This is an optimization exercise on Yosys and OpenROAD, whose aim is small area, a short achievable clock period and few clock cycles, not a production implementation. RTL that was checked went through simulation tests only; none was proved equivalent to the original. The series may have gaps, and a smaller design here may also do less where the tests do not look. Function not checked in run 10: the RTL went through the layout flow alone.

--- constraint.sdc ---
create_clock -name core_clock -period 10.0 [get_ports {clk}]
set_input_delay 2.0000 -clock core_clock [delete_from_list [all_inputs] [get_ports {clk}]]
set_output_delay 2.0000 -clock core_clock [all_outputs]
set_load 0.01 [all_outputs]
--- config.mk ---
export PLATFORM = sky130hd
export DESIGN_NAME = geofence
export DESIGN_NICKNAME = geofence
export VERILOG_FILES = /design/flow/design.v
export SDC_FILE = /design/flow/constraint.sdc
export NUM_CORES = 4
export LEC_CHECK = 0
export CAP_MARGIN = 20
export CORE_MARGIN = 2
export CORE_UTILIZATION = 40
export PLACE_DENSITY = 0.6
export SLEW_MARGIN = 20
--- design.v ---
module geofence (clk, reset, X, Y, valid, is_inside);
input               clk;
input               reset;
input       [9:0]   X;
input       [9:0]   Y;
output              valid;
output  reg     is_inside;
reg         [19:0]  OBJ;     
reg         [19:0]  SEN0;    
reg         [19:0]  SEN1;
reg         [19:0]  SEN2;
reg         [19:0]  SEN3;
reg         [19:0]  SEN4;
reg         [19:0]  SEN5;
reg         [19:0]  A;
reg         [19:0]  B;
reg         [19:0]  C;
wire                buff_out;  
reg         [2:0]   cnt;             
reg         [2:0]   cnt_sort;        
integer i;
reg     [4:0]   state;
reg     [4:0]   nstate;
parameter READ_XY   = 0,
            SORT1   = 1,
            EXCH1   = 2,  
            SORT2   = 3,
            EXCH2   = 4,
            SORT3   = 5,
            EXCH3   = 6,
            SORT4   = 7,
            EXCH4   = 8,
            COMP01  = 9,
            COMP12  = 10,  
            COMP23  = 11,
            COMP34  = 12,
            COMP45  = 13,
            COMP50  = 14,
            FINISH  = 15;
assign valid = (state == FINISH) ? 1'b1 : 1'b0;
cross_product u_cross_product(.x0({1'b0, A[19:10]}), .y0({1'b0, A[9:0]}), .x1({1'b0, B[19:10]}), .y1({1'b0, B[9:0]}), .x2({1'b0, C[19:10]}), .y2({1'b0, C[9:0]}), .out(buff_out));
always @(posedge clk or posedge reset) begin
    if (reset) begin
        is_inside <= 1'b1;
    end
    else begin
        if (state == READ_XY) begin
            is_inside <= 1'b1;
        end
        else if (state == COMP01 || state == COMP12 || state == COMP23 || state == COMP34 || state == COMP45 || state == COMP50) begin
            is_inside <= is_inside & (~buff_out);
        end
    end
end
always @(posedge clk or posedge reset) begin : CROSS_PRODUCT_INPUT
    if (reset) begin
        {A, B, C} <= 60'b0;
    end
    else begin
        case (state)
            SORT1   : {A, B, C} <= {SEN0, SEN1, SEN2};
            SORT2   : {A, B, C} <= {SEN0, SEN2, SEN3};
            SORT3   : {A, B, C} <= {SEN0, SEN3, SEN4};
            SORT4   : {A, B, C} <= {SEN0, SEN4, SEN5};
            EXCH4   : {A, B, C} <= {OBJ , SEN0, SEN1};
            COMP01  : {A, B, C} <= {OBJ , SEN1, SEN2};
            COMP12  : {A, B, C} <= {OBJ , SEN2, SEN3};
            COMP23  : {A, B, C} <= {OBJ , SEN3, SEN4};
            COMP34  : {A, B, C} <= {OBJ , SEN4, SEN5};
            COMP45  : {A, B, C} <= {OBJ , SEN5, SEN0};
            default : {A, B, C} <= {A, B, C};
        endcase
    end
end
always @(posedge clk or posedge reset) begin : READ_INPUT
    if (reset) begin
        OBJ     <= 20'b0;
        SEN0    <= 20'b0;
        SEN1    <= 20'b0;
        SEN2    <= 20'b0;
        SEN3    <= 20'b0;
        SEN4    <= 20'b0;
        SEN5    <= 20'b0;
    end
    else begin
        if (state == READ_XY) begin
            case(cnt)
                3'd0 : OBJ  <= {X, Y};
                3'd1 : SEN0 <= {X, Y};
                3'd2 : SEN1 <= {X, Y};
                3'd3 : SEN2 <= {X, Y};
                3'd4 : SEN3 <= {X, Y};
                3'd5 : SEN4 <= {X, Y};
                3'd6 : SEN5 <= {X, Y};
                default : OBJ  <= OBJ;
            endcase
        end
        else begin
            case (state)
                EXCH1 : {SEN1, SEN2} <= (buff_out) ? {SEN2, SEN1} : {SEN1, SEN2};
                EXCH2 : {SEN2, SEN3} <= (buff_out) ? {SEN3, SEN2} : {SEN2, SEN3};
                EXCH3 : {SEN3, SEN4} <= (buff_out) ? {SEN4, SEN3} : {SEN3, SEN4};
                EXCH4 : {SEN4, SEN5} <= (buff_out) ? {SEN5, SEN4} : {SEN4, SEN5};
                default : OBJ  <= OBJ;
            endcase
        end
    end
end
always @(posedge clk or posedge reset) begin
    if (reset) begin
        cnt_sort <= 3'd0;
    end
    else begin
        if (state == FINISH) begin
            cnt_sort <= 3'd0;
        end
        else if (state == EXCH4) begin
            cnt_sort <= cnt_sort + 3'd1;
        end
    end
end
always @(posedge clk or posedge reset) begin : COUNTER_INPUT
    if (reset) begin
        cnt <= 3'b0;
    end
    else begin
        if (state == FINISH) begin
            cnt <= 3'b0;
        end
        else if (state == READ_XY) begin
            cnt <= cnt + 3'b1;
        end
    end
end
always @(*) begin
    case(state)
        READ_XY : nstate = (cnt == 3'd6) ? SORT1 : READ_XY;
        SORT1   : nstate = EXCH1;
        EXCH1   : nstate = SORT2;
        SORT2   : nstate = EXCH2;
        EXCH2   : nstate = SORT3;
        SORT3   : nstate = EXCH3;
        EXCH3   : nstate = SORT4;
        SORT4   : nstate = EXCH4;
        EXCH4   : nstate = (cnt_sort == 3'd3) ? COMP01 : SORT1;
        COMP01  : nstate = COMP12;
        COMP12  : nstate = COMP23;
        COMP23  : nstate = COMP34;
        COMP34  : nstate = COMP45;
        COMP45  : nstate = COMP50;
        COMP50  : nstate = FINISH;
        FINISH  : nstate = READ_XY;
        default : nstate = READ_XY;
    endcase
end
always @(posedge clk or posedge reset) begin
    if (reset) begin
        state <= READ_XY;
    end
    else begin
        state <= nstate;
    end
end
endmodule
module cross_product(x0, y0, x1, y1, x2, y2, out);
    input signed    [10:0]  x0, y0;  
    input signed    [10:0]  x1, y1;
    input signed    [10:0]  x2, y2;
    output          out;  
    wire signed     [10:0]  x1_x0;  
    wire signed     [10:0]  y2_y0;  
    wire signed     [10:0]  x2_x0;  
    wire signed     [10:0]  y1_y0;  
    wire signed     [20:0]  Ax_By;  
    wire signed     [20:0]  Bx_Ay;  
    assign x1_x0 = x1 - x0;
    assign y2_y0 = y2 - y0;
    assign x2_x0 = x2 - x0;
    assign y1_y0 = y1 - y0;
    assign Ax_By = x1_x0 * y2_y0; 
    assign Bx_Ay = x2_x0 * y1_y0;
    assign out = (Ax_By > Bx_Ay) ? 1'b1 : 1'b0;
endmodule
--- run.sh ---
#!/bin/bash
# synth_recipe.tcl (not shown) runs the flow's synth.tcl, then flattens the netlist and writes it again
# the make line also repeats each setting of config.mk as NAME=value (left out here)
make -C /OpenROAD-flow-scripts/flow DESIGN_CONFIG=/design/flow/config.mk WORK_HOME=/design/flow/orfs CLKGATE_MAP_FILE= SYNTH_SCRIPT=/design/flow/synth_recipe.tcl finish
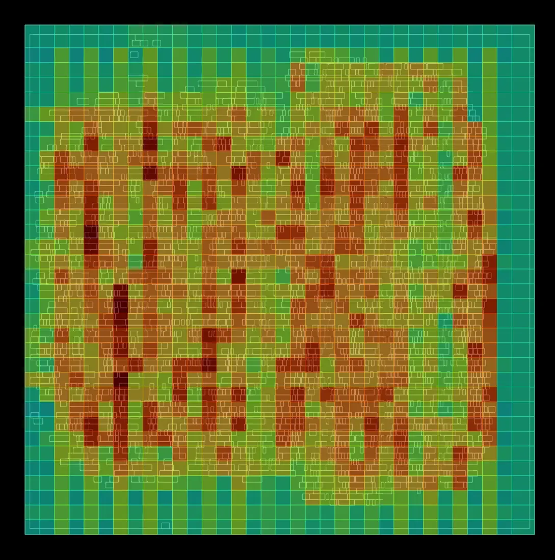
Fig. 1. Routing congestion (run 1).
met1 demand-to-capacity share in global routing: 31.6%
layer carrying the most global-route usage: met2
global router's overall resource usage: 22.7%

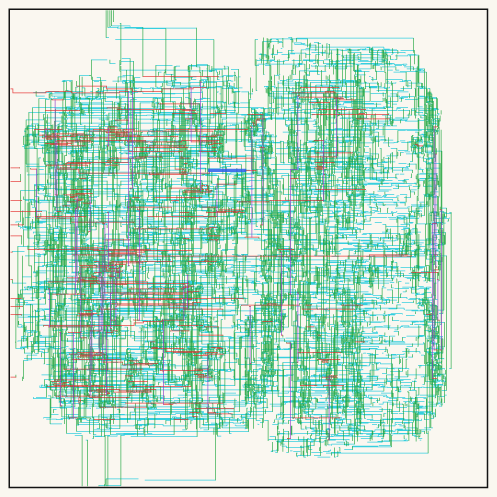
Fig. 2. Signal wires by layer (run 1).
(2 px per µm)
| colour | layer | wire length |
|---|---|---|
| blue | metal 5 | 17.5 µm |
| cyan | metal 1 | 28.1 mm |
| green | metal 2 | 29.5 mm |
| purple | metal 4 | 1,870 µm |
| red | metal 3 | 3,960 µm |

==> flow_summary_export.csv, run 1 <==
group,metric,value,unit
outcome,status,"timing/DRC/antenna clean",
floorplanning,tap_cells,696,
place,place_area,23100,µm²
layout,fin_util,44.1,%
critical_path,max_fanout_on_critical_path,14,
routing,first_pass_iters,10,
global_routing,number_of_antenna_violations_at_the_first_check_in_global_routing,2,
synthesis,synth_simple_gate_area_share,14.4,%
cts,worstSkewPairLatency,510,ps
cts,cts_inserted_buffers,22,
worst_hold_path,min_to,"A[19]$_DFFE_PP0P_",
synthesis,ys.warnings.count,1,
synthesis,netlist_area,22000,µm²
global_routing,grtUsageMet3,2.05,%
layout,layout.cells.most_common_list,"sky130_fd_sc_hd__inv_1, sky130_fd_sc_hd__nand2_1, sky130_fd_sc_hd__nor2_1",
critical_path,critical_path.n_buffers_inverters,5,
synthesis,synth_commonest_cells,"sky130_fd_sc_hd__inv_1, sky130_fd_sc_hd__nand2_1, sky130_fd_sc_hd__nor2_1",
cts,cts_tree,"done",
synthesis,fraction_of_post_synthesis_cell_area_in_the_top_cell_type_by_area,23.9,%
floorplanning,io_pins,24,
floorplanning,rows,85,
synthesis,ys_seq_elements,211,
cts,ctsLongestPathBuffers,3,
timing,timing.clock.skew,12.6,ps
routing,post_drt_via_cell_ratio,5.60,
routing,routedWlPerCell,20.1,µm
layout,drive_gt1_share,8.62,%
critical_path,worst_r2r_path_depth,34,
layout,flops_and_latches,211,
timing,setup_tns,0,ps
timing,worst_hold_slack,475,ps
synthesis,synth_compound_area_share,14.3,%
routing,wl_met1,28.1,mm
critical_path,crit_path_start_kind,"flop",
cts,clk_transition_reported_paths,60,ps
routing,route.final.wire_length,63.5,mm
layout,multi_input_area,14900,µm²
routing,routed-wl-met3,3.96,mm
layout,num_antenna_cells,0,
timing,fin_crit_sh,94.7,%
critical_path,slowest_library_cell_on_the_worst_path,"sky130_fd_sc_hd__fa_1",
critical_path,worst_r2r_endpoint,"SEN3[11]$_DFFE_PP0P_",
floorplanning,design.die.area,56800,µm²
cts,cts_post_setup_buffers_inserted,0,
critical_path,r2r_slack,530,ps
critical_path,critPathRequiredTime,10390,ps
layout,sh_seq_area,22.1,%
layout,nonClkBufAreaFrac,2.83,%
place,dp_cells,3114,
worst_hold_path,min_path_cells,2,
synthesis,synth.avg_cell_area,8.91,µm²
place,dp_hpwl,47.1,mm
synthesis,dominantRegCellSynth,"sky130_fd_sc_hd__dfrtp_1",
synthesis,syn-instance-count,2466,
timing,max_freq,106,MHz
cts,cts.root.buffer_cell,"sky130_fd_sc_hd__clkbuf_16",
layout,n_all_buffers,80,
worst_hold_path,hold_path_startpoint,"OBJ[19]$_DFFE_PP0P_",
timing,max_slew_margin,29.3,%
timing,final-max-slew-violation-count,0,
synthesis,synth_xor_area_share,3.83,%
global_routing,grt_max_degree,138,
routing,highest-signal-layer,"met5",
global_routing,vias_in_the_first_global_route,18300,
routing,initial_drc_count,1800,
layout,seqCellArea,5280,µm²
timing,finalCriticalPeriod,9470,ps
Testbench counts for the RTL of run 1, summed over its fixed seeds: cycles 147,200.
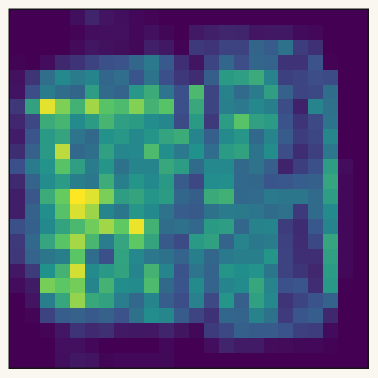
Fig. 3. Routed metal per tile (run 1).
(1.5 px per µm) 24 x 24 tiles, from dark purple (low) to yellow (high), scaled to the fullest tile. Values are wire area over tile area, all layers added.
tiles over half the peak: 20%
nearly empty tiles: 18%
fullest tile: 0.62

==> run 2: changes to the inputs <==
==> design.v (replaced) <==
module geofence (clk, reset, X, Y, valid, is_inside);
input               clk;
input               reset;
input       [9:0]   X;
input       [9:0]   Y;
output  reg         valid;
output  reg         is_inside;
reg     [3:0]   cnt;         
reg     [9:0]   PX, PY;
reg signed [10:0] VX, VY;    
reg signed [10:0] LX, LY, RX, RY;
reg             deg;         
wire signed [10:0] dx = {1'b0, X} - {1'b0, PX};
wire signed [10:0] dy = {1'b0, Y} - {1'b0, PY};
wire signed [21:0] a = LX * VY - LY * VX;
wire signed [21:0] b = VX * RY - VY * RX;
wire a_neg = a[21];
wire b_neg = b[21];
wire a_pos = ~a[21] & (|a);
wire b_pos = ~b[21] & (|b);
wire v_zero = ~(|VX) & ~(|VY);
wire opp = (|LX) ? (VX[10] ^ LX[10]) : (VY[10] ^ LY[10]);
wire first = (cnt == 4'd2);
wire step  = (cnt >= 4'd2) && (cnt <= 4'd7);
wire cov_now = v_zero | (~a_pos & ~b_pos & (~deg | opp));
always @(posedge clk or posedge reset) begin
    if (reset) begin
        cnt   <= 4'd0;
        valid <= 1'b0;
    end else begin
        cnt   <= (cnt == 4'd8) ? 4'd0 : cnt + 4'd1;
        valid <= (cnt == 4'd7);
    end
end
always @(posedge clk) begin
    if (cnt == 4'd0) begin
        PX <= X;
        PY <= Y;
    end
    VX <= dx;
    VY <= dy;
    if (first) begin
        LX <= VX; LY <= VY;
        RX <= VX; RY <= VY;
        deg <= 1'b1;
        is_inside <= v_zero;
    end else if (step) begin
        if (a_neg) begin LX <= VX; LY <= VY; end
        if (b_neg) begin RX <= VX; RY <= VY; end
        if (a_neg | b_neg) deg <= 1'b0;
        is_inside <= is_inside | cov_now;
    end
end
endmodule
==> run 2 against run 1 <==
Setup slack gained 1600 ps. Synthesized area grew 8.2%. Global-route usage is 3.5 points lower. First-iteration DRC count fell by 48%. Die area up 8.0%. Critical endpoint is now is_inside$_DFFE_PP_. Via count fell by 10%. Critical path type unchanged. Clock skew fell by 4.9 ps. Critical path depth decreased by 10.
==> flow_summary_export.csv, run 2 <==
group,metric,value,unit
worst_hold_path,hold_path_startpoint,"cnt[0]$_DFF_PP0_",
layout,sh_seq_area,10.1,%
layout,seqCellArea,2540,µm²
global_routing,grt_most_used_layer,"met2",
synthesis,syn-instance-count,2477,
global_routing,grtUsageMet2,33.0,%
worst_hold_path,min_to,"cnt[0]$_DFF_PP0_",
place,io_buffer_count,23,
synthesis,fraction_of_post_synthesis_cell_area_in_the_top_cell_type_by_area,44.8,%
synthesis,ys.warnings.count,1,
critical_path,worst_r2r_startpoint,"VX[10]$_DFF_P_",
worst_hold_path,hold_class,"flop to flop",
layout,n_all_buffers,47,
layout,synthToLayoutAreaGrowth,5.47,%
floorplanning,die_w,248,µm
global_routing,grtUsageMet3,1.90,%
synthesis,synth_xor_area_share,2.31,%
synthesis,dominantRegCellSynth,"sky130_fd_sc_hd__edfxtp_1",
place,pre_cts_ws,1960,ps
critical_path,r2r_slack,2090,ps
timing,max_freq,126,MHz
layout,final_cell_area,25100,µm²
place,place_area,24700,µm²
routing,wl_met1,23.8,mm
place,dp_hpwl,44.8,mm
layout,final.fill_count,5697,
floorplanning,design.die.area,61400,µm²
critical_path,max_fanout_on_critical_path,27,
routing,sum_of_met2_wire_segment_lengths_after_detailed_routing,27.0,mm
layout,fin_util,42.5,%
cts,worstSkewPairLatency,360,ps
timing,final-max-slew-violation-count,0,
floorplanning,start_util,40.3,%
global_routing,grt.met1_usage,25.9,%
layout,layout.nets,3176,
cts,cts.repair.resized,0,
routing,post_drt_via_cell_ratio,4.92,
global_routing,number_of_antenna_violations_at_the_first_check_in_global_routing,0,
cts,clk_transition_reported_paths,70,ps
place,gp_congestion,0.902,
timing,setup_tns,0,ps
outcome,status,"timing/DRC/antenna clean",
critical_path,path_cells,"buf_4 -> nand2_1 -> fa_1 -> inv_1 -> fa_1 -> inv_1 -> fa_1 -> inv_1 -> fa_1 -> fa_1 -> fa_1 -> inv_1 -> fa_1 -> inv_1 -> ha_1 -> o21a_1 -> o21ai_0 -> nor2b_1 -> o21ai_0 -> nand4_1 -> nor3_1 -> nand3_1 -> o41ai_1 -> a221o_1",
critical_path,crit_path_max_incr_delay,740,ps
timing,timing.clock.skew,7.70,ps
synthesis,netlist_area,23800,µm²
run,number_of_maximum_capacitance_constraint_violations,0,
synthesis,synth_commonest_cells,"sky130_fd_sc_hd__inv_1, sky130_fd_sc_hd__fa_1, sky130_fd_sc_hd__and2_1",
cts,cts.root.buffer_cell,"sky130_fd_sc_hd__clkbuf_16",
timing,worst_hold_slack,496,ps
routing,highest-signal-layer,"met4",
synthesis,async_flop_share,5.38,%
timing,rsz0062_at_grt,"no",
synthesis,synth.area.mux_share,0.216,%
cts,cts_tree,"done",
global_routing,grt_use_total,19.2,%
routing,first_pass_iters,7,
floorplanning,tap_cells,773,
synthesis,synth_simple_gate_area_share,14.7,%
worst_hold_path,min_path_cells,1,
synthesis,ys_seq_elements,93,
timing,max_slew_margin,35.2,%
critical_path,worst_r2r_path_depth,24,
global_routing,grt_first_pass_wirelength,92.3,mm
cts,cts_inserted_buffers,9,
routing,routed-wl-met3,2.15,mm
global_routing,gr-total-overflow,0,
routing,route.final.wire_length,54.5,mm
critical_path,worst_r2r_endpoint,"is_inside$_DFFE_PP_",
layout,flops_and_latches,93,
critical_path,slowest_library_cell_on_the_worst_path,"sky130_fd_sc_hd__o41ai_1",
layout,multi_input_area,18200,µm²
synthesis,post-synth-top-count-cell,"sky130_fd_sc_hd__inv_1",
cts,htreeDepth,3,
layout,non_filler_instance_count_after_layout,3213,
routing,initial_drc_count,933,
critical_path,critical_path.endpoint,"is_inside$_DFFE_PP_",
cts,cts_post_setup_buffers_inserted,0,
critical_path,cp.depth,24,
cts,ctsLongestPathBuffers,2,
layout,nClkBuffers,9,
floorplanning,io_pins,24,
timing,finalSetupViolations,0,
global_routing,vias_in_the_first_global_route,17600,
routing,routedWlPerCell,17.0,µm
critical_path,timing.critical_path.max_delay_family,"adder cells",
layout,layout.cells.most_common_list,"sky130_fd_sc_hd__inv_1, sky130_fd_sc_hd__fa_1, sky130_fd_sc_hd__and2_1",
layout,nonClkBufAreaFrac,1.65,%
layout,proportion_of_cell_area_occupied_by_multi_input_gates,72.8,%
synthesis,synth.avg_cell_area,9.59,µm²
layout,mostFrequentLayoutCell,"sky130_fd_sc_hd__inv_1",
critical_path,critPathRequiredTime,10230,ps
floorplanning,rows,89,
synthesis,synth_compound_area_share,4.79,%
layout,biggestCellCategory,"multi-input combinational cells",
critical_path,critical_path.n_buffers_inverters,6,
layout,clock_tree_area_fraction,1.27,%
layout,num_antenna_cells,0,
critical_path,worst_ep_arrival_time,8140,ps
place,dp_cells,3197,
global_routing,grt_max_degree,28,
timing,fin_crit_sh,79.1,%
routing,drc,0,
floorplanning,fp.dieH,248,µm
layout,drive_gt1_share,2.66,%
synthesis,fraction_of_the_yosys_area_taken_by_sequential_cells,10.7,%
critical_path,crit_path_start_kind,"flop",
synthesis,synth_largest_area_cell,"sky130_fd_sc_hd__fa_1",
Testbench counts for the RTL of run 2, summed over its fixed seeds: cycles 28,800.
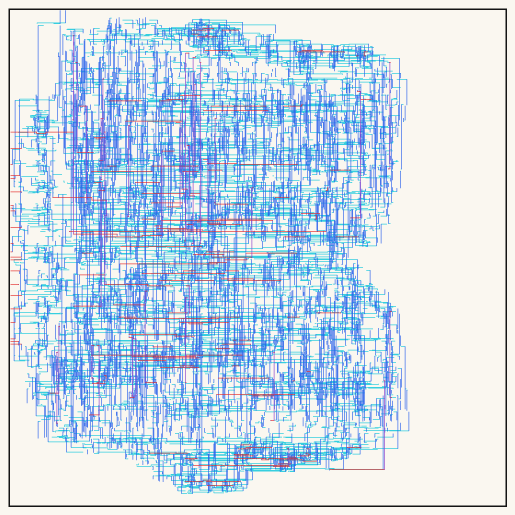
Fig. 4. Signal wires by layer (run 2).
(2 px per µm)
| colour | layer | wire length |
|---|---|---|
| cyan | metal 1 | 23.8 mm |
| blue | metal 2 | 27.0 mm |
| red | metal 3 | 2,150 µm |
| purple | metal 4 | 1,550 µm |

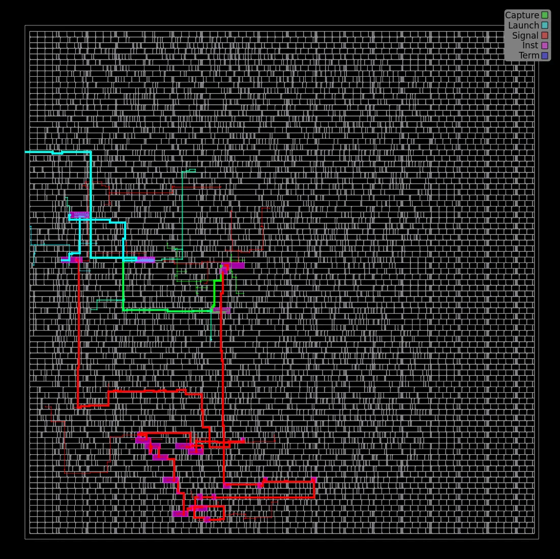
Fig. 5. Worst path highlighted (run 2).
clock period minus final worst setup slack: 7910 ps
setup slack after layout: 2090 ps

## Run 3: large edit since run 2, in outline
design.v: 54 -> 993 lines; modules unchanged: 0
  geofence: edited, 54 -> 53 lines
  cross_sign: new, 940 lines
==> module geofence as of run 3 <==
module geofence (clk, reset, X, Y, valid, is_inside);
input               clk;
input               reset;
input       [9:0]   X;
input       [9:0]   Y;
output  reg         valid;
output  reg         is_inside;
reg     [3:0]   cnt;         
reg     [9:0]   PX, PY;
reg signed [10:0] VX, VY;    
reg signed [10:0] LX, LY, RX, RY;
reg             deg;         
wire signed [10:0] dx = {1'b0, X} - {1'b0, PX};
wire signed [10:0] dy = {1'b0, Y} - {1'b0, PY};
wire a_neg, a_zero, b_neg, b_zero;
cross_sign u_a (.ax(LX), .ay(LY), .bx(VX), .by(VY), .neg(a_neg), .zero(a_zero));
cross_sign u_b (.ax(VX), .ay(VY), .bx(RX), .by(RY), .neg(b_neg), .zero(b_zero));
wire a_pos = ~a_neg & ~a_zero;
wire b_pos = ~b_neg & ~b_zero;
wire v_zero = ~(|VX) & ~(|VY);
wire opp = (|LX) ? (VX[10] ^ LX[10]) : (VY[10] ^ LY[10]);
wire first = (cnt == 4'd2);
wire step  = (cnt >= 4'd2) && (cnt <= 4'd7);
wire cov_now = v_zero | (~a_pos & ~b_pos & (~deg | opp));
always @(posedge clk or posedge reset) begin
    if (reset) begin
        cnt   <= 4'd0;
        valid <= 1'b0;
    end else begin
        cnt   <= (cnt == 4'd8) ? 4'd0 : cnt + 4'd1;
        valid <= (cnt == 4'd7);
    end
end
always @(posedge clk) begin
    if (cnt == 4'd0) begin
        PX <= X;
        PY <= Y;
    end
    VX <= dx;
    VY <= dy;
    if (first) begin
        LX <= VX; LY <= VY;
        RX <= VX; RY <= VY;
        deg <= 1'b1;
        is_inside <= v_zero;
    end else if (step) begin
        if (a_neg) begin LX <= VX; LY <= VY; end
        if (b_neg) begin RX <= VX; RY <= VY; end
        if (a_neg | b_neg) deg <= 1'b0;
        is_inside <= is_inside | cov_now;
    end
end
endmodule
--- a/config.mk
+++ b/config.mk
@@ -6,7 +6,9 @@
 export NUM_CORES = 4
 export LEC_CHECK = 0
+export ABC_CLOCK_PERIOD_IN_PS = 5000
 export CAP_MARGIN = 20
 export CORE_MARGIN = 2
 export CORE_UTILIZATION = 40
 export PLACE_DENSITY = 0.6
+export SETUP_SLACK_MARGIN = 4
 export SLEW_MARGIN = 20
==> run 3 against run 2 <==
Still clean on timing, DRC and antenna. Die area decreased by 21%. Synthesized area down 22%. Clock-buffer cell count unchanged. Maximum frequency rose by 27%. Register-to-register slack better by 1700 ps. Critical path depth shrank 5. Clock skew is 0.90 ps higher. Non-clock buffer count increased by 114. Core utilization is 3.5 points higher. Final cell count down 18%. Via count fell by 16%. Largest cell class unchanged.
==> flow_summary_export.csv, run 3 <==
group,metric,value,unit
global_routing,grt_use_total,23.0,%
global_routing,grt_max_degree,28,
synthesis,synth.avg_cell_area,9.55,µm²
global_routing,grtUsageMet2,38.4,%
critical_path,r2r_slack,3790,ps
layout,multi_input_area,14200,µm²
global_routing,number_of_antenna_violations_at_the_first_check_in_global_routing,4,
routing,routedWlPerCell,19.5,µm
routing,drc,0,
layout,nClkBuffers,9,
worst_hold_path,min_path_cells,1,
layout,drive_gt1_share,11.7,%
routing,highest-signal-layer,"met5",
layout,flops_and_latches,93,
global_routing,grt.met1_usage,29.6,%
global_routing,grt_first_pass_wirelength,83.4,mm
place,dp_hpwl,34.9,mm
layout,n_all_buffers,161,
layout,mostFrequentLayoutCell,"sky130_fd_sc_hd__inv_1",
cts,cts_post_setup_buffers_inserted,100,
outcome,status,"timing/DRC/antenna clean",
timing,finalSetupViolations,0,
routing,post_drt_via_cell_ratio,5.02,
synthesis,synth_compound_area_share,2.59,%
critical_path,critical_path.endpoint,"LY[3]$_DFFE_PP_",
routing,first_pass_iters,5,
layout,proportion_of_cell_area_occupied_by_multi_input_gates,66.9,%
synthesis,netlist_area,18600,µm²
routing,routed-wl-met3,4.19,mm
synthesis,ys.warnings.count,1,
critical_path,worst_r2r_startpoint,"LX[3]$_DFFE_PP_",
timing,final-max-slew-violation-count,0,
place,dp_cells,2511,
floorplanning,design.die.area,48300,µm²
synthesis,syn-instance-count,1951,
layout,seqCellArea,2570,µm²
layout,clock_tree_area_fraction,1.43,%
layout,synthToLayoutAreaGrowth,14.2,%
synthesis,synth_xor_area_share,2.68,%
place,io_buffer_count,23,
routing,sum_of_met2_wire_segment_lengths_after_detailed_routing,24.7,mm
critical_path,cp.depth,19,
critical_path,path_cells,"buf_6 -> and2_4 -> fa_1 -> fa_1 -> fa_1 -> fa_2 -> inv_2 -> fa_2 -> fa_1 -> fa_1 -> ha_2 -> or4_4 -> a31oi_4 -> a2111oi_4 -> nor3_2 -> nor2_2 -> buf_6 -> a21oi_4 -> clkbuf_16",
global_routing,vias_in_the_first_global_route,15100,
critical_path,worst_r2r_path_depth,19,
synthesis,synth_simple_gate_area_share,16.2,%
global_routing,grt_most_used_layer,"met2",
worst_hold_path,hold_class,"flop to flop",
layout,num_antenna_cells,0,
cts,cts_tree,"done",
critical_path,critical_path.n_buffers_inverters,4,
place,pre_cts_ws,3010,ps
critical_path,crit_path_max_incr_delay,560,ps
place,gp_congestion,0.833,
cts,cts.root.buffer_cell,"sky130_fd_sc_hd__clkbuf_16",
synthesis,async_flop_share,5.38,%
timing,fin_crit_sh,62.1,%
synthesis,fraction_of_the_yosys_area_taken_by_sequential_cells,13.6,%
cts,clk_transition_reported_paths,70,ps
Testbench counts for the RTL of run 3, summed over its fixed seeds: cycles 28,800.
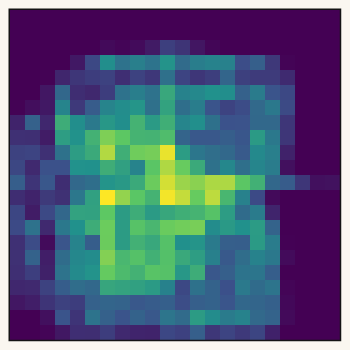
Fig. 6. Routed metal per tile (run 3).
(1.5 px per µm) 22 x 22 tiles, from dark purple (low) to yellow (high), scaled to the fullest tile. Values are wire area over tile area, all layers added.
mean over tiles: 0.18
densest ninth of the die: middle
fullest tile: 0.64

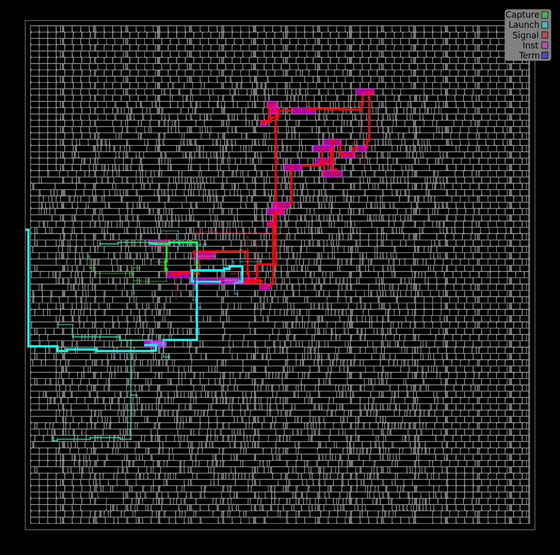
Fig. 7. Worst path highlighted (run 3).
setup slack after layout: 3790 ps
non-filler instance count after layout: 2,649
clock period minus final worst setup slack: 6210 ps

==> run 4: changes to the inputs <==
--- a/config.mk
+++ b/config.mk
@@ -5,7 +5,6 @@
 export SDC_FILE = /design/flow/constraint.sdc
 export NUM_CORES = 4
 export LEC_CHECK = 0
-export ABC_CLOCK_PERIOD_IN_PS = 5000
 export CAP_MARGIN = 20
 export CORE_MARGIN = 2
 export CORE_UTILIZATION = 40
==> run 4 against run 3 <==
Clock-buffer cell count unchanged. Critical path depth unchanged. Clock skew unchanged. Synthesized area unchanged. Final cell count unchanged. Wire length unchanged. Setup slack unchanged. Sequential cell count unchanged. Critical path type unchanged.
==> flow_summary_export.csv, run 4 <==
group,metric,value,unit
outcome,status,"timing/DRC/antenna clean",
routing,route.final.wire_length,51.7,mm
synthesis,synth_compound_area_share,2.59,%
cts,ctsLongestPathBuffers,2,
place,pre_cts_ws,3010,ps
place,dp_hpwl,34.9,mm
place,gp_congestion,0.833,
routing,wl_met1,20.7,mm
cts,cts_post_setup_buffers_inserted,100,
cts,htreeDepth,3,
critical_path,timing.critical_path.max_delay_family,"adder cells",
timing,finalCriticalPeriod,6210,ps
layout,num_antenna_cells,0,
cts,cts.root.buffer_cell,"sky130_fd_sc_hd__clkbuf_16",
layout,multi_input_area,14200,µm²
timing,fin_crit_sh,62.1,%
layout,n_all_buffers,161,
timing,setup_tns,0,ps
global_routing,grtUsageMet2,38.4,%
global_routing,grt_use_total,23.0,%
worst_hold_path,min_to,"cnt[0]$_DFF_PP0_",
routing,post_drt_via_cell_ratio,5.02,
layout,synthToLayoutAreaGrowth,14.2,%
cts,cts_inserted_buffers,9,
critical_path,crit_path_start_kind,"flop",
synthesis,fraction_of_the_yosys_area_taken_by_sequential_cells,13.6,%
cts,cts.repair.resized,92,
synthesis,netlist_area,18600,µm²
place,place_area,19500,µm²
synthesis,syn-instance-count,1951,
routing,drc,0,
critical_path,cp.depth,19,
layout,final.fill_count,4355,
timing,worst_hold_slack,494,ps
critical_path,path_cells,"buf_6 -> and2_4 -> fa_1 -> fa_1 -> fa_1 -> fa_2 -> inv_2 -> fa_2 -> fa_1 -> fa_1 -> ha_2 -> or4_4 -> a31oi_4 -> a2111oi_4 -> nor3_2 -> nor2_2 -> buf_6 -> a21oi_4 -> clkbuf_16",
synthesis,synth_largest_area_cell,"sky130_fd_sc_hd__fa_1",
layout,clock_tree_area_fraction,1.43,%
layout,nClkBuffers,9,
critical_path,max_fanout_on_critical_path,5,
timing,final.setup.worst_slack,3790,ps
global_routing,grt_first_pass_wirelength,83.4,mm
timing,max_freq,161,MHz
cts,worstSkewPairLatency,360,ps
layout,fin_util,46.0,%
synthesis,synth.area.mux_share,0.114,%
critical_path,critPathRequiredTime,10080,ps
place,io_buffer_count,23,
place,dp_cells,2511,
layout,biggestCellCategory,"multi-input combinational cells",
cts,cts_tree,"done",
layout,layout.cells.most_common_list,"sky130_fd_sc_hd__inv_1, sky130_fd_sc_hd__fa_1, sky130_fd_sc_hd__nand2_1",
routing,routed-wl-met3,4.19,mm
floorplanning,start_util,40.3,%
layout,sh_seq_area,12.1,%
floorplanning,design.die.area,48300,µm²
routing,first_pass_iters,5,
floorplanning,tap_cells,607,
layout,flops_and_latches,93,
synthesis,synth_commonest_cells,"sky130_fd_sc_hd__inv_1, sky130_fd_sc_hd__fa_1, sky130_fd_sc_hd__nand2_1",
critical_path,worst_r2r_startpoint,"LX[3]$_DFFE_PP_",
layout,final_cell_area,21300,µm²
layout,layout.nets,2608,
critical_path,critical_path.n_buffers_inverters,4,
critical_path,worst_r2r_endpoint,"LY[3]$_DFFE_PP_",
global_routing,number_of_antenna_violations_at_the_first_check_in_global_routing,4,
timing,timing.clock.skew,8.61,ps
synthesis,dominantRegCellSynth,"sky130_fd_sc_hd__edfxtp_1",
cts,clk_transition_reported_paths,70,ps
layout,seqCellArea,2570,µm²
critical_path,crit_path_max_incr_delay,560,ps
critical_path,critical_path.endpoint,"LY[3]$_DFFE_PP_",
synthesis,post-synth-top-count-cell,"sky130_fd_sc_hd__inv_1",
timing,finalSetupViolations,0,
global_routing,vias_in_the_first_global_route,15100,
synthesis,synth.avg_cell_area,9.55,µm²
layout,nonClkBufAreaFrac,7.34,%
layout,drive_gt1_share,11.7,%
global_routing,gr-total-overflow,0,
worst_hold_path,hold_path_startpoint,"cnt[0]$_DFF_PP0_",
floorplanning,rows,79,
global_routing,grt_max_degree,28,
synthesis,synth_simple_gate_area_share,16.2,%
floorplanning,die_w,220,µm
timing,final-max-slew-violation-count,0,
critical_path,slowest_library_cell_on_the_worst_path,"sky130_fd_sc_hd__fa_2",
synthesis,ys_seq_elements,93,
synthesis,async_flop_share,5.38,%
synthesis,synth_xor_area_share,2.68,%
routing,highest-signal-layer,"met5",
worst_hold_path,hold_class,"flop to flop",
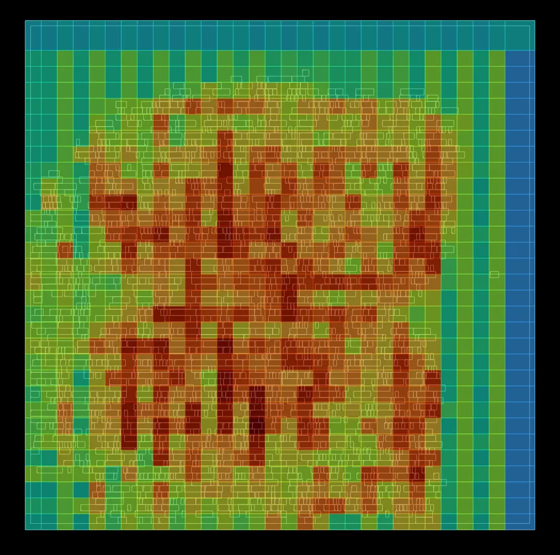
Fig. 8. Routing congestion (run 4).
met1 demand-to-capacity share in global routing: 29.6%
met3 track demand over resource: 4.51%
detail-routed net length per standard cell: 19.5 µm

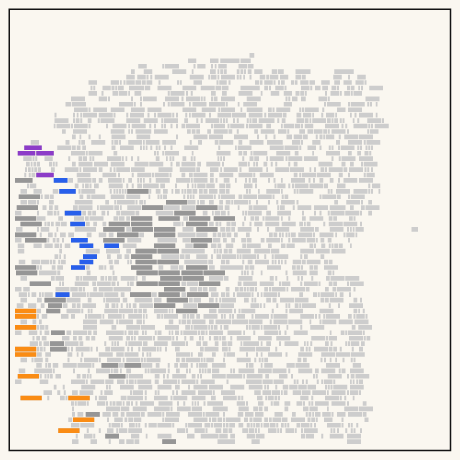
Fig. 9. Where the registers sit (run 4).
(2 px per µm)
| colour | name in the netlist | flops |
|---|---|---|
| orange | PX | 10 |
| blue | VY | 11 |
| purple | cnt | 4 |

==> run 5: changes to the inputs <==
--- a/config.mk
+++ b/config.mk
@@ -9,5 +9,4 @@
 export CORE_MARGIN = 2
 export CORE_UTILIZATION = 40
 export PLACE_DENSITY = 0.6
-export SETUP_SLACK_MARGIN = 4
 export SLEW_MARGIN = 20
==> run 5 against run 4 <==
Setup slack got worse by 1100 ps. Clock-buffer cell count did not move. Critical path depth did not move. Synthesized area did not move. Final cell count fell by 4.4%. Largest cell class unchanged.
==> flow_summary_export.csv, run 5 <==
group,metric,value,unit
outcome,status,"timing/DRC/antenna clean",
synthesis,synth_commonest_cells,"sky130_fd_sc_hd__inv_1, sky130_fd_sc_hd__fa_1, sky130_fd_sc_hd__nand2_1",
critical_path,critical_path.n_buffers_inverters,4,
routing,highest-signal-layer,"met4",
floorplanning,fp.dieH,220,µm
place,io_buffer_count,23,
place,gp_congestion,0.892,
floorplanning,design.die.area,48300,µm²
routing,wl_met1,19.8,mm
synthesis,synth_xor_area_share,2.68,%
cts,worstSkewPairLatency,350,ps
run,number_of_maximum_capacitance_constraint_violations,0,
synthesis,ys.warnings.count,1,
layout,drive_gt1_share,2.55,%
critical_path,worst_r2r_path_depth,19,
routing,drc,0,
place,pre_cts_ws,2690,ps
layout,proportion_of_cell_area_occupied_by_multi_input_gates,70.4,%
synthesis,synth.area.mux_share,0.114,%
routing,initial_drc_count,759,
critical_path,cp.depth,19,
global_routing,vias_in_the_first_global_route,14300,
timing,final-max-slew-violation-count,0,
timing,max_slew_margin,37.2,%
global_routing,number_of_antenna_violations_at_the_first_check_in_global_routing,0,
timing,worst_hold_slack,506,ps
layout,mostFrequentLayoutCell,"sky130_fd_sc_hd__inv_1",
synthesis,post-synth-top-count-cell,"sky130_fd_sc_hd__inv_1",
timing,rsz0062_at_grt,"no",
timing,setup_tns,0,ps
synthesis,dominantRegCellSynth,"sky130_fd_sc_hd__edfxtp_1",
floorplanning,rows,79,
routing,first_pass_iters,5,
critical_path,critPathRequiredTime,9970,ps
cts,clk_transition_reported_paths,60,ps
critical_path,timing.critical_path.max_delay_family,"adder cells",
worst_hold_path,min_to,"cnt[0]$_DFF_PP0_",
layout,multi_input_area,13900,µm²
timing,final.setup.worst_slack,2740,ps
global_routing,grt_max_degree,28,
cts,cts_tree,"done",
worst_hold_path,min_path_cells,1,
critical_path,r2r_slack,2740,ps
layout,sh_seq_area,12.8,%
synthesis,fraction_of_post_synthesis_cell_area_in_the_top_cell_type_by_area,43.4,%
layout,biggestCellCategory,"multi-input combinational cells",
place,dp_hpwl,35.4,mm
layout,nClkBuffers,9,
critical_path,crit_path_max_incr_delay,800,ps
layout,fin_util,42.8,%
layout,n_all_buffers,45,
timing,max_freq,138,MHz
critical_path,worst_r2r_startpoint,"VY[5]$_DFF_P_",
layout,non_filler_instance_count_after_layout,2532,
layout,final_cell_area,19800,µm²
critical_path,critical_path.endpoint,"RX[4]$_DFFE_PP_",
place,place_area,19500,µm²
synthesis,synth_compound_area_share,2.59,%
timing,finalSetupViolations,0,
cts,cts.repair.resized,0,
global_routing,grt_most_used_layer,"met2",
worst_hold_path,hold_class,"flop to flop",
cts,ctsLongestPathBuffers,2,
synthesis,fraction_of_the_yosys_area_taken_by_sequential_cells,13.6,%
timing,timing.clock.skew,10.9,ps
cts,cts_inserted_buffers,9,
synthesis,async_flop_share,5.38,%
critical_path,crit_path_start_kind,"flop",
layout,nonClkBufAreaFrac,2.00,%
layout,num_antenna_cells,1,
floorplanning,io_pins,24,
cts,cts_post_setup_buffers_inserted,0,
synthesis,synth.avg_cell_area,9.55,µm²
place,dp_cells,2515,
layout,final.fill_count,4553,
synthesis,synth_largest_area_cell,"sky130_fd_sc_hd__fa_1",
timing,fin_crit_sh,72.6,%
synthesis,netlist_area,18600,µm²
synthesis,synth_simple_gate_area_share,16.2,%
cts,htreeDepth,3,
layout,layout.nets,2490,
global_routing,gr-total-overflow,0,
synthesis,ys_seq_elements,93,
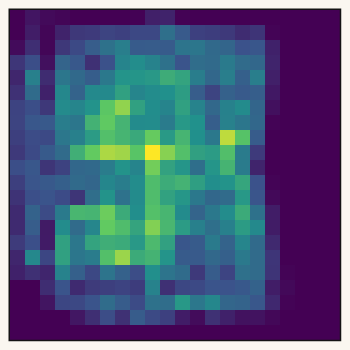
Fig. 10. Routed metal per tile (run 5).
(1.5 px per µm) 22 x 22 tiles, from dark purple (low) to yellow (high), scaled to the fullest tile. Values are wire area over tile area, all layers added.
mean over tiles: 0.16
tiles over half the peak: 17%
nearly empty tiles: 28%
number of vias after detailed routing: 12.6k
aggregate routed wire length: 47.8 mm
detail-routed net length per standard cell: 18.9 µm
global router's overall resource usage: 21.0%

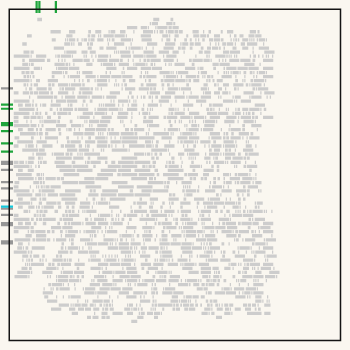
Fig. 11. Ports around the boundary (run 5).
(1.5 px per µm) Pins as bars across the die edge, other pins in grey.
| colour | port | pins | direction | edge |
|---|---|---|---|---|
| cyan | is_inside | 1 | output | left |
| green | Y | 10 | input | 7 left, 3 top |
all pins by edge: 21 left, 3 top

==> run 6: changes to the inputs <==
--- a/config.mk
+++ b/config.mk
@@ -9,4 +9,5 @@
 export CORE_MARGIN = 2
 export CORE_UTILIZATION = 40
 export PLACE_DENSITY = 0.6
+export SETUP_SLACK_MARGIN = 5
 export SLEW_MARGIN = 20
==> run 6 against run 5 <==
Sequential cell count is the same. Synthesized area is the same. Critical path depth shrank 1. Synthesized cell count is the same. First-iteration DRC count grew 13%. Clock-buffer cell count is the same. Core utilization grew 2.8 points. Maximum frequency grew 17%. Die area is the same. Critical endpoint is now LY[6]$_DFFE_PP_. Setup slack gained 1100 ps. Sequential share of layout area shrank 0.58 points.
==> flow_summary_export.csv, run 6 <==
group,metric,value,unit
outcome,status,"timing/DRC/antenna clean",
layout,layout.cells.most_common_list,"sky130_fd_sc_hd__inv_1, sky130_fd_sc_hd__fa_1, sky130_fd_sc_hd__nand2_1",
timing,max_slew_margin,24.5,%
global_routing,grtUsageMet3,4.72,%
critical_path,critPathRequiredTime,10060,ps
critical_path,worst_r2r_path_depth,18,
timing,timing.clock.skew,8.34,ps
global_routing,grt.met1_usage,28.1,%
layout,nonClkBufAreaFrac,6.63,%
synthesis,fraction_of_post_synthesis_cell_area_in_the_top_cell_type_by_area,43.4,%
cts,ctsLongestPathBuffers,2,
layout,synthToLayoutAreaGrowth,13.2,%
routing,highest-signal-layer,"met5",
timing,final-max-slew-violation-count,0,
critical_path,worst_r2r_endpoint,"LY[6]$_DFFE_PP_",
place,pre_cts_ws,3090,ps
floorplanning,start_util,40.3,%
cts,worstSkewPairLatency,340,ps
cts,clk_transition_reported_paths,60,ps
worst_hold_path,hold_class,"flop to flop",
critical_path,timing.critical_path.max_delay_family,"adder cells",
critical_path,max_fanout_on_critical_path,5,
critical_path,slowest_library_cell_on_the_worst_path,"sky130_fd_sc_hd__fa_2",
routing,drc,0,
place,dp_hpwl,35.1,mm
synthesis,synth_compound_area_share,2.59,%
global_routing,grt_most_used_layer,"met2",
critical_path,worst_r2r_startpoint,"LX[5]$_DFFE_PP_",
routing,routed-wl-met3,4.09,mm
synthesis,ys_seq_elements,93,
synthesis,syn-instance-count,1951,
synthesis,synth_simple_gate_area_share,16.2,%
cts,cts_post_setup_buffers_inserted,72,
synthesis,dominantRegCellSynth,"sky130_fd_sc_hd__edfxtp_1",
place,io_buffer_count,23,
global_routing,grt_max_degree,27,
synthesis,ys.warnings.count,1,
timing,fin_crit_sh,62.0,%
layout,num_antenna_cells,1,
worst_hold_path,min_path_cells,1,
cts,cts_tree,"done",
layout,proportion_of_cell_area_occupied_by_multi_input_gates,67.5,%
layout,final.fill_count,4362,
synthesis,post-synth-top-count-cell,"sky130_fd_sc_hd__inv_1",
global_routing,grt_first_pass_wirelength,81.0,mm
global_routing,number_of_antenna_violations_at_the_first_check_in_global_routing,2,
global_routing,vias_in_the_first_global_route,14800,
critical_path,r2r_slack,3800,ps
layout,n_all_buffers,138,
layout,mostFrequentLayoutCell,"sky130_fd_sc_hd__inv_1",
timing,finalSetupViolations,0,
place,gp_congestion,0.850,
floorplanning,io_pins,24,
synthesis,synth_largest_area_cell,"sky130_fd_sc_hd__fa_1",
cts,cts.root.buffer_cell,"sky130_fd_sc_hd__clkbuf_16",
cts,cts_inserted_buffers,9,
critical_path,cp.depth,18,
timing,worst_hold_slack,492,ps
cts,cts.repair.resized,57,
critical_path,path_cells,"and2_4 -> fa_2 -> fa_1 -> fa_1 -> fa_2 -> inv_2 -> fa_2 -> fa_1 -> fa_1 -> ha_2 -> or4_4 -> a31oi_4 -> a2111oi_4 -> nor3_2 -> nor2_2 -> buf_6 -> a21oi_4 -> clkbuf_16",
layout,biggestCellCategory,"multi-input combinational cells",
synthesis,synth.avg_cell_area,9.55,µm²
synthesis,fraction_of_the_yosys_area_taken_by_sequential_cells,13.6,%
critical_path,worst_ep_arrival_time,6260,ps
floorplanning,design.die.area,48300,µm²
place,dp_cells,2510,
global_routing,gr-total-overflow,0,
synthesis,netlist_area,18600,µm²
worst_hold_path,min_to,"cnt[0]$_DFF_PP0_",
critical_path,critical_path.n_buffers_inverters,3,
routing,initial_drc_count,861,
synthesis,synth_xor_area_share,2.68,%
synthesis,synth.area.mux_share,0.114,%
routing,sum_of_met2_wire_segment_lengths_after_detailed_routing,24.8,mm
floorplanning,die_w,220,µm
layout,multi_input_area,14200,µm²
timing,setup_tns,0,ps
worst_hold_path,hold_path_startpoint,"cnt[0]$_DFF_PP0_",
synthesis,synth_commonest_cells,"sky130_fd_sc_hd__inv_1, sky130_fd_sc_hd__fa_1, sky130_fd_sc_hd__nand2_1",
floorplanning,rows,79,
layout,layout.nets,2585,
cts,htreeDepth,3,
layout,seqCellArea,2580,µm²
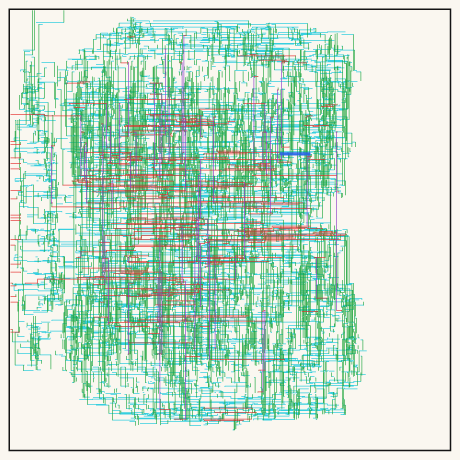
Fig. 12. Signal wires by layer (run 6).
(2 px per µm)
| colour | layer | wire length |
|---|---|---|
| blue | metal 5 | 13.8 µm |
| red | metal 3 | 4,090 µm |
| purple | metal 4 | 1,880 µm |
| cyan | metal 1 | 19,800 µm |
| green | metal 2 | 24.8 mm |
aggregate routed wire length: 50.5 mm
number of vias after detailed routing: 13.1k
detail-routed net length per standard cell: 19.2 µm
global router's overall resource usage: 22.3%

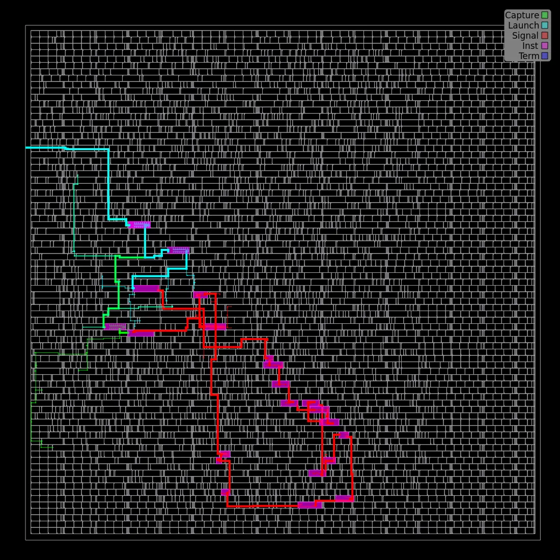
Fig. 13. Worst path highlighted (run 6).
setup slack after layout: 3800 ps
clock period minus final worst setup slack: 6200 ps
fin util: 45.6%

==> run 7: changes to the inputs <==
--- a/config.mk
+++ b/config.mk
@@ -7,7 +7,7 @@
 export LEC_CHECK = 0
 export CAP_MARGIN = 20
 export CORE_MARGIN = 2
-export CORE_UTILIZATION = 40
-export PLACE_DENSITY = 0.6
+export CORE_UTILIZATION = 60
+export PLACE_DENSITY = 0.75
 export SETUP_SLACK_MARGIN = 5
 export SLEW_MARGIN = 20
==> run 7 against run 6 <==
Via count up 4.1%. Wire length down 1.6%. Clock skew up 3.9 ps. Clock-buffer cell count up 1. Final area down 1.2%. Critical path depth up 3. Maximum frequency down 1.5%. Core utilization up 23 points. Global-route usage up 9.9 points. Critical endpoint is now RX[1]$_DFFE_PP_. Highest routed layer is now met4.
==> flow_summary_export.csv, run 7 <==
group,metric,value,unit
floorplanning,rows,64,
floorplanning,design.die.area,32500,µm²
routing,first_pass_iters,5,
synthesis,synth.avg_cell_area,9.55,µm²
floorplanning,start_util,60.9,%
synthesis,synth-edff-count,65,
synthesis,synth.area.mux_share,0.114,%
place,place_area,19300,µm²
timing,max_freq,159,MHz
critical_path,worst_ep_arrival_time,6420,ps
routing,highest-signal-layer,"met4",
global_routing,grt_max_degree,27,
routing,wl_met1,17.6,mm
timing,worst_hold_slack,494,ps
layout,n_all_buffers,136,
synthesis,synth_commonest_cells,"sky130_fd_sc_hd__inv_1, sky130_fd_sc_hd__fa_1, sky130_fd_sc_hd__nand2_1",
synthesis,synth_largest_area_cell,"sky130_fd_sc_hd__fa_1",
global_routing,number_of_antenna_violations_at_the_first_check_in_global_routing,1,
critical_path,r2r_slack,3700,ps
floorplanning,floorplan.core_area,30600,µm²
cts,cts_inserted_buffers,9,
floorplanning,fp.dieH,180,µm
floorplanning,tap_cells,396,
global_routing,gr-total-overflow,0,
critical_path,max_fanout_on_critical_path,5,
global_routing,grtUsageMet2,54.7,%
cts,ctsLongestPathBuffers,2,
layout,drive_gt1_share,11.1,%
cts,worstSkewPairLatency,350,ps
place,dp_hpwl,33.2,mm
critical_path,critical_path.n_buffers_inverters,5,
worst_hold_path,min_path_cells,1,
layout,non_filler_instance_count_after_layout,2414,
timing,finalCriticalPeriod,6300,ps
place,io_buffer_count,23,
global_routing,grt_most_used_layer,"met2",
synthesis,async_flop_share,5.38,%
timing,final-max-slew-violation-count,0,
layout,clock_tree_area_fraction,1.55,%
layout,sh_seq_area,12.3,%
synthesis,fraction_of_post_synthesis_cell_area_in_the_top_cell_type_by_area,43.4,%
routing,initial_drc_count,1081,
run,number_of_maximum_capacitance_constraint_violations,0,
critical_path,crit_path_max_incr_delay,550,ps
worst_hold_path,hold_path_startpoint,"cnt[0]$_DFF_PP0_",
layout,proportion_of_cell_area_occupied_by_multi_input_gates,68.5,%
synthesis,post-synth-top-count-cell,"sky130_fd_sc_hd__inv_1",
worst_hold_path,hold_class,"flop to flop",
critical_path,slowest_library_cell_on_the_worst_path,"sky130_fd_sc_hd__fa_2",
timing,final.setup.worst_slack,3700,ps
critical_path,critical_path.endpoint,"RX[1]$_DFFE_PP_",
routing,routed-wl-met3,4.95,mm
cts,cts_tree,"done",
cts,clk_transition_reported_paths,70,ps
global_routing,grtUsageMet3,6.91,%
synthesis,dominantRegCellSynth,"sky130_fd_sc_hd__edfxtp_1",
timing,setup_tns,0,ps
critical_path,cp.depth,21,
synthesis,synth_xor_area_share,2.68,%
global_routing,vias_in_the_first_global_route,15600,
cts,cts.repair.resized,78,
routing,route.final.wire_length,49.7,mm
layout,layout.cells.most_common_list,"sky130_fd_sc_hd__inv_1, sky130_fd_sc_hd__fa_1, sky130_fd_sc_hd__nand2_1",
critical_path,crit_path_start_kind,"flop",
routing,sum_of_met2_wire_segment_lengths_after_detailed_routing,24.1,mm
critical_path,worst_r2r_path_depth,21,
outcome,status,"timing/DRC/antenna clean",
layout,nClkBuffers,10,
layout,nonClkBufAreaFrac,6.30,%
routing,routed-via-count,13600,
routing,post_drt_via_cell_ratio,5.64,
cts,htreeDepth,3,
timing,timing.clock.skew,12.3,ps
critical_path,worst_r2r_startpoint,"RY[7]$_DFFE_PP_",
synthesis,syn-instance-count,1951,
critical_path,path_cells,"buf_6 -> nand2_2 -> fa_1 -> inv_1 -> fa_1 -> fa_1 -> fa_2 -> inv_2 -> fa_2 -> fa_1 -> fa_1 -> inv_1 -> ha_2 -> nor3b_1 -> nor3_1 -> o21bai_1 -> nor4_4 -> mux2_4 -> nor2_4 -> a21oi_4 -> clkbuf_16",
layout,synthToLayoutAreaGrowth,11.8,%
floorplanning,die_w,180,µm
place,pre_cts_ws,2940,ps
place,gp_congestion,0.905,
layout,final_cell_area,20800,µm²
synthesis,netlist_area,18600,µm²
layout,biggestCellCategory,"multi-input combinational cells",
timing,rsz0062_at_grt,"yes",
synthesis,synth_compound_area_share,2.59,%
synthesis,synth_simple_gate_area_share,16.2,%
critical_path,critPathRequiredTime,10130,ps
cts,cts.root.buffer_cell,"sky130_fd_sc_hd__clkbuf_16",
worst_hold_path,min_to,"cnt[0]$_DFF_PP0_",
global_routing,grt_first_pass_wirelength,80.4,mm
layout,final.fill_count,2237,
timing,max_slew_margin,31.9,%
synthesis,fraction_of_the_yosys_area_taken_by_sequential_cells,13.6,%
timing,finalSetupViolations,0,
synthesis,ys.warnings.count,1,
critical_path,worst_r2r_endpoint,"RX[1]$_DFFE_PP_",
cts,cts_post_setup_buffers_inserted,83,
critical_path,timing.critical_path.max_delay_family,"adder cells",
layout,mostFrequentLayoutCell,"sky130_fd_sc_hd__inv_1",
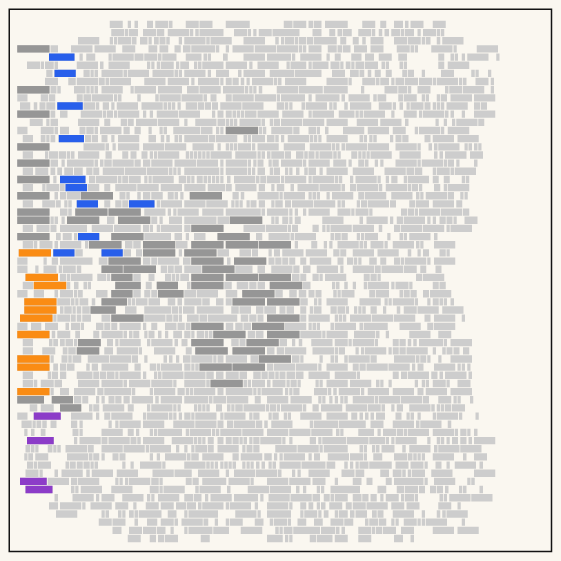
Fig. 14. Where the registers sit (run 7).
(3 px per µm)
| colour | name in the netlist | flops |
|---|---|---|
| orange | PX | 10 |
| blue | VY | 11 |
| purple | cnt | 4 |

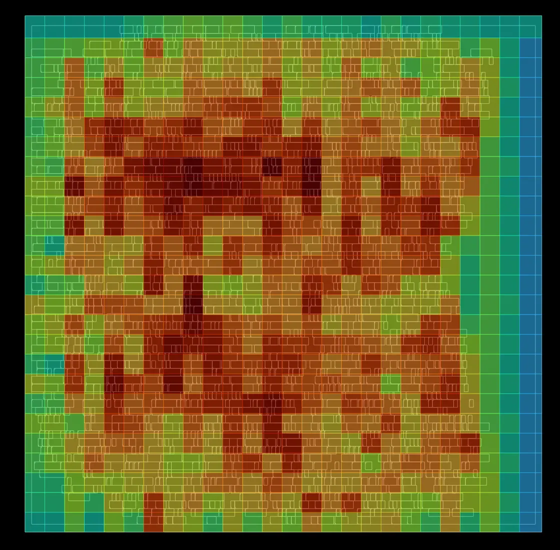
Fig. 15. Routing congestion (run 7).
detail-routed net length per standard cell: 20.6 µm
fin util: 68.1%
met1 demand-to-capacity share in global routing: 38.5%

==> run 8: changes to the inputs <==
==> flow/run.sh (new file) <==
#!/bin/bash
# Standard ORFS layout, with one extra step between synthesis and floorplan:
# flow/polfix.py rewrites the synthesized netlist (same registers, same
# function) to drop the inverters between full adders and to turn half
# adders with an unused output into plain gates.
set -euo pipefail
bash standard.sh synth > synth.log 2>&1
R=orfs/results/${FLOW_PLATFORM}/geofence/base
cp $R/1_2_yosys.v 1_2_yosys.orig.v
python3 flow/polfix.py $R/1_2_yosys.v > polfix.log 2>&1
bash standard.sh finish > finish.log 2>&1
==> flow/polfix.py (new file) <==
#!/usr/bin/env python3
"""Clean up a Yosys gate netlist (sky130hd) without changing its function
or its registers:
  * a half adder whose SUM (COUT) drives nothing becomes an and2 (xor2);
  * full adders are self-dual (inverting all three inputs inverts both
    outputs), so each full adder may be flipped; the flips are chosen by
    local search to need as few inverters as possible, and the inverters
    are then rebuilt, one per net that needs its inverse.
usage: polfix.py netlist.v  (rewritten in place)"""
import re, sys

path = sys.argv[1]
txt = open(path).read()
m = re.search(r'\n\s*sky130_fd_sc_hd__', txt)
head, body = txt[:m.start() + 1], txt[m.start() + 1:]
end = body.rindex('endmodule')
tail = body[end:]
body = body[:end]
cell_re = re.compile(r'\s*(sky130_fd_sc_hd__\w+)\s+(\\\S+ |\S+)\s*\((.*?)\);\s*', re.S)
pin_re = re.compile(r'\.(\w+)\(\s*((?:\\\S+ )|[^()\s]+)\s*\)')
cells = []
pos = 0
while pos < len(body):
    mm = cell_re.match(body, pos)
    if not mm:
        raise SystemExit(f"cannot parse near: {body[pos:pos+200]!r}")
    typ, name, pins = mm.group(1), mm.group(2), mm.group(3)
    cells.append({"type": typ, "name": name, "pins": {p: n.strip() if not n.startswith('\\') else n
                                                      for p, n in pin_re.findall(pins)}})
    pos = mm.end()

ports = set()
mh = re.search(r'module\s+\w+\s*\((.*?)\);', head, re.S)
for p in mh.group(1).split(','):
    ports.add(p.strip())
def is_port(n):
    base = n.split('[')[0].strip()
    return base in ports

OUTS = {"X", "Y", "Q", "Q_N", "SUM", "COUT", "HI", "LO"}
def norm(n):
    return n.strip()

def loads_of():
    ld = {}
    for i, c in enumerate(cells):
        for p, n in c["pins"].items():
            if p not in OUTS:
                ld.setdefault(norm(n), []).append((i, p))
    return ld

# 1. half adders with one output unused
ld = loads_of()
nha = 0
for c in cells:
    if re.fullmatch(r'sky130_fd_sc_hd__ha_\d', c["type"]):
        s, co = c["pins"].get("SUM"), c["pins"].get("COUT")
        if s is not None and norm(s) not in ld and not is_port(s):
            c["type"] = "sky130_fd_sc_hd__and2_1"
            c["pins"] = {"A": c["pins"]["A"], "B": c["pins"]["B"], "X": co}
            nha += 1
        elif co is not None and norm(co) not in ld and not is_port(co):
            c["type"] = "sky130_fd_sc_hd__xor2_1"
            c["pins"] = {"A": c["pins"]["A"], "B": c["pins"]["B"], "X": s}
            nha += 1

# 2. full adder polarity
drv = {}
for i, c in enumerate(cells):
    for p, n in c["pins"].items():
        if p in OUTS:
            drv[norm(n)] = (i, p)
ld = loads_of()
isinv = lambda c: re.fullmatch(r'sky130_fd_sc_hd__inv_\d+', c["type"]) is not None
isfa = lambda c: re.fullmatch(r'sky130_fd_sc_hd__fa_\d+', c["type"]) is not None
removable = set()
for i, c in enumerate(cells):
    if isinv(c) and not is_port(c["pins"]["A"]) and not is_port(c["pins"]["Y"]):
        removable.add(i)
def resolve(n):
    n = norm(n); pol = 0
    seen = 0
    while n in drv and drv[n][0] in removable:
        n = norm(cells[drv[n][0]]["pins"]["A"]); pol ^= 1
        seen += 1
        if seen > 100: raise SystemExit("inverter loop")
    return n, pol
# every load pin of a kept cell, with the root net and polarity it wants
reqs = []     # (cell, pin, root, pol)
for i, c in enumerate(cells):
    if i in removable: continue
    for p, n in c["pins"].items():
        if p in OUTS: continue
        r, pol = resolve(n)
        reqs.append((i, p, r, pol))
before_inv = len(removable)
fa_ids = [i for i, c in enumerate(cells) if isfa(c)]
flip = {i: 0 for i in fa_ids}
by_root = {}
for k, (i, p, r, pol) in enumerate(reqs):
    by_root.setdefault(r, []).append(k)
def root_phys(r):
    d = drv.get(r)
    if d and d[0] in flip: return flip[d[0]]
    return 0
def need(k):
    i, p, r, pol = reqs[k]
    return pol ^ flip.get(i, 0) ^ root_phys(r)
def root_cost(r):
    return 1 if any(need(k) for k in by_root.get(r, [])) else 0
fa_roots = {}
for i in fa_ids:
    rs = set()
    for p in ("A", "B", "CIN"):
        rs.add(resolve(cells[i]["pins"][p])[0])
    for p in ("SUM", "COUT"):
        if p in cells[i]["pins"]: rs.add(norm(cells[i]["pins"][p]))
    fa_roots[i] = rs
total0 = sum(root_cost(r) for r in by_root)
improved = True
it = 0
while improved and it < 50:
    improved = False; it += 1
    for i in fa_ids:
        rs = fa_roots[i]
        b = sum(root_cost(r) for r in rs)
        flip[i] ^= 1
        a = sum(root_cost(r) for r in rs)
        if a < b:
            improved = True
        else:
            flip[i] ^= 1
# simulated annealing on top of the greedy result
import random, math
rng = random.Random(1)
cur = sum(root_cost(r) for r in by_root)
best = cur; best_flip = dict(flip)
T = 2.0
steps = 200000
for st in range(steps):
    i = fa_ids[rng.randrange(len(fa_ids))]
    rs = fa_roots[i]
    b = sum(root_cost(r) for r in rs)
    flip[i] ^= 1
    a = sum(root_cost(r) for r in rs)
    d = a - b
    if d <= 0 or rng.random() < math.exp(-d / T):
        cur += d
        if cur < best:
            best = cur; best_flip = dict(flip)
    else:
        flip[i] ^= 1
    T = max(0.02, 2.0 * (1 - st / steps))
flip.update(best_flip)
total1 = sum(root_cost(r) for r in by_root)
# rebuild
newcells = [c for i, c in enumerate(cells) if i not in removable]
idx_map = {}
j = 0
for i in range(len(cells)):
    if i not in removable:
        idx_map[i] = j; j += 1
invnet = {}
extra_wires = []
for r, ks in by_root.items():
    if any(need(k) for k in ks):
        nn = f"polfix_n{len(invnet)}"
        invnet[r] = nn
        extra_wires.append(nn)
        newcells.append({"type": "sky130_fd_sc_hd__inv_1", "name": f"polfix_inv{len(invnet)}",
                         "pins": {"A": r, "Y": nn}})
for k, (i, p, r, pol) in enumerate(reqs):
    c = newcells[idx_map[i]]
    c["pins"][p] = invnet[r] if need(k) else r
# nets that were only inverter outputs and now float are simply unused wires
def esc(n):
    n = n.strip()
    return n + " " if n.startswith("\\") else n
out = [head.rstrip('\n')]
for w in extra_wires:
    out.append(f"  wire {w};")
for c in newcells:
    pins = ",\n".join(f"    .{p}({esc(n)})" for p, n in c["pins"].items())
    out.append(f"  {c['type']} {c['name']} (\n{pins}\n  );")
out.append(tail)
open(path, "w").write("\n".join(out))
print(f"polfix: {nha} half adders reduced, inverters {before_inv} -> {total0} (merged) -> {total1}, "
      f"{sum(flip.values())} of {len(fa_ids)} full adders flipped, {it} passes")
==> standard.sh (new file) <==
#!/bin/bash
# synth_recipe.tcl (not shown) runs the flow's synth.tcl, then flattens the netlist and writes it again
# the make line also repeats each setting of config.mk as NAME=value (left out here)
make -C /OpenROAD-flow-scripts/flow DESIGN_CONFIG=/design/flow/config.mk WORK_HOME=/design/flow/orfs CLKGATE_MAP_FILE= SYNTH_SCRIPT=/design/flow/synth_recipe.tcl "${@:-finish}"
--- a/config.mk
+++ b/config.mk
@@ -7,7 +7,7 @@
 export LEC_CHECK = 0
 export CAP_MARGIN = 20
 export CORE_MARGIN = 2
-export CORE_UTILIZATION = 60
-export PLACE_DENSITY = 0.75
+export CORE_UTILIZATION = 40
+export PLACE_DENSITY = 0.6
 export SETUP_SLACK_MARGIN = 5
 export SLEW_MARGIN = 20
removed: run.sh
==> run 8 against run 7 <==
First-iteration DRC count decreased by 23%. Clock-buffer cell count unchanged. Synthesized area decreased by 5.6%. Global-route usage decreased by 9.0 points. Clock skew increased by 2.3 ps. Critical path depth decreased by 2. Critical path type unchanged.
==> flow_summary_export.csv, run 8 <==
group,metric,value,unit
critical_path,worst_ep_arrival_time,6150,ps
global_routing,grtUsageMet2,40.3,%
place,place_area,18500,µm²
global_routing,vias_in_the_first_global_route,14000,
routing,wl_met1,19.9,mm
timing,setup_tns,0,ps
routing,highest-signal-layer,"met5",
layout,mostFrequentLayoutCell,"sky130_fd_sc_hd__fa_1",
layout,layout.cells.most_common_list,"sky130_fd_sc_hd__fa_1, sky130_fd_sc_hd__inv_1, sky130_fd_sc_hd__and2_1",
floorplanning,floorplan.core_area,43300,µm²
run,number_of_maximum_capacitance_constraint_violations,0,
outcome,status,"timing/DRC/antenna clean",
timing,fin_crit_sh,60.9,%
routing,post_drt_via_cell_ratio,5.18,
synthesis,synth.avg_cell_area,10.1,µm²
layout,proportion_of_cell_area_occupied_by_multi_input_gates,68.4,%
cts,worstSkewPairLatency,350,ps
place,dp_cells,2286,
floorplanning,tap_cells,585,
timing,rsz0062_at_grt,"yes",
global_routing,grt_most_used_layer,"met2",
critical_path,worst_r2r_startpoint,"LX[3]$_DFFE_PP_",
global_routing,grt.met1_usage,29.6,%
floorplanning,rows,76,
critical_path,path_cells,"buf_6 -> and2_4 -> fa_1 -> fa_2 -> fa_1 -> fa_2 -> fa_1 -> fa_1 -> fa_1 -> inv_2 -> ha_4 -> or4_4 -> a31oi_4 -> a2111oi_4 -> nor3_2 -> nor2_2 -> buf_12 -> a21oi_4 -> buf_12",
floorplanning,fp.dieH,214,µm
layout,clock_tree_area_fraction,1.61,%
worst_hold_path,hold_path_startpoint,"cnt[0]$_DFF_PP0_",
floorplanning,io_pins,24,
critical_path,r2r_slack,3910,ps
worst_hold_path,min_to,"cnt[0]$_DFF_PP0_",
layout,biggestCellCategory,"multi-input combinational cells",
global_routing,grt_max_degree,28,
timing,final.setup.worst_slack,3910,ps
layout,nClkBuffers,10,
synthesis,syn-instance-count,1748,
floorplanning,die_w,214,µm
layout,synthToLayoutAreaGrowth,17.0,%
layout,drive_gt1_share,16.0,%
global_routing,number_of_antenna_violations_at_the_first_check_in_global_routing,1,
cts,htreeDepth,3,
routing,routedWlPerCell,20.8,µm
critical_path,critPathRequiredTime,10060,ps
place,dp_hpwl,33.9,mm
layout,flops_and_latches,93,
global_routing,grt_use_total,23.3,%
timing,finalCriticalPeriod,6090,ps
routing,route.final.wire_length,50.8,mm
layout,seqCellArea,2580,µm²
critical_path,critical_path.endpoint,"LX[2]$_DFFE_PP_",
cts,cts_inserted_buffers,9,
layout,final_cell_area,20600,µm²
critical_path,crit_path_max_incr_delay,560,ps
cts,clk_transition_reported_paths,80,ps
routing,initial_drc_count,830,
floorplanning,design.die.area,45700,µm²
layout,sh_seq_area,12.5,%
layout,non_filler_instance_count_after_layout,2440,
critical_path,cp.depth,19,
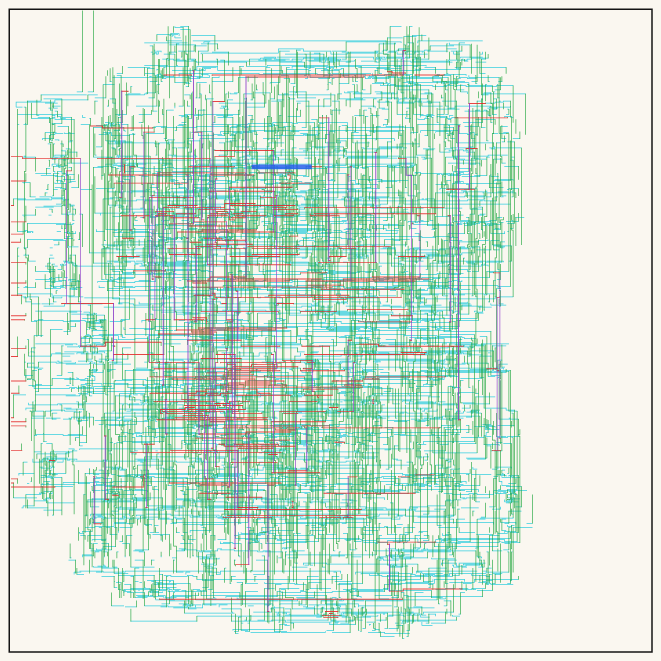
Fig. 16. Signal wires by layer (run 8).
(3 px per µm)
| colour | layer | wire length |
|---|---|---|
| cyan | metal 1 | 19,900 µm |
| red | metal 3 | 3,530 µm |
| blue | metal 5 | 18.4 µm |
| purple | metal 4 | 2,170 µm |
| green | metal 2 | 25.1 mm |

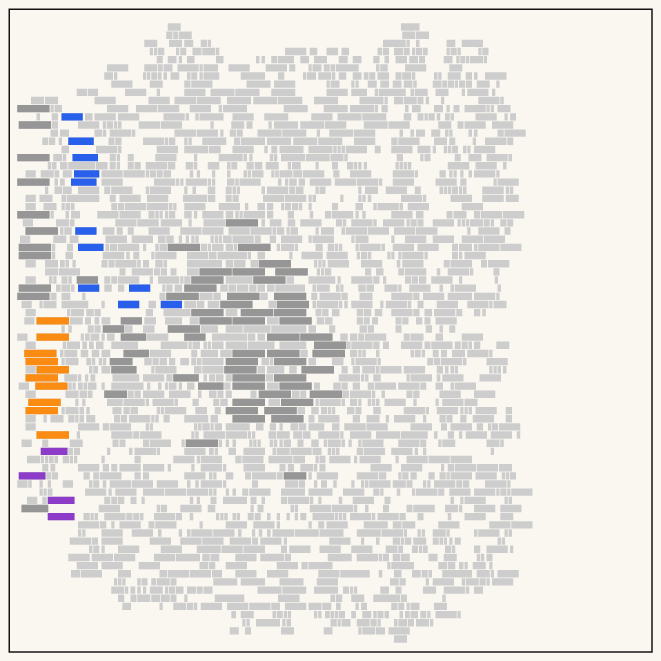
Fig. 17. Where the registers sit (run 8).
(3 px per µm)
| colour | name in the netlist | flops |
|---|---|---|
| orange | PX | 10 |
| blue | VY | 11 |
| purple | cnt | 4 |
not coloured: 68

==> run 9: changes to the inputs <==
--- a/flow/polfix.py
+++ b/flow/polfix.py
@@ -64,7 +64,9 @@
             c["pins"] = {"A": c["pins"]["A"], "B": c["pins"]["B"], "X": s}
             nha += 1
 
-# 2. full adder polarity
+# 2. polarity: full adders may be flipped (self-dual); 2-input AND-family
+# gates may flip inputs and/or output (De Morgan, cell swap); XOR-family
+# gates absorb input inversions and may flip their output for free.
 drv = {}
 for i, c in enumerate(cells):
     for p, n in c["pins"].items():
@@ -73,6 +75,15 @@
 ld = loads_of()
 isinv = lambda c: re.fullmatch(r'sky130_fd_sc_hd__inv_\d+', c["type"]) is not None
 isfa = lambda c: re.fullmatch(r'sky130_fd_sc_hd__fa_\d+', c["type"]) is not None
+ANDF = {"sky130_fd_sc_hd__and2_1": (0, 0), "sky130_fd_sc_hd__nand2_1": (0, 1),
+        "sky130_fd_sc_hd__nor2_1": (1, 0), "sky130_fd_sc_hd__or2_1": (1, 1)}
+ANDF_BY = {v: k for k, v in ANDF.items()}
+XORF = {"sky130_fd_sc_hd__xor2_1": 0, "sky130_fd_sc_hd__xnor2_1": 1}
+INV_AREA = 3.7536
+OUTPIN = {"sky130_fd_sc_hd__and2_1": "X", "sky130_fd_sc_hd__or2_1": "X", "sky130_fd_sc_hd__xor2_1": "X",
+          "sky130_fd_sc_hd__nand2_1": "Y", "sky130_fd_sc_hd__nor2_1": "Y", "sky130_fd_sc_hd__xnor2_1": "Y"}
+def andf_area(i1, o1):
+    return 3.7536 if (i1 ^ o1) else 6.256
 removable = set()
 for i, c in enumerate(cells):
     if isinv(c) and not is_port(c["pins"]["A"]) and not is_port(c["pins"]["Y"]):
@@ -85,7 +96,14 @@
         seen += 1
         if seen > 100: raise SystemExit("inverter loop")
     return n, pol
-# every load pin of a kept cell, with the root net and polarity it wants
+kind = {}
+for i, c in enumerate(cells):
+    if i in removable: continue
+    if isfa(c): kind[i] = "fa"
+    elif c["type"] in ANDF and set(c["pins"]) in ({"A", "B", "X"}, {"A", "B", "Y"}): kind[i] = "and"
+    elif c["type"] in XORF and set(c["pins"]) in ({"A", "B", "X"}, {"A", "B", "Y"}): kind[i] = "xor"
+fi = {i: 0 for i in kind}
+fo = {i: 0 for i in kind}
 reqs = []     # (cell, pin, root, pol)
 for i, c in enumerate(cells):
     if i in removable: continue
@@ -94,65 +112,69 @@
         r, pol = resolve(n)
         reqs.append((i, p, r, pol))
 before_inv = len(removable)
-fa_ids = [i for i, c in enumerate(cells) if isfa(c)]
-flip = {i: 0 for i in fa_ids}
 by_root = {}
 for k, (i, p, r, pol) in enumerate(reqs):
     by_root.setdefault(r, []).append(k)
 def root_phys(r):
     d = drv.get(r)
-    if d and d[0] in flip: return flip[d[0]]
+    if d and d[0] in fo: return fo[d[0]]
     return 0
+def mismatch(k):
+    i, p, r, pol = reqs[k]
+    return pol ^ fi.get(i, 0) ^ root_phys(r)
 def need(k):
-    i, p, r, pol = reqs[k]
-    return pol ^ flip.get(i, 0) ^ root_phys(r)
+    if kind.get(reqs[k][0]) == "xor": return 0
+    return mismatch(k)
 def root_cost(r):
-    return 1 if any(need(k) for k in by_root.get(r, [])) else 0
-fa_roots = {}
-for i in fa_ids:
+    return INV_AREA if any(need(k) for k in by_root.get(r, [])) else 0.0
+def cell_cost(i):
+    if kind.get(i) == "and":
+        i0, o0 = ANDF[cells[i]["type"]]
+        return andf_area(i0 ^ fi[i], o0 ^ fo[i])
+    return 0.0
+touch = {}
+for i in kind:
     rs = set()
-    for p in ("A", "B", "CIN"):
-        rs.add(resolve(cells[i]["pins"][p])[0])
-    for p in ("SUM", "COUT"):
-        if p in cells[i]["pins"]: rs.add(norm(cells[i]["pins"][p]))
-    fa_roots[i] = rs
-total0 = sum(root_cost(r) for r in by_root)
-improved = True
-it = 0
-while improved and it < 50:
-    improved = False; it += 1
-    for i in fa_ids:
-        rs = fa_roots[i]
-        b = sum(root_cost(r) for r in rs)
-        flip[i] ^= 1
-        a = sum(root_cost(r) for r in rs)
-        if a < b:
-            improved = True
-        else:
-            flip[i] ^= 1
-# simulated annealing on top of the greedy result
+    for p, n in cells[i]["pins"].items():
+        if p in OUTS: rs.add(norm(n))
+        else: rs.add(resolve(n)[0])
+    touch[i] = rs
+var_ids = list(kind)
+def total():
+    return sum(root_cost(r) for r in by_root) + sum(cell_cost(i) for i in kind)
+cost0 = total()
 import random, math
 rng = random.Random(1)
-cur = sum(root_cost(r) for r in by_root)
-best = cur; best_flip = dict(flip)
-T = 2.0
-steps = 200000
+def move(i, which):
+    if kind[i] == "fa":
+        fi[i] ^= 1; fo[i] ^= 1
+    elif kind[i] == "and":
+        if which == 0: fi[i] ^= 1
+        elif which == 1: fo[i] ^= 1
+        else: fi[i] ^= 1; fo[i] ^= 1
+    else:
+        fo[i] ^= 1
+def local(i):
+    return sum(root_cost(r) for r in touch[i]) + cell_cost(i)
+cur = cost0; best = cur
+best_state = (dict(fi), dict(fo))
+steps = 300000
 for st in range(steps):
-    i = fa_ids[rng.randrange(len(fa_ids))]
-    rs = fa_roots[i]
-    b = sum(root_cost(r) for r in rs)
-    flip[i] ^= 1
-    a = sum(root_cost(r) for r in rs)
+    T = max(0.05, 4.0 * (1 - st / steps))
+    i = var_ids[rng.randrange(len(var_ids))]
+    w = rng.randrange(3)
+    b = local(i)
+    move(i, w)
+    a = local(i)
     d = a - b
     if d <= 0 or rng.random() < math.exp(-d / T):
         cur += d
-        if cur < best:
-            best = cur; best_flip = dict(flip)
-    else:
-        flip[i] ^= 1
-    T = max(0.02, 2.0 * (1 - st / steps))
-flip.update(best_flip)
-total1 = sum(root_cost(r) for r in by_root)
+        if cur < best - 1e-9:
+            best = cur; best_state = (dict(fi), dict(fo))
+    else:
+        move(i, w)
+fi.update(best_state[0]); fo.update(best_state[1])
+cost1 = total()
 # rebuild
 newcells = [c for i, c in enumerate(cells) if i not in removable]
 idx_map = {}
@@ -169,9 +191,33 @@
         extra_wires.append(nn)
         newcells.append({"type": "sky130_fd_sc_hd__inv_1", "name": f"polfix_inv{len(invnet)}",
                          "pins": {"A": r, "Y": nn}})
+xpar = {}
 for k, (i, p, r, pol) in enumerate(reqs):
     c = newcells[idx_map[i]]
-    c["pins"][p] = invnet[r] if need(k) else r
+    if kind.get(i) == "xor":
+        c["pins"][p] = r
+        xpar[i] = xpar.get(i, 0) ^ mismatch(k)
+    else:
+        c["pins"][p] = invnet[r] if need(k) else r
+nswap = 0
+for i, kd in kind.items():
+    c = newcells[idx_map[i]]
+    if kd == "and":
+        i0, o0 = ANDF[c["type"]]
+        t = ANDF_BY[(i0 ^ fi[i], o0 ^ fo[i])]
+    elif kd == "xor":
+        t0 = XORF[c["type"]]
+        t1 = t0 ^ fo[i] ^ xpar.get(i, 0)
+        t = "sky130_fd_sc_hd__xnor2_1" if t1 else "sky130_fd_sc_hd__xor2_1"
+    else:
+        continue
+    if t != c["type"]:
+        nswap += 1
+        onet = c["pins"].get("X", c["pins"].get("Y"))
+        c["pins"] = {"A": c["pins"]["A"], "B": c["pins"]["B"],
+                     OUTPIN[t]: onet}
+        c["type"] = t
+total0 = cost0; total1 = cost1
 # nets that were only inverter outputs and now float are simply unused wires
 def esc(n):
     n = n.strip()
@@ -184,5 +230,5 @@
     out.append(f"  {c['type']} {c['name']} (\n{pins}\n  );")
 out.append(tail)
 open(path, "w").write("\n".join(out))
-print(f"polfix: {nha} half adders reduced, inverters {before_inv} -> {total0} (merged) -> {total1}, "
-      f"{sum(flip.values())} of {len(fa_ids)} full adders flipped, {it} passes")
+print(f"polfix: {nha} half adders reduced, {before_inv} inverters removed, {len(invnet)} rebuilt, "
+      f"{nswap} gates swapped, polarity cost {total0:.1f} -> {total1:.1f} um2")
==> run 9 against run 8 <==
Sequential share of layout area grew 1.0 points. Register-to-register slack lost 150 ps. Final area fell by 7.2%. Worst hold slack improved by 6.2 ps. Sequential cell count did not move. Critical path type unchanged. Critical endpoint is now RX[1]$_DFFE_PP_.
==> flow_summary_export.csv, run 9 <==
group,metric,value,unit
layout,layout.non_clock_inverters,204,
routing,highest-signal-layer,"met4",
global_routing,grt.met1_usage,34.1,%
layout,flops_and_latches,93,
critical_path,timing.critical_path.max_delay_family,"adder cells",
critical_path,path_cells,"buf_6 -> inv_2 -> nor2_2 -> fa_1 -> fa_2 -> fa_2 -> fa_2 -> fa_2 -> fa_1 -> fa_1 -> inv_2 -> ha_4 -> nor4_4 -> nand3_2 -> a211oi_4 -> nor4_4 -> mux2_4 -> nor2_4 -> buf_6 -> a21oi_4 -> buf_6",
layout,layout.nets,2252,
routing,route.final.wire_length,54.7,mm
worst_hold_path,hold_class,"flop to flop",
cts,clk_transition_reported_paths,80,ps
layout,final.fill_count,3806,
timing,rsz0062_at_grt,"yes",
routing,routedWlPerCell,24.2,µm
synthesis,syn-instance-count,1661,
routing,drc,0,
critical_path,worstSetupEndpointType,"flop",
run,number_of_maximum_capacitance_constraint_violations,0,
cts,ctsLongestPathBuffers,2,
floorplanning,start_util,40.7,%
layout,n_all_buffers,139,
global_routing,grt_use_total,26.5,%
floorplanning,die_w,208,µm
cts,cts_post_setup_buffers_inserted,87,
routing,post_drt_via_cell_ratio,5.45,
timing,timing.clock.skew,16.6,ps
layout,nonClkBufAreaFrac,7.04,%
global_routing,vias_in_the_first_global_route,14100,
layout,n_multi_input_combinational_cell,1278,
critical_path,setup.worst_path.start,"RY[7]$_DFFE_PP_",
place,gp_congestion,0.953,
timing,max_freq,160,MHz
synthesis,ys.warnings.count,1,
floorplanning,design.die.area,43300,µm²
cts,worstSkewPairLatency,360,ps
place,place_area,17400,µm²
critical_path,worst_r2r_path_depth,21,
place,dp_cells,2139,
routing,routed-wl-met3,5.46,mm
layout,num_antenna_cells,0,
routing,sum_of_met2_wire_segment_lengths_after_detailed_routing,25.6,mm
worst_hold_path,hold_path_startpoint,"cnt[0]$_DFF_PP0_",
cts,cts.root.buffer_cell,"sky130_fd_sc_hd__clkbuf_16",
global_routing,grt_first_pass_wirelength,84.4,mm
routing,wl_met1,21.2,mm
layout,biggestCellCategory,"multi-input combinational cells",
place,io_buffer_count,23,
floorplanning,io_pins,24,
layout,nClkBuffers,10,
timing,timing_worst_slew_pin_value,947,ps
cts,htreeDepth,3,
synthesis,synth.avg_cell_area,10.0,µm²
cts,cts_tree,"done",
global_routing,grt_max_degree,27,
place,dp_hpwl,39.7,mm
routing,first_pass_iters,6,
floorplanning,rows,74,
routing,routed-via-count,12300,
global_routing,grt_most_used_layer,"met2",
layout,multi_input_area,13400,µm²
global_routing,grtUsageMet3,6.87,%
layout,mostFrequentLayoutCell,"sky130_fd_sc_hd__fa_1",
layout,clock_tree_area_fraction,1.56,%
critical_path,max_fanout_on_critical_path,6,
timing,max_slew_margin,36.8,%
critical_path,worst_r2r_startpoint,"RY[7]$_DFFE_PP_",
cts,clock_sink_count,93,
layout,sh_seq_area,13.5,%
timing,worst_hold_slack,487,ps
global_routing,number_of_antenna_violations_at_the_first_check_in_global_routing,0,
timing,final-max-slew-violation-count,0,
timing,finalSetupViolations,0,
timing,fin_crit_sh,62.4,%
critical_path,worst_ep_arrival_time,6370,ps
floorplanning,tap_cells,532,
routing,initial_drc_count,1098,
worst_hold_path,min_path_cells,1,
critical_path,critPathRequiredTime,10130,ps
outcome,status,"timing/DRC/antenna clean",
layout,proportion_of_cell_area_occupied_by_multi_input_gates,70.2,%
synthesis,netlist_area,16700,µm²
layout,drive_gt1_share,14.8,%
layout,synthToLayoutAreaGrowth,14.7,%
critical_path,critical_path.endpoint,"RX[1]$_DFFE_PP_",
synthesis,synth.net_count,2188,
critical_path,slowest_library_cell_on_the_worst_path,"sky130_fd_sc_hd__fa_2",
layout,final_cell_area,19100,µm²
layout,layout.cells.most_common_list,"sky130_fd_sc_hd__fa_1, sky130_fd_sc_hd__nand2_1, sky130_fd_sc_hd__nor2_1",
critical_path,cp.depth,21,
worst_hold_path,min_to,"cnt[0]$_DFF_PP0_",
cts,ctsHoldBuffers,0,
critical_path,critical_path.n_buffers_inverters,5,
critical_path,worst_r2r_endpoint,"RX[1]$_DFFE_PP_",
critical_path,crit_path_max_incr_delay,600,ps
critical_path,r2r_slack,3760,ps
floorplanning,fp.dieH,208,µm
layout,seqCellArea,2580,µm²
global_routing,gr-total-overflow,0,
global_routing,grtUsageMet2,42.8,%
critical_path,timing.critical_path.mode_cell,"sky130_fd_sc_hd__fa_2",
cts,cts.repair.resized,90,
routing,drt.antenna.violating_nets,0,
place,pre_cts_ws,2630,ps
critical_path,crit_path_start_kind,"flop",
floorplanning,floorplan.core_area,40900,µm²
cts,cts_inserted_buffers,9,
timing,finalHoldViolCount,0,
critical_path,worstSetupPathType,"flop to flop",
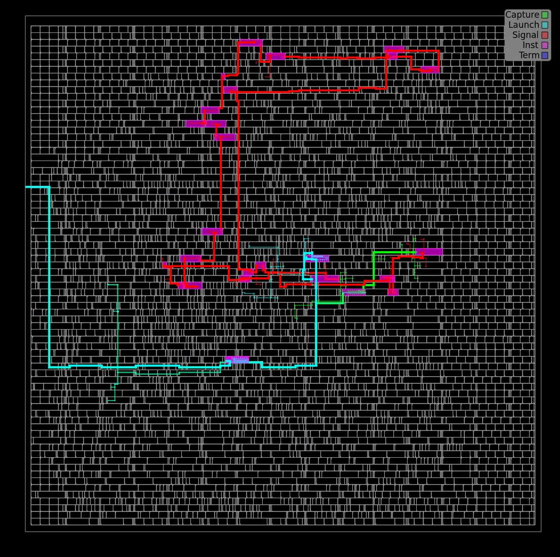
Fig. 18. Worst path highlighted (run 9).
final-layout setup total negative slack: 0 ps
setup slack after layout: 3760 ps
fin util: 46.7%
clock period minus final worst setup slack: 6240 ps
non-filler instance count after layout: 2,262

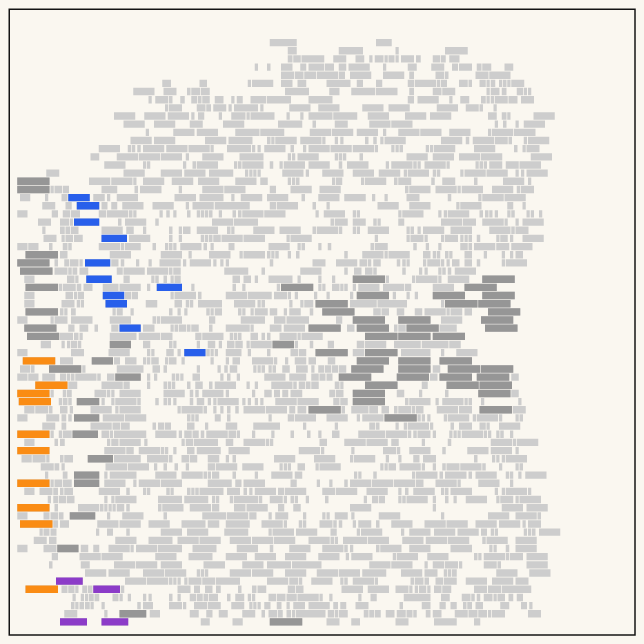
Fig. 19. Where the registers sit (run 9).
(3 px per µm)
| colour | name in the netlist | flops |
|---|---|---|
| blue | VY | 11 |
| orange | PX | 10 |
| purple | cnt | 4 |

--- run 10: outline of the changes from run 9 ---
design.v: 993 -> 1117 lines; modules unchanged: 0
  geofence: edited, 53 -> 53 lines
  cross_pair: new, 1064 lines
  removed: cross_sign
==> module geofence as of run 10 <==
module geofence (clk, reset, X, Y, valid, is_inside);
input               clk;
input               reset;
input       [9:0]   X;
input       [9:0]   Y;
output  reg         valid;
output  reg         is_inside;
reg     [3:0]   cnt;         
reg     [9:0]   PX, PY;
reg signed [10:0] VX, VY;    
reg signed [10:0] LX, LY, RX, RY;
reg             deg;         
wire signed [10:0] dx = {1'b0, X} - {1'b0, PX};
wire signed [10:0] dy = {1'b0, Y} - {1'b0, PY};
wire a_neg, a_zero, b_neg, b_zero;
cross_pair u_ab (.lx(LX), .ly(LY), .rx(RX), .ry(RY), .vx(VX), .vy(VY),
                 .a_neg(a_neg), .a_zero(a_zero), .b_neg(b_neg), .b_zero(b_zero));
wire a_pos = ~a_neg & ~a_zero;
wire b_pos = ~b_neg & ~b_zero;
wire v_zero = ~(|VX) & ~(|VY);
wire opp = (|LX) ? (VX[10] ^ LX[10]) : (VY[10] ^ LY[10]);
wire first = (cnt == 4'd2);
wire step  = (cnt >= 4'd2) && (cnt <= 4'd7);
wire cov_now = v_zero | (~a_pos & ~b_pos & (~deg | opp));
always @(posedge clk or posedge reset) begin
    if (reset) begin
        cnt   <= 4'd0;
        valid <= 1'b0;
    end else begin
        cnt   <= (cnt == 4'd8) ? 4'd0 : cnt + 4'd1;
        valid <= (cnt == 4'd7);
    end
end
always @(posedge clk) begin
    if (cnt == 4'd0) begin
        PX <= X;
        PY <= Y;
    end
    VX <= dx;
    VY <= dy;
    if (first) begin
        LX <= VX; LY <= VY;
        RX <= VX; RY <= VY;
        deg <= 1'b1;
        is_inside <= v_zero;
    end else if (step) begin
        if (a_neg) begin LX <= VX; LY <= VY; end
        if (b_neg) begin RX <= VX; RY <= VY; end
        if (a_neg | b_neg) deg <= 1'b0;
        is_inside <= is_inside | cov_now;
    end
end
endmodule
==> run.sh (new file) <==
#!/bin/bash
# synth_recipe.tcl (not shown) runs the flow's synth.tcl, then flattens the netlist and writes it again
# the make line also repeats each setting of config.mk as NAME=value (left out here)
make -C /OpenROAD-flow-scripts/flow DESIGN_CONFIG=/design/flow/config.mk WORK_HOME=/design/flow/orfs CLKGATE_MAP_FILE= SYNTH_SCRIPT=/design/flow/synth_recipe.tcl finish
--- a/config.mk
+++ b/config.mk
@@ -10,4 +10,4 @@
 export CORE_UTILIZATION = 40
 export PLACE_DENSITY = 0.6
-export SETUP_SLACK_MARGIN = 5
+export SETUP_SLACK_MARGIN = 4
 export SLEW_MARGIN = 20
removed: flow/run.sh
removed: flow/polfix.py
removed: standard.sh
==> run 10 against run 9 <==
Still clean. Wire length increased by 40%. Final area increased by 23%. Register-to-register slack improved by 260 ps. First-iteration DRC count increased to 2.6 times the previous value. Critical path depth increased by 2. Critical path type unchanged.
==> flow_summary_export.csv, run 10 <==
group,metric,value,unit
global_routing,gr-total-overflow,0,
synthesis,dominantRegCellSynth,"sky130_fd_sc_hd__edfxtp_1",
cts,cts.repair.resized,131,
worst_hold_path,hold_path_startpoint,"PX[0]$_DFFE_PN_",
routing,initial_drc_count,2836,
critical_path,max_fanout_on_critical_path,20,
layout,layout.cells.most_common_list,"sky130_fd_sc_hd__inv_1, sky130_fd_sc_hd__fa_1, sky130_fd_sc_hd__a21oi_1",
worst_hold_path,min_path_cells,2,
routing,drc,0,
timing,finalHoldViolCount,0,
routing,route.final.wire_length,76.6,mm
critical_path,timing.critical_path.max_delay_family,"adder cells",
layout,multi_input_area,15900,µm²
timing,setup_tns,0,ps
critical_path,r2r_slack,4020,ps
floorplanning,die_w,228,µm
synthesis,synth_largest_area_cell,"sky130_fd_sc_hd__fa_1",
layout,flops_and_latches,93,
timing,finalCriticalPeriod,5980,ps
global_routing,grt_max_degree,74,
critical_path,cp.depth,23,
routing,routedWlPerCell,23.8,µm
synthesis,synth-edff-count,65,
layout,layout.non_clock_inverters,365,
floorplanning,fp.dieH,228,µm
synthesis,synth_commonest_cells,"sky130_fd_sc_hd__inv_1, sky130_fd_sc_hd__fa_1, sky130_fd_sc_hd__clkbuf_1",
timing,timing.clock.skew,13.0,ps
global_routing,grtUsageMet3,6.21,%
synthesis,ys_seq_elements,93,
layout,mostFrequentLayoutCell,"sky130_fd_sc_hd__inv_1",
synthesis,ys.warnings.count,1,
timing,fin_crit_sh,59.8,%
layout,nonClkBufAreaFrac,10.5,%
synthesis,async_flop_share,5.38,%
layout,fin_util,47.8,%
synthesis,fraction_of_the_yosys_area_taken_by_sequential_cells,12.7,%
layout,n_multi_input_combinational_cell,1849,
floorplanning,floorplan.core_area,49200,µm²
synthesis,synth_simple_gate_area_share,12.2,%
timing,finalSetupViolations,0,
synthesis,post-synth-top-count-cell,"sky130_fd_sc_hd__inv_1",
global_routing,grt.met1_usage,37.7,%
synthesis,synth_xor_area_share,4.80,%
global_routing,grtUsageMet2,44.8,%
cts,cts_tree,"done",
floorplanning,tap_cells,664,
floorplanning,start_util,40.7,%
critical_path,worstSetupPathType,"flop to flop",
synthesis,fraction_of_post_synthesis_cell_area_in_the_top_cell_type_by_area,21.6,%
critical_path,crit_path_max_incr_delay,540,ps
routing,routed-wl-met3,9.00,mm
layout,nClkBuffers,11,
place,pre_cts_ws,2500,ps
cts,ctsHoldBuffers,0,
timing,final-max-slew-violation-count,0,
synthesis,synth.net_count,2941,
outcome,status,"timing/DRC/antenna clean",
critical_path,worst_r2r_endpoint,"LX[4]$_DFFE_PP_",
critical_path,slowest_library_cell_on_the_worst_path,"sky130_fd_sc_hd__fa_2",
critical_path,crit_path_start_kind,"flop",
layout,synthToLayoutAreaGrowth,17.5,%
floorplanning,design.die.area,51800,µm²
timing,max_freq,167,MHz
routing,post_drt_via_cell_ratio,6.10,
layout,biggestCellCategory,"multi-input combinational cells",
layout,non_filler_instance_count_after_layout,3214,
layout,final_cell_area,23500,µm²
synthesis,synth_compound_area_share,23.0,%
cts,worstSkewPairLatency,370,ps
global_routing,grt_use_total,28.9,%
cts,cts.root.buffer_cell,"sky130_fd_sc_hd__clkbuf_16",
synthesis,netlist_area,20000,µm²
routing,sum_of_met2_wire_segment_lengths_after_detailed_routing,33.5,mm
place,dp_cells,3035,
routing,wl_met1,28.9,mm
critical_path,path_cells,"buf_12 -> xor2_4 -> and2_4 -> buf_12 -> a22oi_2 -> o21ai_1 -> fa_2 -> inv_1 -> fa_1 -> inv_2 -> fa_1 -> fa_2 -> inv_1 -> fa_2 -> inv_1 -> ha_2 -> or4_1 -> nor2_2 -> o21ai_2 -> and2_4 -> xnor2_4 -> a21oi_4 -> clkbuf_16",
cts,htreeDepth,3,
place,dp_hpwl,50.3,mm
cts,cts_post_setup_buffers_inserted,66,
critical_path,worst_ep_arrival_time,6070,ps
global_routing,grt_most_used_layer,"met2",
layout,clock_tree_area_fraction,1.21,%
place,place_area,20500,µm²
worst_hold_path,hold_class,"flop to flop",
layout,sh_seq_area,11.1,%
timing,rsz0062_at_grt,"yes",
critical_path,critical_path.n_buffers_inverters,7,
floorplanning,rows,81,
critical_path,worst_r2r_startpoint,"VY[8]$_DFF_P_",
cts,ctsLongestPathBuffers,2,
critical_path,setup.worst_path.start,"VY[8]$_DFF_P_",
global_routing,vias_in_the_first_global_route,18300,
routing,drt.antenna.violating_nets,0,
cts,clock_sink_count,93,
critical_path,critical_path.endpoint,"LX[4]$_DFFE_PP_",
critical_path,critPathRequiredTime,10090,ps
worst_hold_path,min_to,"VX[0]$_DFF_P_",
floorplanning,io_pins,24,
routing,first_pass_iters,6,
critical_path,worst_r2r_path_depth,23,
global_routing,number_of_antenna_violations_at_the_first_check_in_global_routing,1,
global_routing,grt_first_pass_wirelength,113,mm
layout,proportion_of_cell_area_occupied_by_multi_input_gates,67.7,%
timing,max_slew_margin,37.4,%
synthesis,syn-instance-count,2559,
cts,clk_transition_reported_paths,70,ps
timing,timing_worst_slew_pin_value,938,ps
layout,seqCellArea,2600,µm²
layout,layout.nets,2927,
routing,highest-signal-layer,"met5",
synthesis,synth.area.mux_share,1.50,%
layout,final.fill_count,4746,
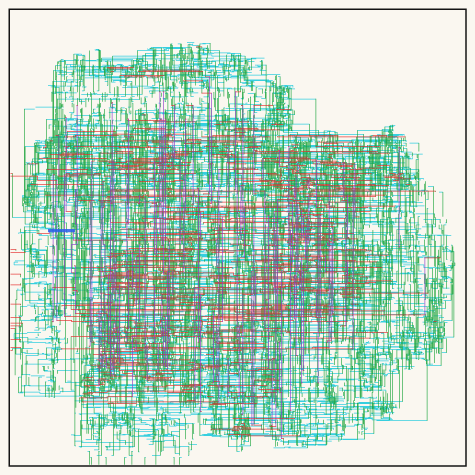
Fig. 20. Signal wires by layer (run 10).
(2 px per µm)
| colour | layer | wire length |
|---|---|---|
| blue | metal 5 | 12.0 µm |
| green | metal 2 | 33.5 mm |
| red | metal 3 | 9,000 µm |
| cyan | metal 1 | 28.9 mm |
| purple | metal 4 | 5,180 µm |

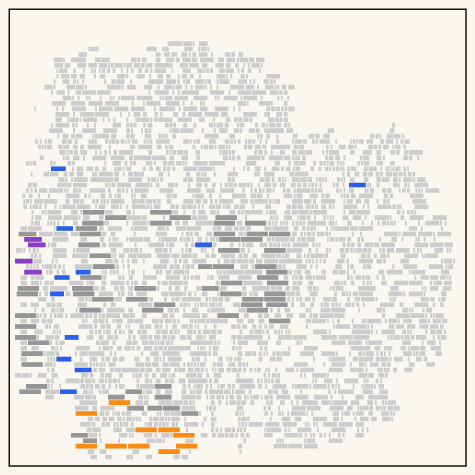
Fig. 21. Where the registers sit (run 10).
(2 px per µm)
| colour | name in the netlist | flops |
|---|---|---|
| blue | VY | 11 |
| purple | cnt | 4 |
| orange | PX | 10 |
not coloured: 68

## Run 11: large edit since run 10, in outline
design.v: 1117 -> 1069 lines; modules unchanged: 0
  geofence: edited, 53 -> 56 lines
  cross_pair: edited, 1064 -> 1013 lines
==> module geofence as of run 11 <==
module geofence (clk, reset, X, Y, valid, is_inside);
input               clk;
input               reset;
input       [9:0]   X;
input       [9:0]   Y;
output  reg         valid;
output  reg         is_inside;
reg     [3:0]   cnt;         
reg     [9:0]   PX, PY;
reg signed [10:0] VX, VY;    
reg signed [11:0] VD;        
reg signed [10:0] LX, LY, RX, RY;
reg             deg;         
wire signed [10:0] dx = {1'b0, X} - {1'b0, PX};
wire signed [10:0] dy = {1'b0, Y} - {1'b0, PY};
wire signed [11:0] dd = {1'b0, PX} - {1'b0, X} + {1'b0, Y} - {1'b0, PY};
wire a_neg, a_zero, b_neg, b_zero;
cross_pair u_ab (.lx(LX), .ly(LY), .rx(RX), .ry(RY), .vx(VX), .vy(VY), .d(VD),
                 .a_neg(a_neg), .a_zero(a_zero), .b_neg(b_neg), .b_zero(b_zero));
wire a_pos = ~a_neg & ~a_zero;
wire b_pos = ~b_neg & ~b_zero;
wire v_zero = ~(|VX) & ~(|VY);
wire opp = (|LX) ? (VX[10] ^ LX[10]) : (VY[10] ^ LY[10]);
wire first = (cnt == 4'd2);
wire step  = (cnt >= 4'd2) && (cnt <= 4'd7);
wire cov_now = v_zero | (~a_pos & ~b_pos & (~deg | opp));
always @(posedge clk or posedge reset) begin
    if (reset) begin
        cnt   <= 4'd0;
        valid <= 1'b0;
    end else begin
        cnt   <= (cnt == 4'd8) ? 4'd0 : cnt + 4'd1;
        valid <= (cnt == 4'd7);
    end
end
always @(posedge clk) begin
    if (cnt == 4'd0) begin
        PX <= X;
        PY <= Y;
    end
    VX <= dx;
    VY <= dy;
    VD <= dd;
    if (first) begin
        LX <= VX; LY <= VY;
        RX <= VX; RY <= VY;
        deg <= 1'b1;
        is_inside <= v_zero;
    end else if (step) begin
        if (a_neg) begin LX <= VX; LY <= VY; end
        if (b_neg) begin RX <= VX; RY <= VY; end
        if (a_neg | b_neg) deg <= 1'b0;
        is_inside <= is_inside | cov_now;
    end
end
endmodule
==> flow/run.sh (new file) <==
#!/bin/bash
# Standard ORFS layout, with one extra step between synthesis and floorplan:
# flow/polfix.py rewrites the synthesized netlist (same registers, same
# function) to drop the inverters between full adders and to turn half
# adders with an unused output into plain gates.
set -euo pipefail
bash standard.sh synth > synth.log 2>&1
R=orfs/results/${FLOW_PLATFORM}/geofence/base
cp $R/1_2_yosys.v 1_2_yosys.orig.v
python3 flow/polfix.py $R/1_2_yosys.v > polfix.log 2>&1
bash standard.sh finish > finish.log 2>&1
==> flow/polfix.py (new file) <==
#!/usr/bin/env python3
"""Clean up a Yosys gate netlist (sky130hd) without changing its function
or its registers:
  * a half adder whose SUM (COUT) drives nothing becomes an and2 (xor2);
  * full adders are self-dual (inverting all three inputs inverts both
    outputs), so each full adder may be flipped; the flips are chosen by
    local search to need as few inverters as possible, and the inverters
    are then rebuilt, one per net that needs its inverse.
usage: polfix.py netlist.v  (rewritten in place)"""
import re, sys

path = sys.argv[1]
txt = open(path).read()
m = re.search(r'\n\s*sky130_fd_sc_hd__', txt)
head, body = txt[:m.start() + 1], txt[m.start() + 1:]
end = body.rindex('endmodule')
tail = body[end:]
body = body[:end]
cell_re = re.compile(r'\s*(sky130_fd_sc_hd__\w+)\s+(\\\S+ |\S+)\s*\((.*?)\);\s*', re.S)
pin_re = re.compile(r'\.(\w+)\(\s*((?:\\\S+ )|[^()\s]+)\s*\)')
cells = []
pos = 0
while pos < len(body):
    mm = cell_re.match(body, pos)
    if not mm:
        raise SystemExit(f"cannot parse near: {body[pos:pos+200]!r}")
    typ, name, pins = mm.group(1), mm.group(2), mm.group(3)
    cells.append({"type": typ, "name": name, "pins": {p: n.strip() if not n.startswith('\\') else n
                                                      for p, n in pin_re.findall(pins)}})
    pos = mm.end()

ports = set()
mh = re.search(r'module\s+\w+\s*\((.*?)\);', head, re.S)
for p in mh.group(1).split(','):
    ports.add(p.strip())
def is_port(n):
    base = n.split('[')[0].strip()
    return base in ports

OUTS = {"X", "Y", "Q", "Q_N", "SUM", "COUT", "HI", "LO"}
def norm(n):
    return n.strip()

def loads_of():
    ld = {}
    for i, c in enumerate(cells):
        for p, n in c["pins"].items():
            if p not in OUTS:
                ld.setdefault(norm(n), []).append((i, p))
    return ld

# 1. half adders with one output unused
ld = loads_of()
nha = 0
for c in cells:
    if re.fullmatch(r'sky130_fd_sc_hd__ha_\d', c["type"]):
        s, co = c["pins"].get("SUM"), c["pins"].get("COUT")
        if s is not None and norm(s) not in ld and not is_port(s):
            c["type"] = "sky130_fd_sc_hd__and2_1"
            c["pins"] = {"A": c["pins"]["A"], "B": c["pins"]["B"], "X": co}
            nha += 1
        elif co is not None and norm(co) not in ld and not is_port(co):
            c["type"] = "sky130_fd_sc_hd__xor2_1"
            c["pins"] = {"A": c["pins"]["A"], "B": c["pins"]["B"], "X": s}
            nha += 1

# 2. polarity: full adders may be flipped (self-dual); 2-input AND-family
# gates may flip inputs and/or output (De Morgan, cell swap); XOR-family
# gates absorb input inversions and may flip their output for free.
drv = {}
for i, c in enumerate(cells):
    for p, n in c["pins"].items():
        if p in OUTS:
            drv[norm(n)] = (i, p)
ld = loads_of()
isinv = lambda c: re.fullmatch(r'sky130_fd_sc_hd__inv_\d+', c["type"]) is not None
isfa = lambda c: re.fullmatch(r'sky130_fd_sc_hd__fa_\d+', c["type"]) is not None
ANDF = {"sky130_fd_sc_hd__and2_1": (0, 0), "sky130_fd_sc_hd__nand2_1": (0, 1),
        "sky130_fd_sc_hd__nor2_1": (1, 0), "sky130_fd_sc_hd__or2_1": (1, 1)}
ANDF_BY = {v: k for k, v in ANDF.items()}
XORF = {"sky130_fd_sc_hd__xor2_1": 0, "sky130_fd_sc_hd__xnor2_1": 1}
INV_AREA = 3.7536
OUTPIN = {"sky130_fd_sc_hd__and2_1": "X", "sky130_fd_sc_hd__or2_1": "X", "sky130_fd_sc_hd__xor2_1": "X",
          "sky130_fd_sc_hd__nand2_1": "Y", "sky130_fd_sc_hd__nor2_1": "Y", "sky130_fd_sc_hd__xnor2_1": "Y"}
def andf_area(i1, o1):
    return 3.7536 if (i1 ^ o1) else 6.256
removable = set()
for i, c in enumerate(cells):
    if isinv(c) and not is_port(c["pins"]["A"]) and not is_port(c["pins"]["Y"]):
        removable.add(i)
def resolve(n):
    n = norm(n); pol = 0
    seen = 0
    while n in drv and drv[n][0] in removable:
        n = norm(cells[drv[n][0]]["pins"]["A"]); pol ^= 1
        seen += 1
        if seen > 100: raise SystemExit("inverter loop")
    return n, pol
kind = {}
for i, c in enumerate(cells):
    if i in removable: continue
    if isfa(c): kind[i] = "fa"
    elif c["type"] in ANDF and set(c["pins"]) in ({"A", "B", "X"}, {"A", "B", "Y"}): kind[i] = "and"
    elif c["type"] in XORF and set(c["pins"]) in ({"A", "B", "X"}, {"A", "B", "Y"}): kind[i] = "xor"
fi = {i: 0 for i in kind}
fo = {i: 0 for i in kind}
reqs = []     # (cell, pin, root, pol)
for i, c in enumerate(cells):
    if i in removable: continue
    for p, n in c["pins"].items():
        if p in OUTS: continue
        r, pol = resolve(n)
        reqs.append((i, p, r, pol))
before_inv = len(removable)
by_root = {}
for k, (i, p, r, pol) in enumerate(reqs):
    by_root.setdefault(r, []).append(k)
def root_phys(r):
    d = drv.get(r)
    if d and d[0] in fo: return fo[d[0]]
    return 0
def mismatch(k):
    i, p, r, pol = reqs[k]
    return pol ^ fi.get(i, 0) ^ root_phys(r)
def need(k):
    if kind.get(reqs[k][0]) == "xor": return 0
    return mismatch(k)
def root_cost(r):
    return INV_AREA if any(need(k) for k in by_root.get(r, [])) else 0.0
def cell_cost(i):
    if kind.get(i) == "and":
        i0, o0 = ANDF[cells[i]["type"]]
        return andf_area(i0 ^ fi[i], o0 ^ fo[i])
    return 0.0
touch = {}
for i in kind:
    rs = set()
    for p, n in cells[i]["pins"].items():
        if p in OUTS: rs.add(norm(n))
        else: rs.add(resolve(n)[0])
    touch[i] = rs
var_ids = list(kind)
def total():
    return sum(root_cost(r) for r in by_root) + sum(cell_cost(i) for i in kind)
cost0 = total()
import random, math
rng = random.Random(1)
def move(i, which):
    if kind[i] == "fa":
        fi[i] ^= 1; fo[i] ^= 1
    elif kind[i] == "and":
        if which == 0: fi[i] ^= 1
        elif which == 1: fo[i] ^= 1
        else: fi[i] ^= 1; fo[i] ^= 1
    else:
        fo[i] ^= 1
def local(i):
    return sum(root_cost(r) for r in touch[i]) + cell_cost(i)
cur = cost0; best = cur
best_state = (dict(fi), dict(fo))
steps = 300000
for st in range(steps):
    T = max(0.05, 4.0 * (1 - st / steps))
    i = var_ids[rng.randrange(len(var_ids))]
    w = rng.randrange(3)
    b = local(i)
    move(i, w)
    a = local(i)
    d = a - b
    if d <= 0 or rng.random() < math.exp(-d / T):
        cur += d
        if cur < best - 1e-9:
            best = cur; best_state = (dict(fi), dict(fo))
    else:
        move(i, w)
fi.update(best_state[0]); fo.update(best_state[1])
cost1 = total()
# rebuild
newcells = [c for i, c in enumerate(cells) if i not in removable]
idx_map = {}
j = 0
for i in range(len(cells)):
    if i not in removable:
        idx_map[i] = j; j += 1
invnet = {}
extra_wires = []
for r, ks in by_root.items():
    if any(need(k) for k in ks):
        nn = f"polfix_n{len(invnet)}"
        invnet[r] = nn
        extra_wires.append(nn)
        newcells.append({"type": "sky130_fd_sc_hd__inv_1", "name": f"polfix_inv{len(invnet)}",
                         "pins": {"A": r, "Y": nn}})
xpar = {}
for k, (i, p, r, pol) in enumerate(reqs):
    c = newcells[idx_map[i]]
    if kind.get(i) == "xor":
        c["pins"][p] = r
        xpar[i] = xpar.get(i, 0) ^ mismatch(k)
    else:
        c["pins"][p] = invnet[r] if need(k) else r
nswap = 0
for i, kd in kind.items():
    c = newcells[idx_map[i]]
    if kd == "and":
        i0, o0 = ANDF[c["type"]]
        t = ANDF_BY[(i0 ^ fi[i], o0 ^ fo[i])]
    elif kd == "xor":
        t0 = XORF[c["type"]]
        t1 = t0 ^ fo[i] ^ xpar.get(i, 0)
        t = "sky130_fd_sc_hd__xnor2_1" if t1 else "sky130_fd_sc_hd__xor2_1"
    else:
        continue
    if t != c["type"]:
        nswap += 1
        onet = c["pins"].get("X", c["pins"].get("Y"))
        c["pins"] = {"A": c["pins"]["A"], "B": c["pins"]["B"],
                     OUTPIN[t]: onet}
        c["type"] = t
total0 = cost0; total1 = cost1
# nets that were only inverter outputs and now float are simply unused wires
def esc(n):
    n = n.strip()
    return n + " " if n.startswith("\\") else n
out = [head.rstrip('\n')]
for w in extra_wires:
    out.append(f"  wire {w};")
for c in newcells:
    pins = ",\n".join(f"    .{p}({esc(n)})" for p, n in c["pins"].items())
    out.append(f"  {c['type']} {c['name']} (\n{pins}\n  );")
out.append(tail)
open(path, "w").write("\n".join(out))
print(f"polfix: {nha} half adders reduced, {before_inv} inverters removed, {len(invnet)} rebuilt, "
      f"{nswap} gates swapped, polarity cost {total0:.1f} -> {total1:.1f} um2")
==> standard.sh (new file) <==
#!/bin/bash
# synth_recipe.tcl (not shown) runs the flow's synth.tcl, then flattens the netlist and writes it again
# the make line also repeats each setting of config.mk as NAME=value (left out here)
make -C /OpenROAD-flow-scripts/flow DESIGN_CONFIG=/design/flow/config.mk WORK_HOME=/design/flow/orfs CLKGATE_MAP_FILE= SYNTH_SCRIPT=/design/flow/synth_recipe.tcl "${@:-finish}"
--- a/config.mk
+++ b/config.mk
@@ -10,4 +10,4 @@
 export CORE_UTILIZATION = 40
 export PLACE_DENSITY = 0.6
-export SETUP_SLACK_MARGIN = 4
+export SETUP_SLACK_MARGIN = 3
 export SLEW_MARGIN = 20
removed: run.sh
==> run 11 against run 10 <==
Final cell count shrank 30%. Clock skew shrank 1.8 ps. Global-route usage shrank 3.9 points. Highest routed layer is now met4. Via count shrank 29%. Sequential share of layout area grew 4.6 points. Non-clock buffer count shrank 137.
==> flow_summary_export.csv, run 11 <==
group,metric,value,unit
cts,cts_post_setup_buffers_inserted,1,
layout,final_cell_area,17800,µm²
timing,finalHoldViolCount,0,
critical_path,worst_r2r_endpoint,"RY[5]$_DFFE_PP_",
place,pre_cts_ws,2480,ps
layout,proportion_of_cell_area_occupied_by_multi_input_gates,71.3,%
cts,clock_sink_count,105,
timing,final.setup.worst_slack,3310,ps
timing,rsz0062_at_grt,"no",
layout,biggestCellCategory,"multi-input combinational cells",
layout,nClkBuffers,10,
timing,finalCriticalPeriod,6690,ps
global_routing,grt_use_total,25.0,%
place,dp_hpwl,37.3,mm
global_routing,number_of_antenna_violations_at_the_first_check_in_global_routing,0,
worst_hold_path,min_to,"cnt[0]$_DFF_PP0_",
timing,max_slew_margin,37.5,%
cts,worstSkewPairLatency,360,ps
place,io_buffer_count,23,
critical_path,worst_ep_arrival_time,6690,ps
critical_path,path_cells,"nor2b_2 -> a22oi_1 -> fa_1 -> inv_1 -> fa_1 -> fa_1 -> fa_1 -> fa_1 -> inv_1 -> ha_1 -> or4_1 -> a311oi_2 -> o211ai_1 -> a41o_1 -> nand3_2 -> xor2_2 -> o21ai_2",
critical_path,slowest_library_cell_on_the_worst_path,"sky130_fd_sc_hd__edfxtp_1",
place,gp_congestion,0.917,
cts,cts_inserted_buffers,9,
critical_path,setup.worst_path.start,"RY[5]$_DFFE_PP_",
timing,setup_tns,0,ps
layout,n_multi_input_combinational_cell,1355,
critical_path,r2r_slack,3310,ps
critical_path,worst_r2r_path_depth,17,
cts,cts.repair.resized,12,
global_routing,grtUsageMet3,4.40,%
floorplanning,tap_cells,532,
layout,seqCellArea,2780,µm²
routing,first_pass_iters,6,
routing,wl_met1,21.2,mm
routing,highest-signal-layer,"met4",
worst_hold_path,hold_class,"flop to flop",
synthesis,syn-instance-count,1792,
cts,ctsLongestPathBuffers,2,
layout,layout.nets,2056,
synthesis,netlist_area,16600,µm²
routing,post_drt_via_cell_ratio,6.11,
floorplanning,start_util,40.5,%
routing,drc,0,
synthesis,synth.net_count,2122,
timing,finalSetupViolations,0,
layout,num_antenna_cells,0,
routing,routed-via-count,13800,
place,dp_cells,2218,
global_routing,vias_in_the_first_global_route,14200,
layout,n_all_buffers,90,
critical_path,timing.critical_path.mode_cell,"sky130_fd_sc_hd__fa_1",
timing,timing.clock.skew,11.2,ps
routing,drt.antenna.violating_nets,0,
timing,max_freq,150,MHz
layout,drive_gt1_share,8.09,%
cts,cts_tree,"done",
global_routing,gr-total-overflow,0,
critical_path,crit_path_start_kind,"flop",
timing,timing_worst_slew_pin_value,936,ps
critical_path,cp.depth,17,
cts,cts.root.buffer_cell,"sky130_fd_sc_hd__clkbuf_16",
global_routing,grt_first_pass_wirelength,83.7,mm
global_routing,grt_most_used_layer,"met2",
routing,route.final.wire_length,54.1,mm
critical_path,max_fanout_on_critical_path,13,
floorplanning,design.die.area,43100,µm²
timing,final-max-slew-violation-count,0,
run,number_of_maximum_capacitance_constraint_violations,0,
layout,non_filler_instance_count_after_layout,2263,
worst_hold_path,min_path_cells,1,
cts,htreeDepth,3,
layout,synthToLayoutAreaGrowth,7.10,%
critical_path,critPathRequiredTime,10000,ps
layout,flops_and_latches,105,
layout,mostFrequentLayoutCell,"sky130_fd_sc_hd__fa_1",
floorplanning,floorplan.core_area,40900,µm²
layout,multi_input_area,12700,µm²
outcome,status,"timing/DRC/antenna clean",
place,place_area,17200,µm²
timing,fin_crit_sh,66.9,%
synthesis,synth.avg_cell_area,9.26,µm²
Testbench counts for the RTL of run 11, summed over its fixed seeds: cycles 28,800.
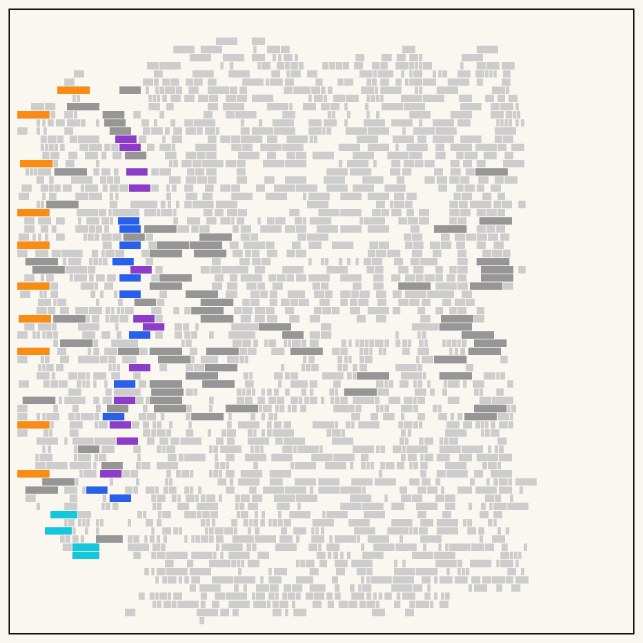
Fig. 22. Where the registers sit (run 11).
(3 px per µm)
| colour | name in the netlist | flops |
|---|---|---|
| blue | VY | 11 |
| purple | VD | 12 |
| cyan | cnt | 4 |
| orange | PX | 10 |
not coloured: 68
fin util: 43.4%
flip-flop and latch share of the layout cell area: 15.6%

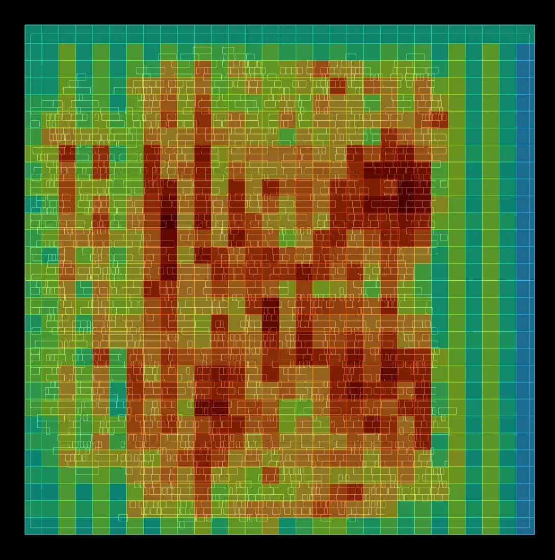
Fig. 23. Routing congestion (run 11).
met1 demand-to-capacity share in global routing: 32.1%
fraction of met2 tracks used by global routing: 41.2%
detail-routed net length per standard cell: 23.9 µm


==> screenshots <==
Signal wires by layer.
picture 1
(2 px per µm)
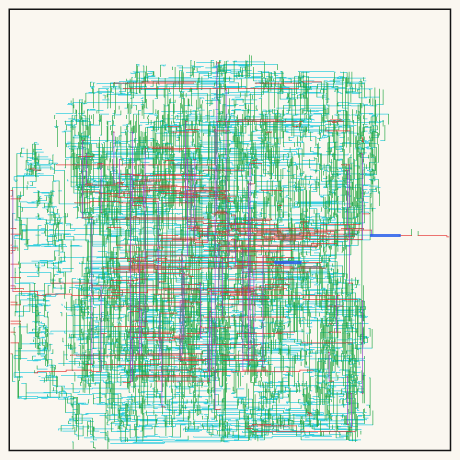
picture 2
(3 px per µm)
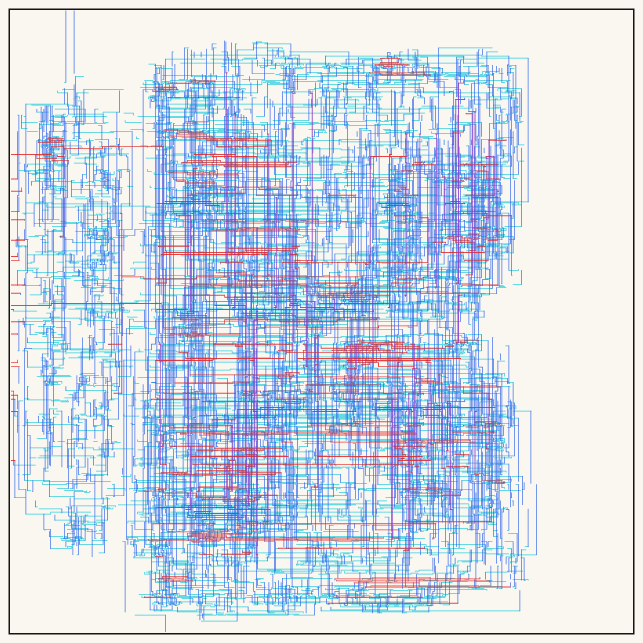
picture 3
(3 px per µm)
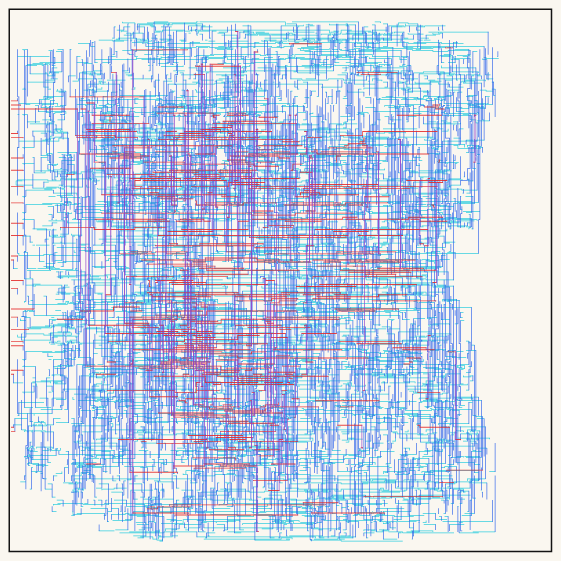
picture 4
(3 px per µm)
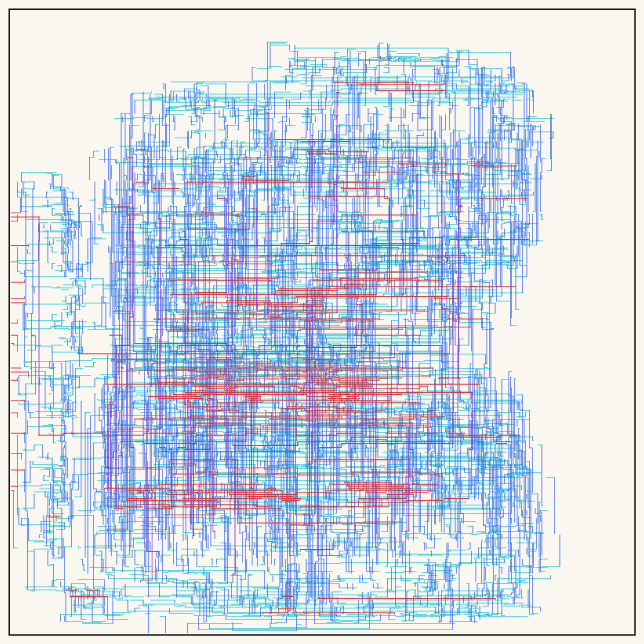
picture 5
(2 px per µm)
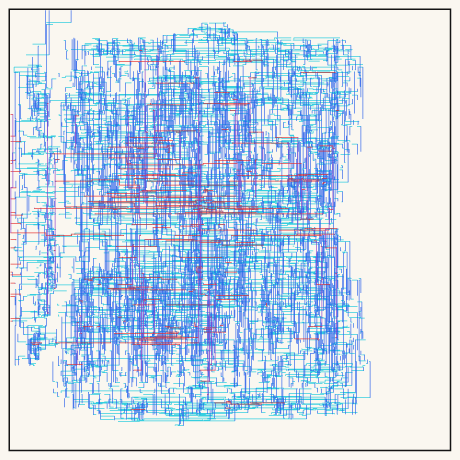
Run 4 is picture 1.
Run 5 is picture 5.
Run 11 is picture 2.
Run 9 is picture 4.
Run 7 is picture 3.
- smallest die: picture 3

Key to picture 1:
| colour | layer | wire length |
|---|---|---|
| green | metal 2 | 24.7 mm |
| cyan | metal 1 | 20.7 mm |
| blue | metal 5 | 25.8 µm |
| red | metal 3 | 4,190 µm |
| purple | metal 4 | 2,070 µm |


==> screenshots <==
Where the registers sit.
(2 px per µm)
(a)
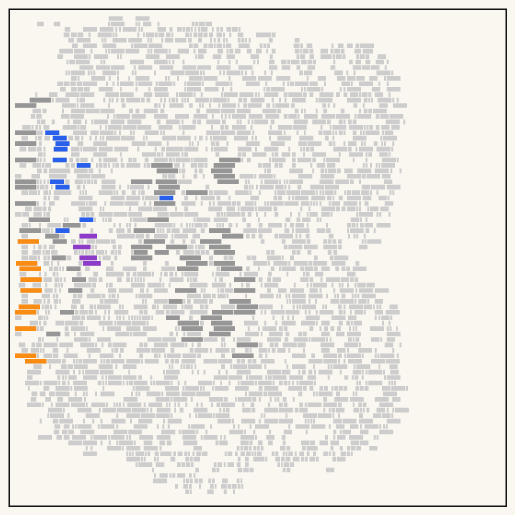
(b)
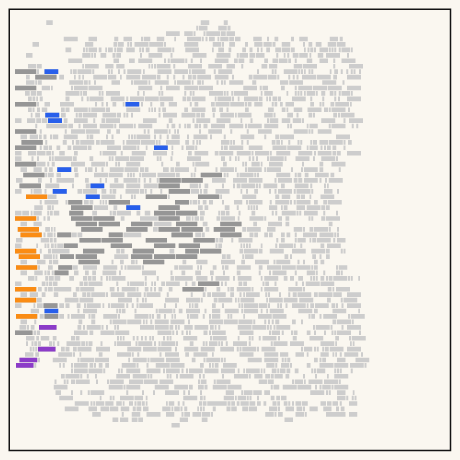
(b) -> run 5
(a) -> run 2
Of these, most cells: (a)
Of these, largest die: (a)

Key to (a):
| colour | name in the netlist | flops |
|---|---|---|
| orange | PX | 10 |
| purple | cnt | 4 |
| blue | VY | 11 |

## port drivers added, routing unchanged
The results above use ideal ports. As a check the final layouts listed here were re-extracted and re-timed, cells and wires unchanged. Step 1: set_driving_cell puts a clkbuf_16 on clk and a buf_2 on each other input, an assumption about the parent block. Step 2 also shifts input and output timing later by t, the mid clock arrival at the registers, as if the neighbouring blocks saw the same clock. Three values: no drivers, after step 1, after step 2; two values: the first two.
| run | shift t [ns] | slack for setup (ns) | latest minus earliest clock arrival (ns) |
|---|---|---|---|
| run 1 | 0.558 | 0.528 / 0.528 / 0.528 | 0.013 / 0.013 |
| run 2 | 0.397 | 2.090 / 2.090 / 2.090 | 0.008 / 0.008 |
| run 3 | 0.396 | 3.794 / 3.794 / 3.794 | 0.008 / 0.008 |
| run 4 | 0.396 | 3.794 / 3.794 / 3.794 | 0.008 / 0.008 |
| run 5 | 0.382 | 2.740 / 2.740 / 2.740 | 0.011 / 0.011 |
| run 6 | 0.368 | 3.797 / 3.797 / 3.797 | 0.009 / 0.009 |
| run 7 | 0.391 | 3.703 / 3.703 / 3.703 | 0.012 / 0.012 |
| run 8 | 0.381 | 3.908 / 3.908 / 3.908 | 0.015 / 0.015 |
| run 9 | 0.401 | 3.758 / 3.758 / 3.758 | 0.016 / 0.017 |
| run 10 | 0.420 | 4.020 / 4.020 / 4.020 | 0.013 / 0.013 |
| run 11 | 0.404 | 3.313 / 3.313 / 3.313 | 0.011 / 0.012 |
After both steps setup and hold are still met in every run listed.
